From an optimization exercise on the open Yosys and OpenROAD flow, aimed at a short achievable clock period and few clock cycles per item; shortcuts taken in it are not production practice. Where RTL was checked, it was by simulation tests only, not by an equivalence proof against the original. The series may have gaps, and a smaller design here may also do less where the tests do not look. For run 4, only the layout was checked, not whether the RTL still works. Power is estimated from default activity; no workload was simulated.

$ cat config.mk
export PLATFORM = sky130hd
export DESIGN_NAME = Module_of_product
export DESIGN_NICKNAME = Module_of_product
export VERILOG_FILES = /design/flow/design.v
export SDC_FILE = /design/flow/constraint.sdc
export NUM_CORES = 4
export LEC_CHECK = 0
export ABC_CLOCK_PERIOD_IN_PS = 3000
export CAP_MARGIN = 20
export CORE_MARGIN = 2
export CORE_UTILIZATION = 40
export SETUP_SLACK_MARGIN = 2.0
export SLEW_MARGIN = 20
$ cat constraint.sdc
create_clock -name core_clock -period 6.5 [get_ports {clk}]
set_input_delay 1.3000 -clock core_clock [delete_from_list [all_inputs] [get_ports {clk}]]
set_output_delay 1.3000 -clock core_clock [all_outputs]
set_load 0.01 [all_outputs]
$ cat design.v
module Module_of_product (
    input  wire         clk,
    input  wire         rst,
    input  wire         start,
    input  wire [256:0] Y,
    input  wire [256:0] N,
    output wire [256:0] o_result,
    output reg          done
);
    reg [256:0] cur;
    reg [256:0] n_r;
    reg [7:0]   cnt;
    reg         busy;
    wire [257:0] dbl = {cur, 1'b0};
    wire [257:0] dif = dbl - {1'b0, n_r};
    always @(posedge clk or posedge rst) begin
        if (rst) begin
            busy <= 1'b0;
            cnt  <= 8'd0;
            done <= 1'b0;
        end else begin
            done <= 1'b0;
            if (!busy) begin
                if (start) begin
                    busy <= 1'b1;
                    cnt  <= 8'd0;
                end
            end else begin
                cnt <= cnt + 8'd1;
                if (cnt == 8'd255) begin
                    busy <= 1'b0;
                    done <= 1'b1;
                end
            end
        end
    end
    always @(posedge clk) begin
        n_r <= N;
        if (!busy) cur <= Y;
        else       cur <= dif[257] ? dbl[256:0] : dif[256:0];
    end
    assign o_result = cur;
endmodule
$ cat run.sh
#!/bin/bash
# synth_recipe.tcl (not shown) runs the flow's synth.tcl, then flattens the netlist and writes it again
# the make line also repeats each setting of config.mk as NAME=value (left out here)
make -C /OpenROAD-flow-scripts/flow DESIGN_CONFIG=/design/flow/config.mk WORK_HOME=/design/flow/orfs CLKGATE_MAP_FILE= SYNTH_SCRIPT=/design/flow/synth_recipe.tcl finish
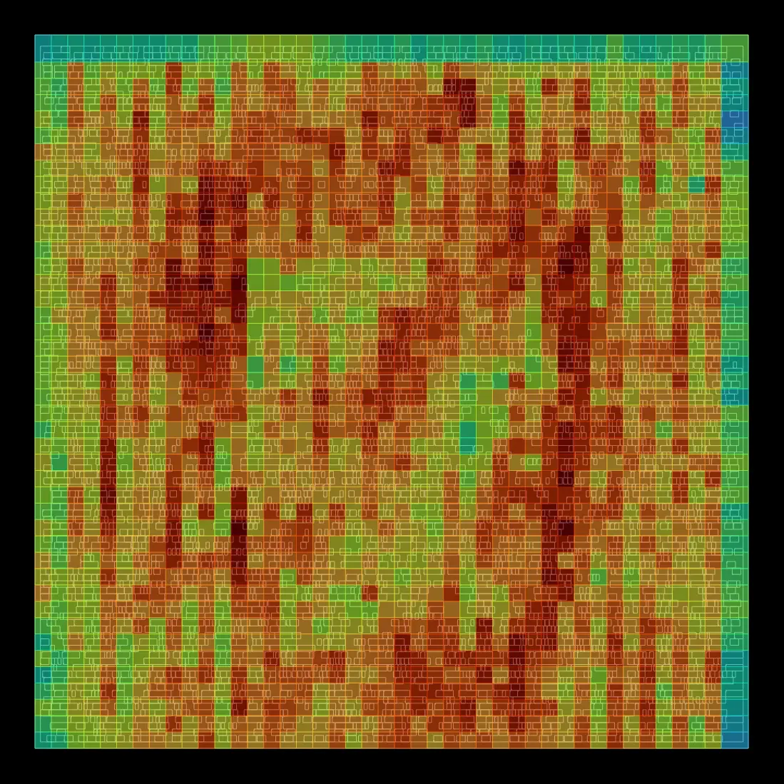
Run 1: routing congestion
global routing's busiest layer: met2
met1 GRT Util: 0.459
drt wl/cell: 26.0 um

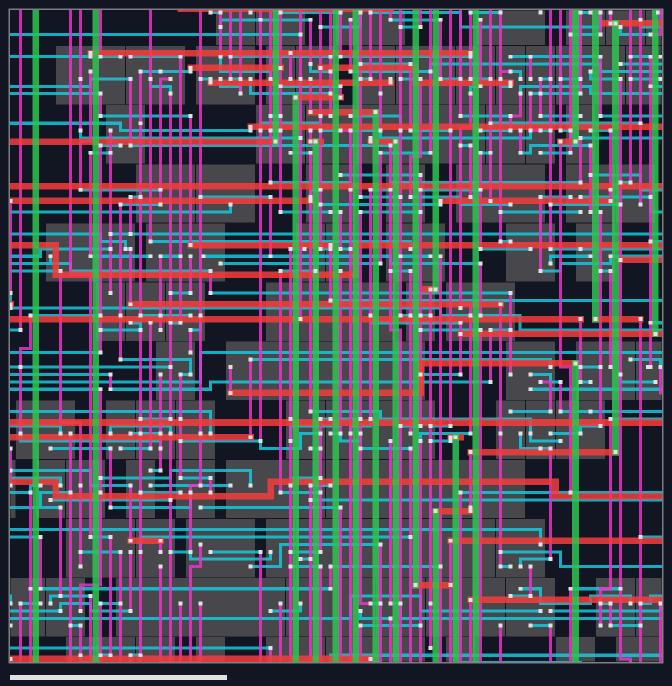
Run 1: layout detail
Scale bar: 10 um. Region (60, 211) to (90, 241) um. Cells in gray, sequential cells in the stronger gray; small squares are vias.
| layer | color |
|---|---|
| M2 | magenta |
| M1 | cyan |
| M4 | green |
| M3 | red |
sequential cells in the window: 0
cells with their middle in the window: 83
most frequent: a21oi_1 (11), nand2_1 (10), o21ai_0 (8)

==> metrics.yaml, run 1 <==
synth-xor-area-share: 0.0630
worst-setup-path-type: "reg2reg"
ioPinCount: 775
synth_top_family_by_area: "compound AO/OA/AOI/OAI gates"
ys_types: 85
ir_worst_vdd_v: 0.000342
crit_required_ps: 7060
synth_fa_ha_area_frac: 0.0916
rsz0062_at_grt: "yes"
combPwrFrac: 0.744
multi_input_area_mm2: 0.0249
fmax_mhz: 207
rows: 108
finalSetupViolations: 0
synth_area_leaders: "dfxtp_1, a21oi_1, ha_1"
slew-limit-headroom: 0.346
rr_startpoint: "n_r[56]$_DFF_P_"
path_cells: "inv_2 > ha_4 > nand4_1 > or2_4 > or3_4 > a21oi_2 > nor2_2 > o41ai_4 > a41oi_4 > o21ba_4 > o31a_4 > o31ai_4 > buf_6 > a31oi_4 > xor2_4 > buf_12 > buf_12 > buf_8 > buf_6 > buf_16 > a21oi_4 > a21oi_1"
clock_latency_ps: 730
outcome: "no timing/DRC/antenna violations"
ant_nets: 0
fillers: 8189
first_global_vias: 38000
dieArea_mm2: 0.0907
gp_congestion: 1.03
ys_ff_latch: 524
startpoint: "n_r[56]$_DFF_P_"
syn_avg_cell_area_um2: 7.23
layout.nets: 6421
initial_core_util: 0.405
postSynthCellCount: 4884
worst_setup_path_end_kind: "register"
drive_gt1_frac: 0.134
syn-cell-area_mm2: 0.0353
synthArstFlopShare: 0.0191
die_w_um: 301
final_cell_mix: "clkdlybuf4s50_1, a21oi_1, nor2_1"
dr_total_vias: 40100
via_per_inst: 5.85
tightest_slew_ps: 972
synth_compound_area_frac: 0.274
sw_frac_of_total: 0.496
overflow: 0
grt_pass1_wl_um: 246000
yosys.area_share.simple: 0.195
cpLargestDelayFamily: "compound AO/OA/AOI/OAI gates"
grt_max_degree: 184
layout_commonest_cell: "clkdlybuf4s50_1"
cap_violations: 0
routed_wl_um: 178000
seq_area_frac_synth: 0.298
clk_pin_slew_worst_paths_ps: 60
Testbench counts for the RTL of run 1, summed over its fixed seeds: cycles 33,024, items 128.
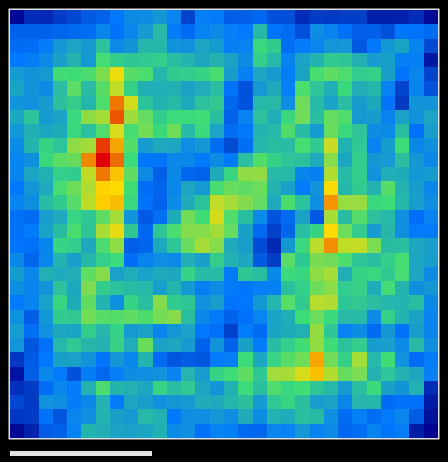
Run 1: wiring heat map
Scale bar: 100 um. The die is cut into 30 by 30 equal tiles; dark blue is low, red is high, scaled to the fullest tile. Values are wire area over tile area, all layers added.
tiles over half the peak: 18%
fullest tile: 0.87
mean over tiles: 0.33

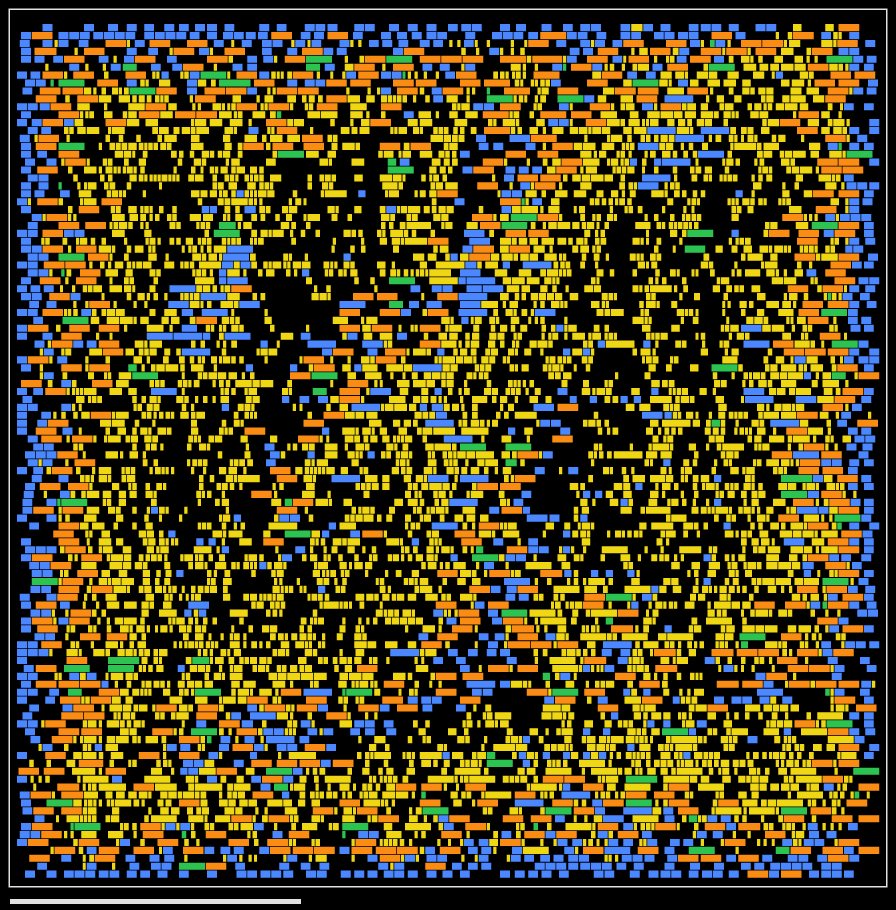
Run 1: placement by cell class
Scale bar: 100 um.
| class | color | cells |
|---|---|---|
| remaining logic cells | yellow | 4091 |
| clock drivers and dummy loads | green | 108 |
| registers | orange | 524 |
| remaining buffers and delay cells | blue | 970 |

## run 1: layer usage
layer | share of wire | GRT usage
met5 | 0.00030 | 0
met4 | 0.051 | 0.145
met3 | 0.086 | 0.0615
met2 | 0.46 | 0.604
met1 | 0.40 | 0.459
## run 1: logic make-up after synthesis
group           Yosys count
compound gates         1661
xor+xnor                251
flops                   524
simple gates           1558
mux                      23
fa+ha+maj               258
buf+inv                 609
## run 1: worst reg2reg max path: cells and delay by family, from the launching register on
kind / cells / cell delay [ps]
adder cells (fa/ha/maj): 1 / 280
XOR/XNOR: 1 / 200
AND/OR/NAND/NOR: 4 / 890
AO/OA/AOI/OAI: 9 / 2010
flip-flops: 1 / 330
buffers and inverters: 7 / 980
## run 1: sequential cells by signal (all words and copies together) (netlist names)
name,cells
done,1
n_r,257
cur,257
cnt,8
busy,1
## run 1: final timing paths
| check | cells after the start | endpoint |
|---|---|---|
| min in group asynchronous | 2 | busy$_DFF_PP0_ |
| max | 22 | cur[147]$_DFF_P_ |
| max in group asynchronous | 2 | busy$_DFF_PP0_ |
| max reg2reg | 22 | cur[147]$_DFF_P_ |
| min | 1 | cnt[7]$_DFFE_PP0P_ |
| min reg2reg | 1 | cnt[7]$_DFFE_PP0P_ |
## run 1: power by group through the flow
stage	clock [W]	sequential (W)	combinational, W
floorplan	0	0.00542	0.0124
global placement	0	0.00537	0.0191
detailed placement	0	0.00537	0.0191
CTS	0.00350	0.00538	0.0225
global route	0.00361	0.00559	0.0276
finish	0.00347	0.00551	0.0261
## run 1: repair_timing
item | CTS | global route
setup endpoints to repair | 257 | 257
buffers inserted | 59 | 54
pin swaps | 124 | 122
gates resized for setup | 324 | 356
cloned | 23 | 24
hold buffers | 0 | 0
## run 1: cell type report
| class | count | share of cell area |
|---|---|---|
| multi-input cells | 3751 | 0.491 |
| flip-flops and latches | 524 | 0.209 |
| repair buffers | 970 | 0.207 |
| clock buffers | 80 | 0.0323 |
| well taps | 1155 | 0.0285 |
| inverters | 340 | 0.0252 |
| clock inverters | 28 | 0.00623 |
| diodes | 15 | 0.000741 |
## run 1: stage by stage
stage	area, um^2	instances	setup slack, ps	total power [W]	util
floorplan	35300	4884	2060	0.0178	-
global route	50600	6858	1550	0.0368	0.581
finish	50600	6863	1660	0.0351	0.581
global placement	43700	6580	670	0.0244	0.501
detailed placement	43700	6580	572	0.0244	0.501
CTS	48200	6770	1690	0.0314	0.553
Run 1, local utilization:
The die is cut into 30 by 30 equal tiles; dark blue is low, red is high, 0 to 100% covered.
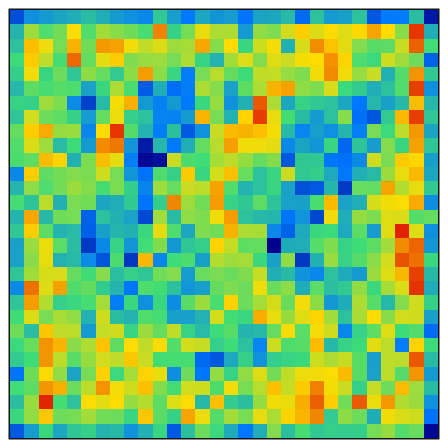

--- run 2 (diff from run 1) ---
--- a/config.mk
+++ b/config.mk
@@ -6,8 +6,8 @@
 export NUM_CORES = 4
 export LEC_CHECK = 0
-export ABC_CLOCK_PERIOD_IN_PS = 3000
+export ABC_CLOCK_PERIOD_IN_PS = 2000
 export CAP_MARGIN = 20
 export CORE_MARGIN = 2
 export CORE_UTILIZATION = 40
-export SETUP_SLACK_MARGIN = 2.0
+export SETUP_SLACK_MARGIN = 3.0
 export SLEW_MARGIN = 20
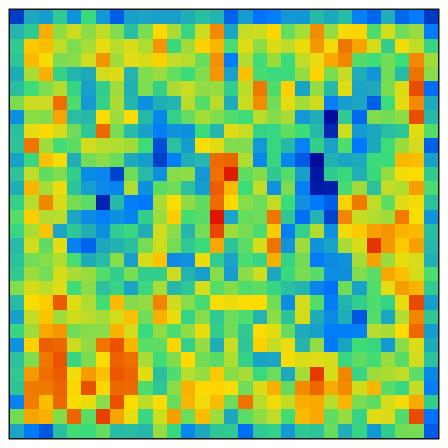
Run 2: local utilization
The die is cut into 30 by 30 equal tiles; dark blue is low, red is high, 0 to 100% covered.
densest ninth of the die: lower left
mean over tiles: 56%
tiles over 75% full: 17%
fullest tile: 98%

==> run 2 against run 1 <==
Compared with the run above:
- clock skew shrank 27 ps
- non-clock buffer count grew 61
- die area is the same
- still clean on timing, DRC and antenna
- sequential power grew 1%
- utilization grew 2.2 points
- sequential share of layout area shrank 0.78 points
- clock-buffer cell count shrank 3
- register-to-register slack lost 260 ps
- global-route usage grew 0.63 points
- first-iteration DRC count shrank 0.37%
- critical path depth shrank 3
==> metrics.yaml, run 2 <==
tightest_slew_ps: 1280  # was 972 ps
finalSetupViolations: 0  # unchanged
crit_slowest_cell: "ha_1"  # was o41ai_4
die_w_um: 301  # unchanged
clock_path_buffers: 3  # unchanged
cp_common_cell: "o21ai_1"
drive_gt1_frac: 0.163  # was 0.134
dr.pass1.iters: 6  # unchanged
syn2layout_area_growth_pct: 48.7  # was 43.3%
min_period_over_period: 0.784  # was 0.744
yosys.area.top_type: "dfxtp_1"  # unchanged
dp_slack_ps: 217  # was 572 ps
rows: 108  # unchanged
overflow: 0  # unchanged
ys.flop_type: "dfxtp_1"  # unchanged
clock_latency_ps: 670  # was 730 ps
cpLargestDelayFamily: "compound AO/OA/AOI/OAI gates"  # unchanged
layout.nets: 6481  # was 6421
tns_ps: 0  # unchanged
syn-cell-area_mm2: 0.0353  # unchanged
worst_slack_ps: 1400  # was 1660 ps
dr_total_vias: 40400  # was 40100
startpoint_type: "register"  # unchanged
cap_violations: 0  # unchanged
outcome: "no timing/DRC/antenna violations"  # unchanged
grt_pass1_wl_um: 252000  # was 246000 um
critPathMaxStageDelay_ps: 440  # was 450 ps
dieArea_mm2: 0.0907  # unchanged
arrival_ps: 5640  # was 5400 ps
ir_worst_vdd_v: 0.000463  # was 0.000342 V
hold_class: "reg2reg"  # unchanged
layout_commonest_cell: "clkdlybuf4s50_1"  # unchanged
synth_warnings: 1  # unchanged
cts_buffers: 58  # was 59
coreArea_mm2: 0.0872  # unchanged
fmax_mhz: 196  # was 207 MHz
cts_sinks: 524  # unchanged
ys_ff_latch: 524  # unchanged
dpl.hpwl_um: 133000  # was 135000 um
yosysMostFrequentCell: "a21oi_1"  # unchanged
seq_area_frac_synth: 0.298  # unchanged
ys_types: 85  # unchanged
path_cells: "ha_1 > a21oi_1 > o21ai_0 > a21oi_1 > o21ai_1 > nor3_1 > nor2_1 > a211oi_1 > o41a_1 > o41ai_4 > buf_4 > a31oi_2 > o21ai_2 > a21boi_1 > o21a_1 > o21ai_1 > xnor2_1 > o21ai_1 > mux2_2"  # was inv_2 > ha_4 > nand4_1 > or2_4 > or3_4 > a21oi_2 > nor2_2 > o41ai_4 > a41oi_4 > o21ba_4 > o31a_4 > o31ai_4 > buf_6 > a31oi_4 > xor2_4 > buf_12 > buf_12 > buf_8 > buf_6 > buf_16 > a21oi_4 > a21oi_1
postSynthCellCount: 4884  # unchanged
grt_antenna_before_repair: 27  # was 21
synthArstFlopShare: 0.0191  # unchanged
synth-edff-count: 0  # unchanged
io_buffer_count: 774  # unchanged
routedWlPerCell_um: 26.0  # about the same
synth_area_leaders: "dfxtp_1, a21oi_1, ha_1"  # unchanged
worst_setup_path_end_kind: "register"  # unchanged
skew_ps: 24.1  # was 51.1 ps
routed_wl_um: 180000  # was 178000 um
syn_avg_cell_area_um2: 7.23  # unchanged
drtIter0Drc: 3766  # was 3780
ioPinCount: 775  # unchanged
clockRootBuffer: "clkbuf_16"  # unchanged
crit_required_ps: 7050  # was 7060 ps
final_cell_mix: "clkdlybuf4s50_1, a21oi_1, nor2_1"  # unchanged
via_per_inst: 5.84  # was 5.85
grt_usage: 0.367  # was 0.361
power_density_mw_per_mm2: 742  # was 693 mW/mm^2
rsz0062_at_grt: "yes"  # unchanged
drc: 0  # unchanged
die_height_um: 301  # unchanged
hold_viol_final: 0  # unchanged
gp_congestion: 0.988  # was 1.03
initial_core_util: 0.405  # unchanged
synth.top_cells.by_count: "a21oi_1, nor2_1, dfxtp_1, nand2_1, inv_1"  # unchanged
slew-limit-headroom: 0.140  # was 0.346
first_global_vias: 38800  # was 38000
leakage_nw: 21.8  # was 21.0 nW
min_period_ps: 5100  # was 4840 ps
worst-setup-path-type: "reg2reg"  # unchanged
htreeDepth: 2  # unchanged
synth_top_area_share: 0.291  # unchanged
ant_nets: 0  # unchanged
clk_pin_slew_worst_paths_ps: 60  # about the same
grt_max_degree: 143  # was 184
reg_top3: "cur: 257 flops, n_r: 257 flops, cnt: 8 flops"  # unchanged
path_buf_inv: 1  # was 7
cts_tree: "built"  # unchanged
cp_max_fo: 8  # was 9
maxSlewViolCount: 0  # unchanged
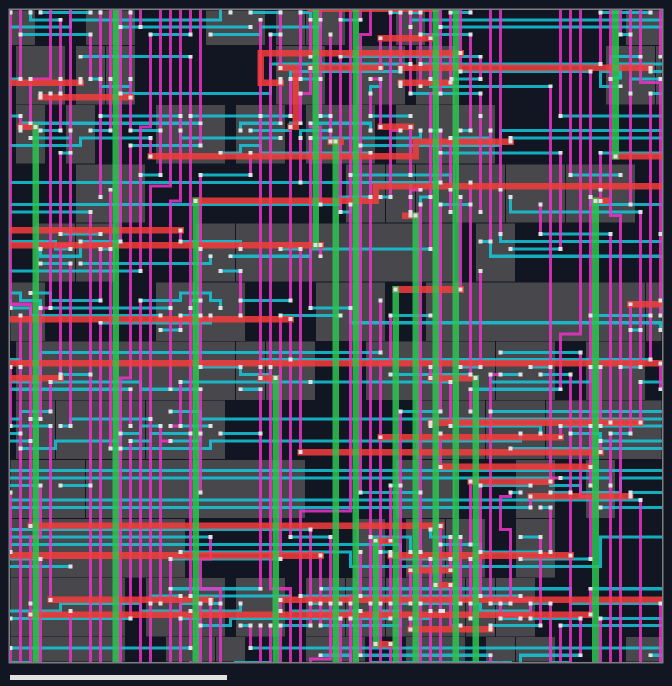
Run 2: layout detail
Scale bar: 10 um. Region (60, 211) to (90, 241) um. Cells in gray, sequential cells in the stronger gray; small squares are vias.
| layer | color |
|---|---|
| M2 | magenta |
| M1 | cyan |
| M4 | green |
| M3 | red |
cells with their middle in the window: 71
sequential cells in the window: 0
most frequent: a21oi_1 (9), nand2_1 (8)

==> run 2: cell counts after synthesis <==
Identical to the previous run, type by type.
==> run 2: cells by family after synthesis <==
kind of cell / share of synthesized area
compound gates: 0.274
flops: 0.298
xor+xnor: 0.0630
buf+inv: 0.0711
simple gates: 0.195
fa+ha+maj: 0.0916
mux: 0.00708
==> run 2: what timing repair did <==
item / CTS / global route
buffers inserted: 114 / 42
setup endpoints to repair: 257 / 257
hold buffers: 0 / 0
resized for setup: 410 / 489
gates cloned: 46 / 23
pin swaps: 61 / 279
==> run 2: worst paths after layout <==
path                                    start                  to  slack [ps]  cells after the start
max                           cur[90]$_DFF_P_    cur[232]$_DFF_P_        1400                     19
min                        cnt[5]$_DFFE_PP0P_  cnt[5]$_DFFE_PP0P_         490                      1
max reg2reg                   cur[90]$_DFF_P_    cur[232]$_DFF_P_        1400                     19
max in group asynchronous                 rst      busy$_DFF_PP0_        5270                      2
min reg2reg                cnt[5]$_DFFE_PP0P_  cnt[5]$_DFFE_PP0P_         490                      1
min in group asynchronous                 rst      busy$_DFF_PP0_         920                      2
==> run 2: power by group <==
group	total, W	switching [W]	internal, W
Clock	0.00336	0.00145	0.00191
Sequential	0.00558	0.00122	0.00435
Combinational	0.0300	0.0165	0.0135
==> run 2: cell type report <==
class	instances	area (um^2)
Fill cell	7936	34600
Multi-Input combinational cell	3751	25600
Timing Repair Buffer	1031	11700
Sequential cell	524	10600
Clock buffer	77	1630
Tap cell	1155	1450
Inverter	340	1280
Clock inverter	23	256
Antenna cell	26	65.1
==> run 2: metrics by stage <==
stage | area (um^2) | utilization | hold WS [ps] | cells | power [W]
CTS | 49600 | 0.569 | 486 | 6836 | 0.0341
global route | 52500 | 0.603 | 508 | 6924 | 0.0407
finish | 52500 | 0.603 | 490 | 6927 | 0.0390
global placement | 43800 | 0.503 | 471 | 6576 | 0.0247
floorplan | 35500 | - | 445 | 4884 | 0.0179
detailed placement | 43800 | 0.503 | 475 | 6576 | 0.0246
==> run 2: layer usage <==
| layer | track usage | share of wire |
|---|---|---|
| met3 | 0.0719 | 0.087 |
| met4 | 0.150 | 0.048 |
| met1 | 0.461 | 0.40 |
| met5 | 0 | 0.00030 |
| met2 | 0.613 | 0.46 |
Run 2, wiring heat map:
Scale bar: 100 um. The die is cut into 30 by 30 equal tiles; dark blue is low, red is high, scaled to the fullest tile. Values are wire area over tile area, all layers added.
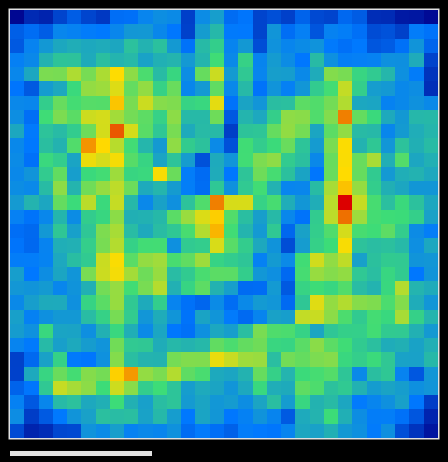

--- run 3 (diff from run 2) ---
--- a/design.v
+++ b/design.v
@@ -13,5 +13,6 @@
     reg         busy;
     wire [257:0] dbl = {cur, 1'b0};
-    wire [257:0] dif = dbl - {1'b0, n_r};
+    wire [257:0] dif;
+    pfx_add #(.W(258)) u_sub (.a(dbl), .b(~{1'b0, n_r}), .ci(1'b1), .s(dif), .co());
     always @(posedge clk or posedge rst) begin
         if (rst) begin
@@ -42,2 +43,32 @@
     assign o_result = cur;
 endmodule
+module pfx_add #(parameter W = 16) (
+    input  wire [W-1:0] a,
+    input  wire [W-1:0] b,
+    input  wire         ci,
+    output reg  [W-1:0] s,
+    output reg          co
+);
+    localparam L = (W + 1 > 256) ? 9 : (W + 1 > 128) ? 8 : (W + 1 > 64) ? 7 : (W + 1 > 32) ? 6 :
+                   (W + 1 > 16) ? 5 : (W + 1 > 8) ? 4 : (W + 1 > 4) ? 3 : 2;
+    reg [W:0] g, p, gn, pn, p0;
+    integer k, i;
+    always @(*) begin
+        g  = {a & b, ci};
+        p0 = {a ^ b, 1'b0};
+        p  = p0;
+        for (k = 0; k < L; k = k + 1) begin
+            gn = g;
+            pn = p;
+            for (i = 0; i <= W; i = i + 1)
+                if (i >= (1 << k)) begin
+                    gn[i] = g[i] | (p[i] & g[i - (1 << k)]);
+                    pn[i] = p[i] & p[i - (1 << k)];
+                end
+            g = gn;
+            p = pn;
+        end
+        s  = p0[W:1] ^ g[W-1:0];
+        co = g[W];
+    end
+endmodule
--- a/config.mk
+++ b/config.mk
@@ -6,8 +6,8 @@
 export NUM_CORES = 4
 export LEC_CHECK = 0
-export ABC_CLOCK_PERIOD_IN_PS = 2000
+export ABC_CLOCK_PERIOD_IN_PS = 3000
 export CAP_MARGIN = 20
 export CORE_MARGIN = 2
 export CORE_UTILIZATION = 40
-export SETUP_SLACK_MARGIN = 3.0
+export SETUP_SLACK_MARGIN = 2.0
 export SLEW_MARGIN = 20
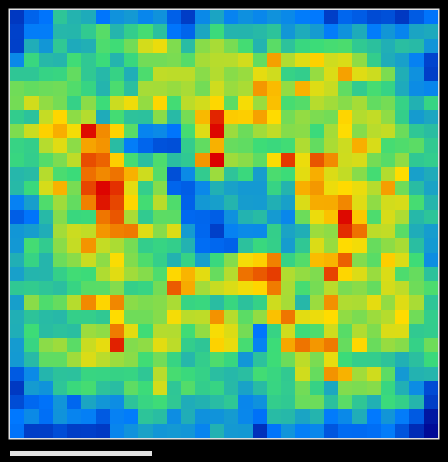
Run 3: wiring heat map
Scale bar: 100 um. The die is cut into 30 by 30 equal tiles; dark blue is low, red is high, scaled to the fullest tile. Values are wire area over tile area, all layers added.
fullest tile: 0.66
mean over tiles: 0.35
tiles over half the peak: 53%

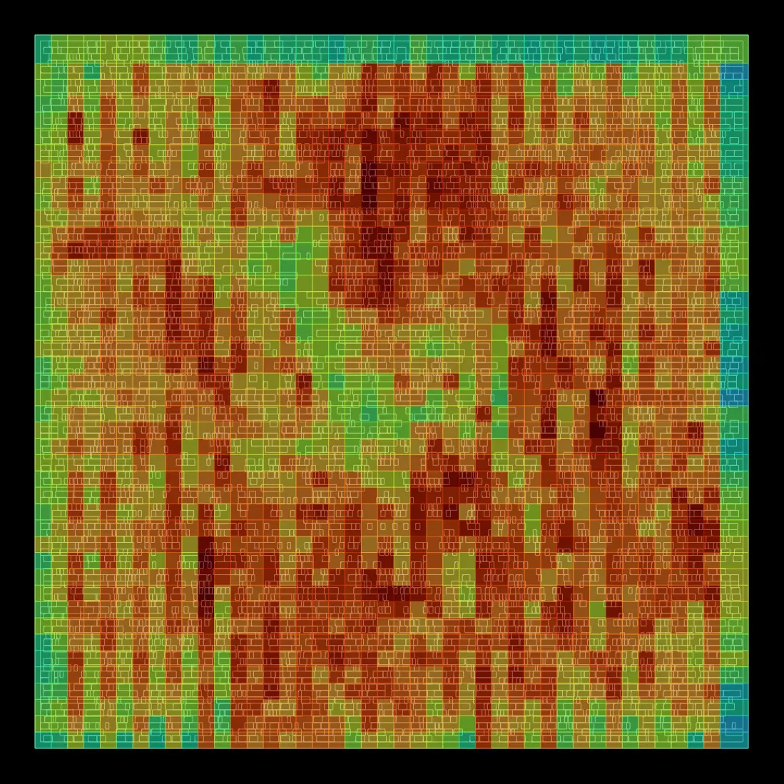
Run 3: routing congestion
met3 usage: 0.0696
met2 usage: 0.606
fin util: 0.594

==> run 3 against run 2 <==
Compared with the run above:
- still clean
- die area up 0.33%
- combinational power down 4%
- first-iteration DRC count down 0.58%
- global-route usage down 0.55 points
- sequential share of layout area up 0.077 points
- sequential power up 1%
- non-clock buffer count down 68
- clock-buffer cell count up 3
- critical path type unchanged
- largest power group unchanged
==> metrics.yaml, run 3 <==
post_cts_buffers: 40  # was 114
grt_antenna_before_repair: 13  # was 27
fillers: 8126  # was 7936
seq_area_frac_synth: 0.297  # was 0.298
routedWlPerCell_um: 26.8  # was 26.0 um
leakage_nw: 21.2  # was 21.8 nW
skew_ps: 29.7  # was 24.1 ps
cts_sinks: 524  # unchanged
outcome: "no timing/DRC/antenna violations"  # unchanged
placed_cells: 6709  # was 6576
fmax_mhz: 212  # was 196 MHz
tns_ps: 0  # unchanged
synth-edff-count: 0  # unchanged
gp_congestion: 1.03  # was 0.988
min_period_ps: 4720  # was 5100 ps
coreArea_mm2: 0.0881  # was 0.0872 mm^2
ys_types: 77  # was 85
postSynthCellCount: 4985  # was 4884
cts_tree: "built"  # unchanged
startpoint_type: "register"  # unchanged
grt_max_degree: 95  # was 143
grt_usage: 0.361  # was 0.367
overflow: 0  # unchanged
ant_nets: 0  # unchanged
yosysMostFrequentCell: "a21oi_1"  # unchanged
arrival_ps: 5280  # was 5640 ps
maxSlewViolCount: 0  # unchanged
reg_top3: "cur: 257 flops, n_r: 257 flops, cnt: 8 flops"  # unchanged
syn2layout_area_growth_pct: 47.7  # was 48.7%
final_cell_mix: "clkdlybuf4s50_1, a21oi_1, nor2_1"  # unchanged
die_w_um: 302  # was 301 um
die_height_um: 302  # was 301 um
drc: 0  # unchanged
dr_wl_met3_um: 16200  # was 15600 um
dp_slack_ps: 908  # was 217 ps
path_buf_inv: 6  # was 1
worst-setup-path-type: "reg2reg"  # unchanged
power_density_mw_per_mm2: 730  # was 742 mW/mm^2
ys_ff_latch: 524  # unchanged
layout_commonest_cell: "clkdlybuf4s50_1"  # unchanged
dr_wl_met2_um: 86300  # was 83400 um
crit_slowest_cell: "o41a_1"  # was ha_1
rsz0062_at_grt: "yes"  # unchanged
rows: 109  # was 108
via_per_inst: 5.95  # was 5.84
slew-limit-headroom: 0.180  # was 0.140
dieArea_mm2: 0.0910  # was 0.0907 mm^2
dpl.hpwl_um: 138000  # was 133000 um
drtIter0Drc: 3744  # was 3766
ioPinCount: 775  # unchanged
dr.pass1.iters: 6  # unchanged
grt_pass1_wl_um: 249000  # was 252000 um
tightest_slew_ps: 1220  # was 1280 ps
min_period_over_period: 0.726  # was 0.784
busiest_layer: "met2"  # unchanged
crit_required_ps: 7070  # was 7050 ps
clock_latency_ps: 690  # was 670 ps
ys.flop_type: "dfxtp_1"  # unchanged
post_cts_resized: 210  # was 410
drive_gt1_frac: 0.160  # was 0.163
ir_worst_vdd_v: 0.000391  # was 0.000463 V
first_global_vias: 39300  # was 38800
routed.top_layer: "met5"  # unchanged
layout.nets: 6535  # was 6481
ctsHoldBuffers: 0  # unchanged
initial_core_util: 0.402  # was 0.405
worst_slack_ps: 1780  # was 1400 ps
syn-cell-area_mm2: 0.0354  # was 0.0353 mm^2
instances_no_fill: 6976  # was 6927
cap_violations: 0  # unchanged
dr_total_vias: 41500  # was 40400
clockRootBuffer: "clkbuf_16"  # unchanged
clk_pin_slew_worst_paths_ps: 60  # about the same
routed_wl_um: 187000  # was 180000 um
htreeDepth: 2  # unchanged
syn_avg_cell_area_um2: 7.11  # was 7.23 um^2
cp_max_fo: 8  # unchanged
synthArstFlopShare: 0.0191  # unchanged
critPathMaxStageDelay_ps: 480  # was 440 ps
finalSetupViolations: 0  # unchanged
path_cells: "inv_2 > ha_4 > nand2b_4 > a21o_1 > a21o_1 > a2111o_1 > a21boi_2 > o211ai_1 > a31oi_2 > nor2_4 > o41a_1 > o31a_1 > buf_6 > xor2_4 > buf_12 > buf_12 > buf_16 > buf_16 > nand2_1 > o21ai_1 > mux2_2"  # was ha_1 > a21oi_1 > o21ai_0 > a21oi_1 > o21ai_1 > nor3_1 > nor2_1 > a211oi_1 > o41a_1 > o41ai_4 > buf_4 > a31oi_2 > o21ai_2 > a21boi_1 > o21a_1 > o21ai_1 > xnor2_1 > o21ai_1 > mux2_2
synth_top_area_share: 0.290  # was 0.291
synth_area_leaders: "dfxtp_1, a21oi_1, ha_1"  # unchanged
synth.top_cells.by_count: "a21oi_1, nor2_1, dfxtp_1, nand2_1, inv_1"  # unchanged
worst_setup_path_end_kind: "register"  # unchanged
clock_path_buffers: 3  # unchanged
cpLargestDelayFamily: "compound AO/OA/AOI/OAI gates"  # unchanged
use_met1: 0.453  # was 0.461
m1WireLength_um: 74300  # was 72200 um
hold_viol_final: 0  # unchanged
cts_buffers: 60  # was 58
io_buffer_count: 774  # unchanged
hold_class: "reg2reg"  # unchanged
yosys.area.top_type: "dfxtp_1"  # unchanged
synth_warnings: 2  # was 1
reg2reg_slack_ps: 1780  # was 1400 ps
Testbench counts for the RTL of run 3, summed over its fixed seeds: cycles 33,024, items 128.
-- run 3: changes by cell type in the layout (fill, tap and decap cells not counted), sizes merged, moves of 14 or more --
cell,delta
nor2,+37
nand2,+25
buf,-81
diode,-19
nand2b,-19
a21oi,+14
a21o,-20
o21ai,+27
clkbuf,+18
-- run 3: path summary, 6_finish.rpt --
| path | startpoint | endpoint | cells after the start |
|---|---|---|---|
| worst max-delay path | n_r[1]$_DFF_P_ | cur[109]$_DFF_P_ | 21 |
| worst min-delay path | cnt[5]$_DFFE_PP0P_ | cnt[5]$_DFFE_PP0P_ | 1 |
| worst max register to register | n_r[1]$_DFF_P_ | cur[109]$_DFF_P_ | 21 |
| worst min register to register | cnt[5]$_DFFE_PP0P_ | cnt[5]$_DFFE_PP0P_ | 1 |
| max in group asynchronous | rst | busy$_DFF_PP0_ | 2 |
| min in group asynchronous | rst | cnt[6]$_DFFE_PP0P_ | 2 |
-- run 3: final cells by class --
type	instances	area, um^2	area share
clock inverter	27	385	0.00736
inverter	351	1320	0.0252
antenna	7	17.5	0.000334
sequential	524	10600	0.202
multi-input combinational	3859	26100	0.499
clock buffer	80	1720	0.0328
tap	1165	1460	0.0278
timing repair buffer	963	10800	0.206
-- run 3: power by group --
group / total (W) / switching [W] / internal [W]
Combinational: 0.0289 / 0.0165 / 0.0123
Clock: 0.00368 / 0.00151 / 0.00217
Sequential: 0.00564 / 0.00130 / 0.00435
Total: 0.0382 / 0.0194 / 0.0189
-- run 3: logic make-up (layout without fill, tap and decap cells) --
family                   Yosys count  after routing  share of synthesized area
AND/OR/NAND/NOR                 1618           1618                      0.199
buffers and inverters            602           1421                     0.0658
AO/OA/AOI/OAI                   1727           1727                      0.283
adder cells (fa/ha/maj)          259            259                     0.0916
other                              0              7                          0
multiplexers                      12             12                    0.00353
XOR/XNOR                         243            243                     0.0603
flip-flops                       524            524                      0.297
-- run 3: per-stage QoR --
stage / hold slack (ps) / area, um^2 / total power, W / utilization
floorplan: 445 / 35400 / 0.0174 / -
global placement: 469 / 44000 / 0.0245 / 0.500
detailed placement: 472 / 44000 / 0.0245 / 0.500
CTS: 484 / 47800 / 0.0307 / 0.543
global route: 502 / 52400 / 0.0398 / 0.594
finish: 483 / 52400 / 0.0382 / 0.594
Run 3, placement by cell class:
Scale bar: 100 um.
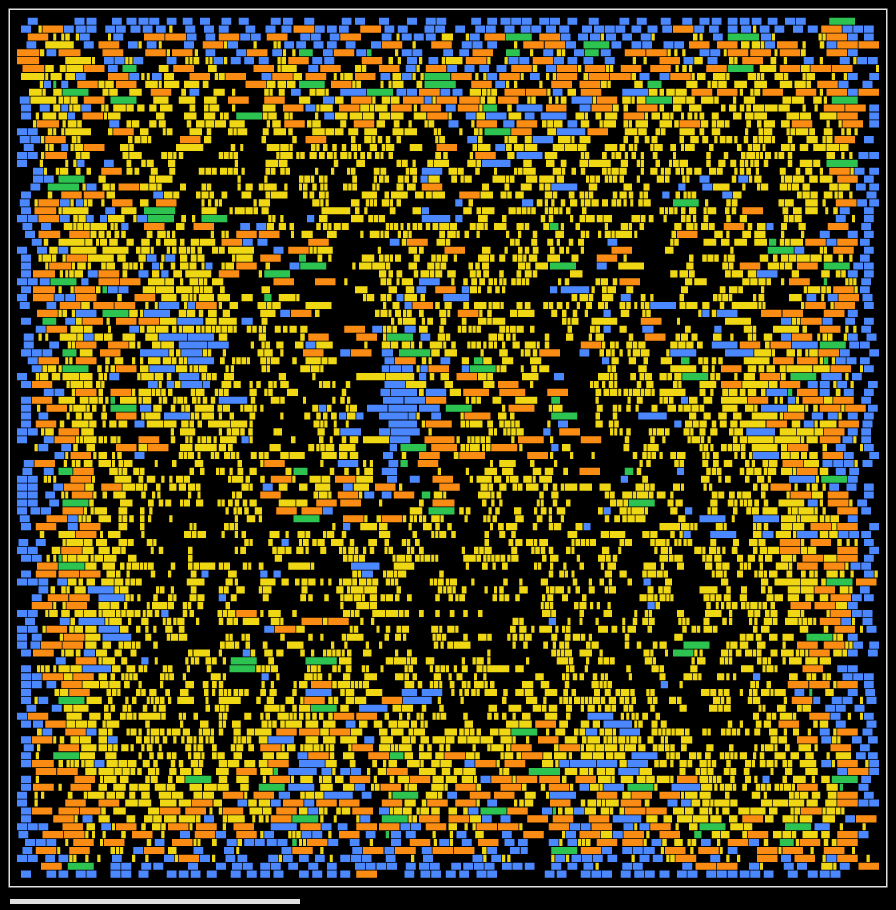

--- run 4 (diff from run 3) ---
==> design.v (replaced) <==
module Module_of_product (
    input wire clk,                
    input wire rst,                
    input wire start,              
    input wire [256:0] Y,           
    input wire [256:0] N,           
    output wire [256:0] o_result,           
    output reg done                
);
    reg [256:0] current;            
    reg [256:0] current_nxt;        
    reg [8:0] counter;             
    reg [8:0] counter_nxt;         
    reg done_nxt;                  
    localparam IDLE = 2'b00;
    localparam COMPUTING = 2'b01;
    localparam FINISHED = 2'b10;
    reg [1:0] state;
    reg [1:0] next_state;
    reg init_computation;          
    reg init_computation_nxt;      
    reg update_current;           
    reg update_current_nxt;       
    assign o_result = current;
    always @(*) begin
        next_state = state;
        init_computation_nxt = 0;
        update_current_nxt = 0;
        done_nxt = 0;
        case (state)
            IDLE: begin
                if (start) begin
                    next_state = COMPUTING;
                    init_computation_nxt = 1;
                end
            end
            COMPUTING: begin
                update_current_nxt = 1;
                if (counter == 255) begin
                    next_state = FINISHED;
                    done_nxt = 1;
                end
            end
            FINISHED: begin
                next_state = IDLE;
                done_nxt = 0;
            end
            default: next_state = IDLE;
        endcase
    end
    always @(*) begin
        current_nxt = current;
        counter_nxt = counter;
        if (init_computation) begin
            current_nxt = Y;
            counter_nxt = 0;
        end
        if (update_current) begin
            if(current + current > N) begin
                current_nxt = (current + current) - N;   
            end
            else begin
                current_nxt = current + current;   
            end
            counter_nxt = counter + 1;
        end
    end
    always @(posedge clk or posedge rst) begin
        if (rst) begin
            state <= IDLE;
            init_computation <= 0;
            update_current <= 0;
            current <= 0;
            counter <= 0;
            done <= 0;
        end else begin
            state <= next_state;
            init_computation <= init_computation_nxt;
            update_current <= update_current_nxt;
            current <= current_nxt;
            counter <= counter_nxt;
            done <= done_nxt;
        end
    end
endmodule
--- a/config.mk
+++ b/config.mk
@@ -6,8 +6,6 @@
 export NUM_CORES = 4
 export LEC_CHECK = 0
-export ABC_CLOCK_PERIOD_IN_PS = 3000
 export CAP_MARGIN = 20
 export CORE_MARGIN = 2
 export CORE_UTILIZATION = 40
-export SETUP_SLACK_MARGIN = 2.0
 export SLEW_MARGIN = 20
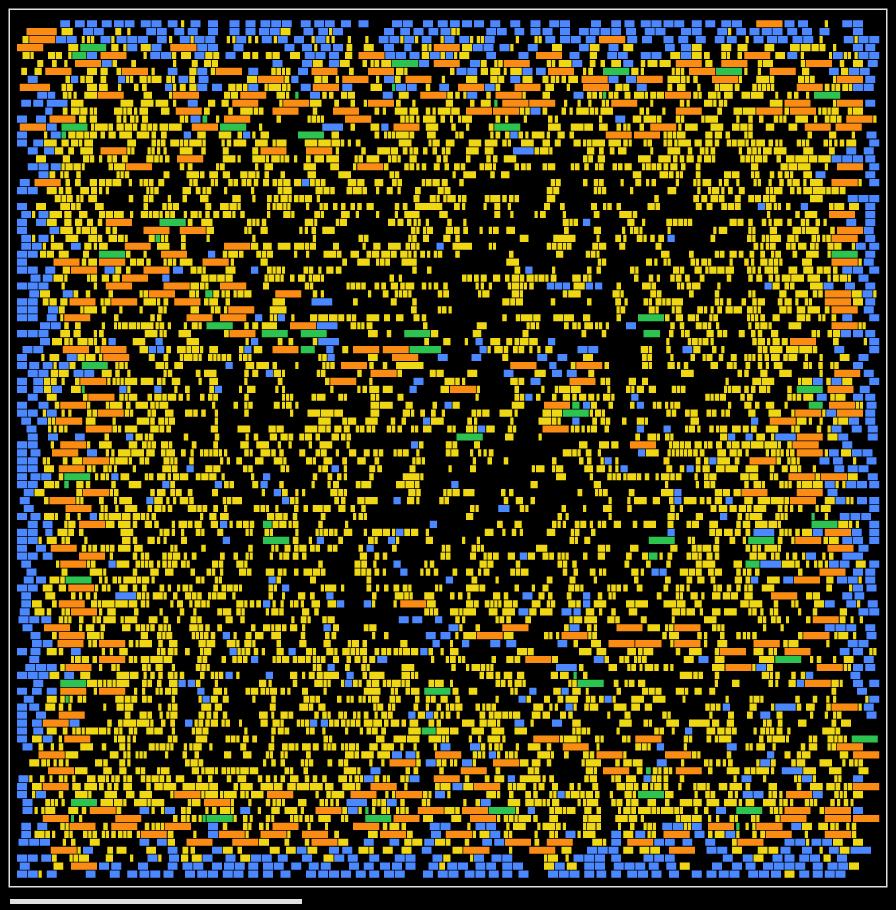
Run 4: placement by cell class
Scale bar: 100 um.
| class | color | cells |
|---|---|---|
| remaining logic cells | yellow | 4548 |
| registers | orange | 271 |
| remaining buffers and delay cells | blue | 941 |
| clock drivers and dummy loads | green | 66 |

==> run 4 against run 3 <==
Compared with the run above:
- still clean
- design area shrank 13%
- clock skew fell by 4.9 ps
- final cell count rose by 0.24%
==> metrics.yaml, run 4 <==
instances_no_fill: 6993  # was 6976
whs_ps: 436  # was 483 ps
grt_antenna_before_repair: 15  # was 13
syn_avg_cell_area_um2: 6.84  # was 7.11 um^2
synth-xor-area-share: 0.0616  # was 0.0603
die_w_um: 300  # was 302 um
cts_tree: "built"  # unchanged
area_share_nonclk_buffers: 0.201  # was 0.206
coreArea_mm2: 0.0868  # was 0.0881 mm^2
muxShareOfSynthArea: 0.0570  # was 0.00353
worst_setup_path_end_kind: "register"  # unchanged
crit_required_ps: 7020  # was 7070 ps
yosysMostFrequentCell: "nand2_1"  # was a21oi_1
grt_pass1_wl_um: 255000  # was 249000 um
ioPinCount: 775  # unchanged
multi_input_area_mm2: 0.0257  # was 0.0261 mm^2
layout_commonest_cell: "clkdlybuf4s50_1"  # unchanged
reg2reg_slack_ps: 980  # was 1780 ps
overflow: 0  # unchanged
hold_class: "reg2reg"  # unchanged
maxSlewViolCount: 0  # unchanged
clk_pin_slew_worst_paths_ps: 60  # about the same
endpoint: "current[223]$_DFFE_PP0P_"  # was cur[109]$_DFF_P_
fin_util: 0.527  # was 0.594
reg_top3: "current: 257 flops, counter: 9 flops, state: 2 flops"  # was cur: 257 flops, n_r: 257 flops, cnt: 8 flops
dpl.hpwl_um: 146000  # was 138000 um
syn-cell-area_mm2: 0.0350  # was 0.0354 mm^2
nWellTaps: 1155  # was 1165
synth_warnings: 1  # was 2
fmax_mhz: 157  # was 212 MHz
timing.rr.end: "current[223]$_DFFE_PP0P_"  # was cur[109]$_DFF_P_
power_w: 0.0251  # was 0.0382 W
min_period_over_period: 0.979  # was 0.726
post_cts_buffers: 0  # was 40
nNonClkBuffers: 941  # was 963
htreeDepth: 2  # unchanged
cts_sinks: 271  # was 524
ys.flop_type: "dfrtp_1"  # was dfxtp_1
slew-limit-headroom: 0.289  # was 0.180
outcome: "no timing/DRC/antenna violations"  # unchanged
clockBufferCount: 55  # was 80
clockRootBuffer: "clkbuf_16"  # unchanged
seq_area_frac: 0.149  # was 0.202
syn2layout_area_growth_pct: 30.5  # was 47.7%
min_period_ps: 6360  # was 4720 ps
yosys.area_share.simple: 0.211  # was 0.199
drtIter0Drc: 4313  # was 3744
worst-setup-path-type: "in2reg"  # was reg2reg
postSynthCellCount: 5118  # was 4985
cap_violations: 0  # unchanged
n_antenna_cell: 12  # was 7
cts_buffers: 38  # was 60
synth_area_leaders: "dfrtp_1, a21oi_1, ha_1"  # was dfxtp_1, a21oi_1, ha_1
largest_register_ffs: 257
ctsHoldBuffers: 0  # unchanged
placed_cells: 6915  # was 6709
power_density_mw_per_mm2: 550  # was 730 mW/mm^2
post_cts_resized: 0  # was 210
layout.nets: 6577  # was 6535
grt_usage: 0.370  # was 0.361
synth.top_cells.by_count: "nand2_1, a21oi_1, o21ai_1, nor2_1, inv_1"  # was a21oi_1, nor2_1, dfxtp_1, nand2_1, inv_1
top_register: "current"
startpoint_type: "input port"  # was register
dr_total_vias: 41700  # was 41500
synth_fa_ha_area_frac: 0.0931  # was 0.0916
synth_top_area_share: 0.194  # was 0.290
ys_ff_latch: 271  # was 524
rsz0062_at_grt: "yes"  # unchanged
yosys.area.top_type: "dfrtp_1"  # was dfxtp_1
worst_slack_ps: 136  # was 1780 ps
nFlopsAndLatches: 271  # was 524
inverters: 366  # was 351
arrival_ps: 6880  # was 5280 ps
dieArea_mm2: 0.0899  # was 0.0910 mm^2
drive_gt1_frac: 0.0496  # was 0.160
synth_top_family_by_area: "compound AO/OA/AOI/OAI gates"  # unchanged
via_per_inst: 5.96  # was 5.95
leakage_nw: 19.1  # was 21.2 nW
clock_latency_ps: 600  # was 690 ps
multi_input_area_share: 0.562  # was 0.499
fillers: 8805  # was 8126
initial_core_util: 0.403  # was 0.402
skew_ps: 24.9  # was 29.7 ps
io_buffer_count: 774  # unchanged
layout.comb_gates.multi_input: 4182  # was 3859
finalSetupViolations: 0  # unchanged
clock_path_buffers: 3  # unchanged
gp_congestion: 0.998  # was 1.03
routed_wl_um: 174000  # was 187000 um
grt_max_degree: 113  # was 95
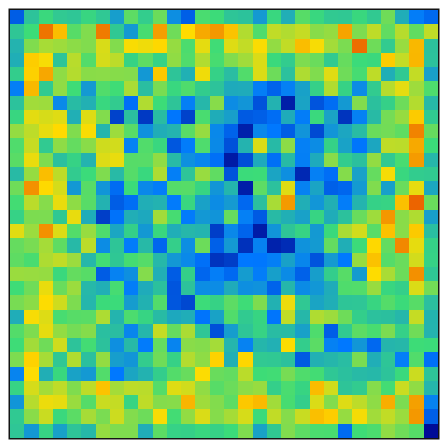
Run 4: local utilization
The die is cut into 30 by 30 equal tiles; dark blue is low, red is high, 0 to 100% covered.
mean over tiles: 49%
emptiest ninth of the die: center
fullest tile: 89%

run 4: cell types whose count changed in the layout (fill, tap and decap cells not counted), sizes merged, moves of 66 or more:
cell,change
a211oi,+67
a21oi,-239
dfrtp,+261
dfxtp,-514
mux2i,+180
nand2,+273
nor2,-346
nor2b,+66
o21ai,+337
run 4: stage by stage:
| step | TNS (ps) | area, um^2 |
|---|---|---|
| floorplan | 0 | 35000 |
| global placement | -1010 | 44500 |
| detailed placement | -1430 | 44500 |
| CTS | 0 | 45600 |
| global route | -67.1 | 45700 |
| finish | 0 | 45700 |
run 4: how the worst min path moves through the flow:
stage | start | to | slack [ps] | cells after the start
5_1_grt | state[0]$_DFFE_PP0P_ | init_computation$_DFF_PP0_ | 450 | 1
3_3_place_gp | state[0]$_DFFE_PP0P_ | init_computation$_DFF_PP0_ | 420 | 1
4_1_cts | state[0]$_DFFE_PP0P_ | init_computation$_DFF_PP0_ | 440 | 1
2_1_floorplan | state[0]$_DFFE_PP0P_ | init_computation$_DFF_PP0_ | 410 | 1
6_report | state[0]$_DFFE_PP0P_ | init_computation$_DFF_PP0_ | 440 | 1
3_5_place_dp | state[0]$_DFFE_PP0P_ | init_computation$_DFF_PP0_ | 440 | 1
run 4: cell families (layout without fill, tap and decap cells):
family	count (synthesis)	count (layout)
AOI/OAI and AO/OA	1846	1846
buffers and inverters	665	1373
xor gates and xnor gates	246	246
DFF	271	271
muxes	198	198
other	0	12
and+or+nand+nor	1632	1632
adders and majority gates	260	260
run 4: critical path, cell delays in order:
cell and delay [ps]:
clkdlybuf4s50_1 560, inv_1 80, ha_1 300, nor2b_1 160, o2111ai_1 230, a211o_1 440
a211oi_4 370, o2111ai_2 270, a21oi_2 350, o211a_1 270, o21ai_1 120, o211ai_2 250
a31oi_2 290, o41a_1 600, o41a_1 520, o31ai_2 260, xor2_1 210, nand2_1 100
a31oi_2 190
run 4: metal layers:
| metal | share of wire | track usage |
|---|---|---|
| met3 | 0.079 | 0.0522 |
| met4 | 0.029 | 0.103 |
| met2 | 0.45 | 0.589 |
| met1 | 0.44 | 0.521 |
| met5 | 0.000075 | 0 |
run 4: report_power, final:
part           total, W  switching (W)  leakage [nW]  internal (W)
clock           0.00209       0.000914         0.568       0.00118
sequential      0.00390        0.00133          3.30       0.00257
combinational    0.0192         0.0115          15.3       0.00768
total            0.0251         0.0137          19.1        0.0114
Run 4, wiring heat map:
Scale bar: 100 um. The die is cut into 30 by 30 equal tiles; dark blue is low, red is high, scaled to the fullest tile. Values are wire area over tile area, all layers added.
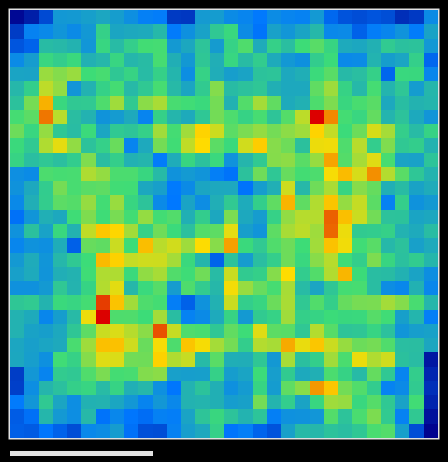

## Run 5: files that changed since run 4, shown whole
==> design.v <==
module Module_of_product (
    input  wire         clk,
    input  wire         rst,
    input  wire         start,
    input  wire [256:0] Y,
    input  wire [256:0] N,
    output wire [256:0] o_result,
    output reg          done
);
    reg       busy;
    reg [6:0] cnt;
    reg       pre1;       
    reg       pre;        
    reg       setup;      
    always @(posedge clk or posedge rst) begin
        if (rst) begin
            busy  <= 1'b0;
            cnt   <= 7'd0;
            pre1  <= 1'b0;
            pre   <= 1'b0;
            setup <= 1'b0;
            done  <= 1'b0;
        end else begin
            pre1  <= start & ~busy;
            pre   <= pre1;
            setup <= pre;
            done  <= busy & (cnt == 7'd68);
            if (!busy) begin
                if (start) begin
                    busy <= 1'b1;
                    cnt  <= 7'd0;
                end
            end else begin
                cnt <= cnt + 7'd1;
                if (cnt == 7'd68) busy <= 1'b0;
            end
        end
    end
    function automatic [7:0] lzc256(input [255:0] x);
        reg [255:0] v0;
        reg [127:0] z1; reg [127:0] c1;
        reg [63:0]  z2; reg [127:0] c2;
        reg [31:0]  z3; reg [95:0]  c3;
        reg [15:0]  z4; reg [63:0]  c4;
        reg [7:0]   z5; reg [39:0]  c5;
        reg [3:0]   z6; reg [23:0]  c6;
        reg [1:0]   z7; reg [13:0]  c7;
        integer i;
        begin
            for (i = 0; i < 128; i = i + 1) begin
                z1[i] = ~(x[2*i+1] | x[2*i]);
                c1[i] = ~x[2*i+1];
            end
            for (i = 0; i < 64; i = i + 1) begin
                z2[i] = z1[2*i+1] & z1[2*i];
                c2[2*i +: 2] = z1[2*i+1] ? {1'b1, c1[2*i]} : {1'b0, c1[2*i+1]};
            end
            for (i = 0; i < 32; i = i + 1) begin
                z3[i] = z2[2*i+1] & z2[2*i];
                c3[3*i +: 3] = z2[2*i+1] ? {1'b1, c2[2*(2*i) +: 2]} : {1'b0, c2[2*(2*i+1) +: 2]};
            end
            for (i = 0; i < 16; i = i + 1) begin
                z4[i] = z3[2*i+1] & z3[2*i];
                c4[4*i +: 4] = z3[2*i+1] ? {1'b1, c3[3*(2*i) +: 3]} : {1'b0, c3[3*(2*i+1) +: 3]};
            end
            for (i = 0; i < 8; i = i + 1) begin
                z5[i] = z4[2*i+1] & z4[2*i];
                c5[5*i +: 5] = z4[2*i+1] ? {1'b1, c4[4*(2*i) +: 4]} : {1'b0, c4[4*(2*i+1) +: 4]};
            end
            for (i = 0; i < 4; i = i + 1) begin
                z6[i] = z5[2*i+1] & z5[2*i];
                c6[6*i +: 6] = z5[2*i+1] ? {1'b1, c5[5*(2*i) +: 5]} : {1'b0, c5[5*(2*i+1) +: 5]};
            end
            for (i = 0; i < 2; i = i + 1) begin
                z7[i] = z6[2*i+1] & z6[2*i];
                c7[7*i +: 7] = z6[2*i+1] ? {1'b1, c6[6*(2*i) +: 6]} : {1'b0, c6[6*(2*i+1) +: 6]};
            end
            lzc256 = z7[1] ? {1'b1, c7[6:0]} : {1'b0, c7[13:7]};
        end
    endfunction
    wire [7:0] lz = lzc256(N[255:0]);
    reg [7:0]   s_r;
    reg [255:0] nh_r, yh_r;
    always @(posedge clk) begin
        s_r  <= lz;
        nh_r <= N[255:0] << {lz[7:4], 4'b0};
        yh_r <= Y[255:0] << {lz[7:4], 4'b0};
    end
    reg [255:0] nn_r;     
    reg [255:0] yy_r;     
    always @(posedge clk) begin
        nn_r <= nh_r << s_r[3:0];
        yy_r <= yh_r << s_r[3:0];
    end
    wire [259:0] n1 = {4'b0, nn_r};
    reg  [259:0] ax [0:6];
    reg  [259:0] ay [0:6];
    reg          ac [0:6];
    always @(*) begin
        ax[0] = n1 << 1;  ay[0] = n1;   ac[0] = 1'b0;
        ax[1] = n1 << 2;  ay[1] = n1;   ac[1] = 1'b0;
        ax[2] = n1 << 3;  ay[2] = ~n1;  ac[2] = 1'b1;
        ax[3] = n1 << 3;  ay[3] = n1;   ac[3] = 1'b0;
        ax[4] = (n1 << 3) ^ (n1 << 1) ^ n1;
        ay[4] = {(((n1 << 3) & (n1 << 1)) | ((n1 << 3) & n1) | ((n1 << 1) & n1)), 1'b0};
        ac[4] = 1'b0;
        ax[5] = (n1 << 3) ^ (n1 << 2) ^ n1;
        ay[5] = {(((n1 << 3) & (n1 << 2)) | ((n1 << 3) & n1) | ((n1 << 2) & n1)), 1'b0};
        ac[5] = 1'b0;
        ax[6] = n1 << 4;  ay[6] = ~n1;  ac[6] = 1'b1;
    end
    reg [129:0] lo_r [0:6];
    reg         lc_r [0:6];
    reg [257:0] tm_r [0:6];
    reg [130:0] lsum;
    reg [129:0] hsum;
    integer mi;
    always @(posedge clk) begin
        for (mi = 0; mi < 7; mi = mi + 1) begin
            lsum = {1'b0, ax[mi][129:0]} + {1'b0, ay[mi][129:0]} + {130'd0, ac[mi]};
            lo_r[mi] <= lsum[129:0];
            lc_r[mi] <= lsum[130];
            hsum = ax[mi][259:130] + ay[mi][259:130] + {129'd0, lc_r[mi]};
            tm_r[mi] <= {hsum[127:0], lo_r[mi]};
        end
    end
    wire [257:0] t1 = {2'b0, nn_r};
    wire [257:0] rm [0:16];
    assign rm[0]  = 258'd0;
    assign rm[1]  = t1;
    assign rm[2]  = t1 << 1;
    assign rm[3]  = tm_r[0];
    assign rm[4]  = t1 << 2;
    assign rm[5]  = tm_r[1];
    assign rm[6]  = tm_r[0] << 1;
    assign rm[7]  = tm_r[2];
    assign rm[8]  = t1 << 3;
    assign rm[9]  = tm_r[3];
    assign rm[10] = tm_r[1] << 1;
    assign rm[11] = tm_r[4];
    assign rm[12] = tm_r[0] << 2;
    assign rm[13] = tm_r[5];
    assign rm[14] = tm_r[2] << 1;
    assign rm[15] = tm_r[6];
    assign rm[16] = t1 << 4;
    function automatic [20:0] mula(input integer k, input [15:0] a);
        reg [20:0] v;
        begin
            v = {5'b0, a};
            case (k)
                1:  mula = v;
                2:  mula = v << 1;
                3:  mula = (v << 1) + v;
                4:  mula = v << 2;
                5:  mula = (v << 2) + v;
                6:  mula = (v << 2) + (v << 1);
                7:  mula = (v << 3) - v;
                8:  mula = v << 3;
                9:  mula = (v << 3) + v;
                10: mula = (v << 3) + (v << 1);
                11: mula = (v << 3) + (v << 1) + v;
                12: mula = (v << 3) + (v << 2);
                13: mula = (v << 3) + (v << 2) + v;
                14: mula = (v << 4) - (v << 1);
                15: mula = (v << 4) - v;
                default: mula = v << 4;
            endcase
        end
    endfunction
    reg [20:0] pj_r [1:16];     
    reg [17:0] wm   [1:16];
    reg [23:0] vv;
    integer jj;
    always @(posedge clk) begin
        for (jj = 1; jj <= 16; jj = jj + 1) begin
            pj_r[jj] <= mula(jj, nn_r[255:240]);
            vv = 24'd0 - {3'b0, pj_r[jj]} - (jj + 33);
            wm[jj] <= vv[21:4];
        end
    end
    reg [256:0] S, C;
    reg [16:0]  e;        
    reg [256:0] msel;
    integer j;
    always @(*) begin
        msel = 257'd0;
        for (j = 1; j <= 16; j = j + 1)
            msel = msel | ({257{e[j]}} & rm[j][256:0]);
    end
    wire [256:0] opM = ~msel;
    wire [256:0] P  = setup ? {1'b0, yy_r} : {S[252:0], 4'h1};
    wire [256:0] Q  = setup ? 257'd1       : {C[252:0], 4'h0};
    wire [256:0] Sn = P ^ Q ^ opM;
    wire [256:0] k1 = (P & Q) | (P & opM) | (Q & opM);
    wire [256:0] Cn = {k1[255:0], 1'b0};
    wire [17:0] sh = S[253:236];
    wire [17:0] ch = C[253:236];
    reg  [17:0] hq;
    integer qa;
    always @(*) begin
        hq = 18'd0;
        for (qa = 1; qa <= 16; qa = qa + 1)
            hq = hq | ({18{e[qa]}} & rm[qa][257:240]);
    end
    wire [17:0] nhq = ~hq;
    reg  [17:0] x1, y1, x2, y2;
    reg  [18:0] sm;
    reg  [16:0] tsp;
    integer ja;
    always @(*) begin
        tsp = 17'd0;
        for (ja = 1; ja <= 16; ja = ja + 1) begin
            x1 = sh ^ ch ^ wm[ja];
            y1 = {((sh & ch) | (sh & wm[ja]) | (ch & wm[ja])), 1'b0};
            x2 = x1 ^ y1 ^ nhq;
            y2 = {((x1 & y1) | (x1 & nhq) | (y1 & nhq)), 1'b1};
            sm = {1'b0, x2} + {1'b0, y2};
            tsp[ja] = ~sm[17];
        end
    end
    reg  [16:0] tin;
    reg  [24:0] si;
    integer ji;
    always @(*) begin
        tin = 17'd0;
        for (ji = 1; ji <= 16; ji = ji + 1) begin
            si = {5'b0, yy_r[255:240], 4'b0} - {4'b0, pj_r[ji]} - (ji + 33);
            tin[ji] = ~si[24];
        end
    end
    wire [16:0] tt = pre ? 17'd0 : (setup ? tin : tsp);
    wire [16:0] en = {tt[16], tt[15:1] & ~tt[16:2], ~tt[1]};
    always @(posedge clk) begin
        S <= Sn;
        C <= Cn;
        e <= en;
    end
    wire [256:0] nn1 = {1'b0, nn_r};
    wire [256:0] dh  = S ^ C ^ ~nn1;
    wire [256:0] dc  = (S & C) | (S & ~nn1) | (C & ~nn1);
    wire [256:0] dx  = dh;
    wire [256:0] dy  = {dc[255:0], 1'b1};
    wire [129:0] rs_lo  = {1'b0, S[128:0]} + {1'b0, C[128:0]};
    wire [127:0] rs_hi0 = S[256:129] + C[256:129];
    wire [127:0] rs_hi1 = S[256:129] + C[256:129] + 128'd1;
    wire [129:0] rd_lo  = {1'b0, dx[128:0]} + {1'b0, dy[128:0]};
    wire [127:0] rd_hi0 = dx[256:129] + dy[256:129];
    wire [127:0] rd_hi1 = dx[256:129] + dy[256:129] + 128'd1;
    reg [129:0] rsl_r, rdl_r;
    reg [127:0] rs0_r, rs1_r, rd0_r, rd1_r;
    reg [255:0] o_r;
    wire [256:0] rs_f = {(rsl_r[129] ? rs1_r : rs0_r), rsl_r[128:0]};
    wire [256:0] rd_f = {(rdl_r[129] ? rd1_r : rd0_r), rdl_r[128:0]};
    always @(posedge clk) begin
        rsl_r <= rs_lo;
        rdl_r <= rd_lo;
        rs0_r <= rs_hi0;
        rs1_r <= rs_hi1;
        rd0_r <= rd_hi0;
        rd1_r <= rd_hi1;
        o_r   <= (rd_f[256] ? rs_f[255:0] : rd_f[255:0]) >> s_r;
    end
    assign o_result = {1'b0, o_r};
endmodule
==> config.mk <==
export PLATFORM = sky130hd
export DESIGN_NAME = Module_of_product
export DESIGN_NICKNAME = Module_of_product
export VERILOG_FILES = /design/flow/design.v
export SDC_FILE = /design/flow/constraint.sdc
export NUM_CORES = 4
export LEC_CHECK = 0
export ABC_CLOCK_PERIOD_IN_PS = 1200
export CAP_MARGIN = 20
export CORE_MARGIN = 2
export CORE_UTILIZATION = 38
export PLACE_DENSITY = 0.58
export SETUP_SLACK_MARGIN = 2.0
export SLEW_MARGIN = 20
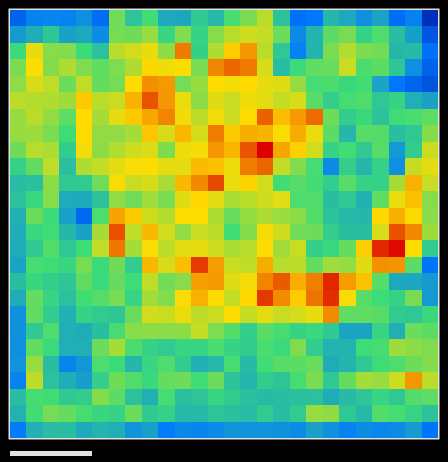
Run 5: wiring heat map
Scale bar: 200 um. The die is cut into 26 by 26 equal tiles; dark blue is low, red is high, scaled to the fullest tile. Values are wire area over tile area, all layers added.
fullest tile: 0.69
mean over tiles: 0.39
tiles over half the peak: 62%

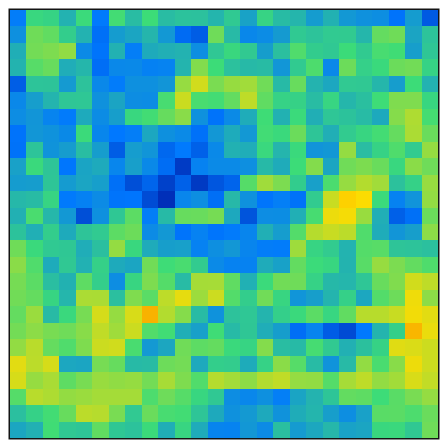
Run 5: local utilization
The die is cut into 26 by 26 equal tiles; dark blue is low, red is high, 0 to 100% covered.
densest ninth of the die: lower left
mean over tiles: 45%
fullest tile: 80%

==> run 5 against run 4 <==
Compared with the run above:
- the layout now fails its checks (capacitance limit, slew limit, setup timing)
- flip-flop and latch count up 5436
- sequential share of layout area up 7.4 points
- die area rose to 12 times the previous value
- setup slack worse by 230 ps
- largest power group unchanged
- highest routed layer unchanged
==> metrics.yaml, run 5 <==
hold_viol_final: 0  # unchanged
ctsHoldBuffers: 0  # unchanged
yosysMostFrequentCell: "dfxtp_1"  # was nand2_1
yosys.area_share.simple: 0.129  # was 0.211
grt_max_degree: 159  # was 113
synth.top_cells.by_count: "dfxtp_1, a21oi_1, nor2_1, nand2_1, inv_1"  # was nand2_1, a21oi_1, o21ai_1, nor2_1, inv_1
routed_wl_um: 2410000  # was 174000 um
min_from: "lo_r[5][30]$_DFF_P_"  # was state[0]$_DFFE_PP0P_
muxShareOfSynthArea: 0.110  # was 0.0570
tightest_slew_ps: 1850  # was 1060 ps
reg2reg_slack_ps: -100  # was 980 ps
drive_gt1_frac: 0.191  # was 0.0496
r2r_cells: 23  # was 17
worst_slack_ps: -98.3  # was 136 ps
synth_top_family_by_area: "compound AO/OA/AOI/OAI gates"  # unchanged
top_register: "tm_r"  # was current
routedWlPerCell_um: 35.4  # was 24.9 um
ys_ff_latch: 5707  # was 271
synth_area_leaders: "dfxtp_1, ha_1, fa_1"  # was dfrtp_1, a21oi_1, ha_1
yosys.area.top_type: "dfxtp_1"  # was dfrtp_1
grtUsageMet3: 0.108  # was 0.0522
rr_startpoint: "nn_r[164]$_DFF_P_"  # was current[0]$_DFFE_PP0P_
skew_ps: 107  # was 24.9 ps
cts_buffers: 688  # was 38
dr_total_vias: 413000  # was 41700
gp_congestion: 1.13  # was 0.998
die_w_um: 1040  # was 300 um
seq_area_frac_synth: 0.278  # was 0.194
cap_violations: 3  # was 0
ir_worst_vdd_v: 0.000512  # was 0.000269 V
hold_class: "reg2reg"  # unchanged
whs_ps: 288  # was 436 ps
ant_nets: 0  # unchanged
cts_tree: "built"  # unchanged
leakage_nw: 229  # was 19.1 nW
worst-setup-path-type: "reg2reg"  # was in2reg
cp_max_fo: 6  # was 3
grt_usage: 0.419  # was 0.370
instances_no_fill: 68100  # was 6993
clock_latency_ps: 1220  # was 600 ps
use_met1: 0.518  # was 0.521
clockRootBuffer: "clkbuf_16"  # unchanged
ys.flop_type: "dfxtp_1"  # was dfrtp_1
rsz0062_at_grt: "yes"  # unchanged
syn_avg_cell_area_um2: 8.84  # was 6.84 um^2
finalInstanceArea_mm2: 0.516  # was 0.0457 mm^2
io_buffer_count: 771  # was 774
synth_fa_ha_area_frac: 0.163  # was 0.0931
ys_types: 110  # was 89
regArea_mm2: 0.115  # was 0.00679 mm^2
arrival_ps: 7640  # was 6880 ps
synth-xor-area-share: 0.0631  # was 0.0616
drtIter0Drc: 51400  # was 4313
overflow: 0  # unchanged
placed_cells: 64700  # was 6915
largest_register_ffs: 1792  # was 257
dp_slack_ps: -1040  # was -447 ps
dr.pass1.iters: 9  # was 7
syn-cell-area_mm2: 0.412  # was 0.0350 mm^2
ioPinCount: 775  # unchanged
multi_input_area_mm2: 0.287  # was 0.0257 mm^2
drc: 0  # unchanged
finalSetupViolations: 7  # was 0
so.violations: "capacitance limit, slew limit, setup timing"
place_area_mm2: 0.477  # was 0.0445 mm^2
whs_path_depth: 0  # was 1
crit_required_ps: 7550  # was 7020 ps
reg_top3: "tm_r: 1792 flops, lo_r: 896 flops, wm: 274 flops"  # was current: 257 flops, counter: 9 flops, state: 2 flops
min_to: "tm_r[5][30]$_DFF_P_"  # was init_computation$_DFF_PP0_
layout.nets: 56200  # was 6577
synth_top_area_share: 0.277  # was 0.194
synth_compound_area_frac: 0.206  # was 0.310
worst_setup_path_end_kind: "register"  # unchanged
grt_antenna_before_repair: 393  # was 15
power_density_mw_per_mm2: 631  # was 550 mW/mm^2
fillers: 105000  # was 8805
min_period_over_period: 1.02  # was 0.979
gr-usage-met2: 0.623  # was 0.589
synth_warnings: 9  # was 1
layout_commonest_cell: "dfxtp_1"  # was clkdlybuf4s50_1
syn2layout_area_growth_pct: 25.3  # was 30.5%
final_cell_mix: "dfxtp_1, buf_4, a21oi_1"  # was clkdlybuf4s50_1, nand2_1, a21oi_1
power_w: 0.326  # was 0.0251 W
coreArea_mm2: 1.08  # was 0.0868 mm^2
maxSlewViolCount: 62  # was 0
fmax_mhz: 152  # was 157 MHz
grt_pass1_wl_um: 3220000  # was 255000 um
synth-edff-count: 0  # unchanged
clk_pin_slew_worst_paths_ps: 60  # about the same
postSynthCellCount: 46600  # was 5118
first_global_vias: 393000  # was 39400
outcome: "finished with violations"  # was no timing/DRC/antenna violations
timing.rr.end: "rd1_r[125]$_DFF_P_"  # was current[223]$_DFFE_PP0P_
via_per_inst: 6.07  # was 5.96
Testbench counts for the RTL of run 5, summed over its fixed seeds: cycles 9,088, items 128.
run 5: timing repair:
item / CTS / global route
pin swaps: 193 / 521
endpoints found under the setup margin: 2142 / 2336
resized for setup: 384 / 1127
setup buffers: 88 / 203
hold endpoints to repair: 0 / 0
cloned: 0 / 1
run 5: stage by stage:
stage	setup TNS, ps	utilization
after floorplan	0	-
after global placement	-20100	0.441
after detailed placement	-17520	0.441
after CTS	0	0.466
after global routing	-933	0.477
final	-322	0.477
run 5: worst max path at each step:
stage                            from                  to  slack [ps]
detailed placement  nn_r[158]$_DFF_P_  rd1_r[127]$_DFF_P_       -1040
finish              nn_r[164]$_DFF_P_  rd1_r[125]$_DFF_P_        -100
global route           S[135]$_DFF_P_  rd1_r[123]$_DFF_P_        -180
CTS                    S[129]$_DFF_P_  rd1_r[127]$_DFF_P_           4
floorplan           nn_r[129]$_DFF_P_  rd1_r[123]$_DFF_P_         620
global placement    nn_r[158]$_DFF_P_  rd1_r[127]$_DFF_P_       -1120
run 5: where the power goes:
| group | internal [W] | leakage [nW] | switching [W] | total [W] |
|---|---|---|---|---|
| sequential | 0.0520 | 48.2 | 0.0114 | 0.0634 |
| clock | 0.0245 | 11.8 | 0.0177 | 0.0422 |
| combinational | 0.0833 | 169 | 0.137 | 0.220 |
| total | 0.160 | 229 | 0.166 | 0.326 |
run 5: worst max-delay path, stage by stage, from the launching register on:
cell and delay, ps:
dfxtp_4 340, buf_4 180, fa_1 490, inv_1 60
ha_1 330, buf_4 190, nand2_1 110, o21ai_0 1050
o21bai_1 310, buf_12 180, a21o_1 220, nor2_1 100
buf_4 210, o221a_2 340, buf_4 170, nor2_1 370
nor3_1 110, xnor2_1 360, nand3_2 200, or4_4 470
nor3_4 240, buf_6 170, nand3_4 80, xnor2_2 180
run 5: final cells by class:
| cell class | instances | area share |
|---|---|---|
| multi-input combinational | 35400 | 0.556 |
| sequential | 5707 | 0.223 |
| timing repair buffer | 6521 | 0.108 |
| clock buffer | 921 | 0.0379 |
| tap | 14400 | 0.0349 |
| inverter | 2945 | 0.0217 |
| clock inverter | 332 | 0.00911 |
| antenna | 1859 | 0.00902 |
run 5: metal layers:
metal,part of all wire,wire length [um]
met5,0.00047,1130
met4,0.093,223000
met3,0.094,227000
met2,0.42,1020000
met1,0.39,937000

## afterwards: timing with drivers on the ports
Ports are ideal in the flow. The routed layouts listed here were re-timed in OpenROAD.
Step 1: set_driving_cell puts a clkbuf_16 on clk and a buf_2 on each other input, an assumption about the parent block.
Step 2, shift: input delay + t, output delay - t, t = (earliest + latest rising clock arrival at the registers) / 2. This alone moves slack from input paths to output paths.
a / b / c = ideal ports / drivers / drivers and shift; a / b = the first two.
run | t, ns | slack for setup (ns) | worst setup path after step 2 | slew at the worst register clock pin (ns) | pins driven straight from the clock port
run 1 | 0.780 | 1.662 / 1.662 / 1.662 | register to register | 0.07 / 0.07 | 1
run 2 | 0.729 | 1.404 / 1.404 / 1.404 | register to register | 0.07 / 0.07 | 1
run 3 | 0.751 | 1.782 / 1.782 / 1.782 | register to register | 0.07 / 0.07 | 1
run 4 | 0.653 | 0.136 / 0.178 / -0.476 | input to register | 0.06 / 0.06 | 1
run 5 | 1.345 | -0.098 / -0.098 / -0.779 | input to register | 0.08 / 0.08 | 1
Met with ideal ports but missed after step 2: setup timing in run 4. The setup slack of run 5, which loses most, moves by 0.000 ns with the drivers and by -0.681 ns with both steps.
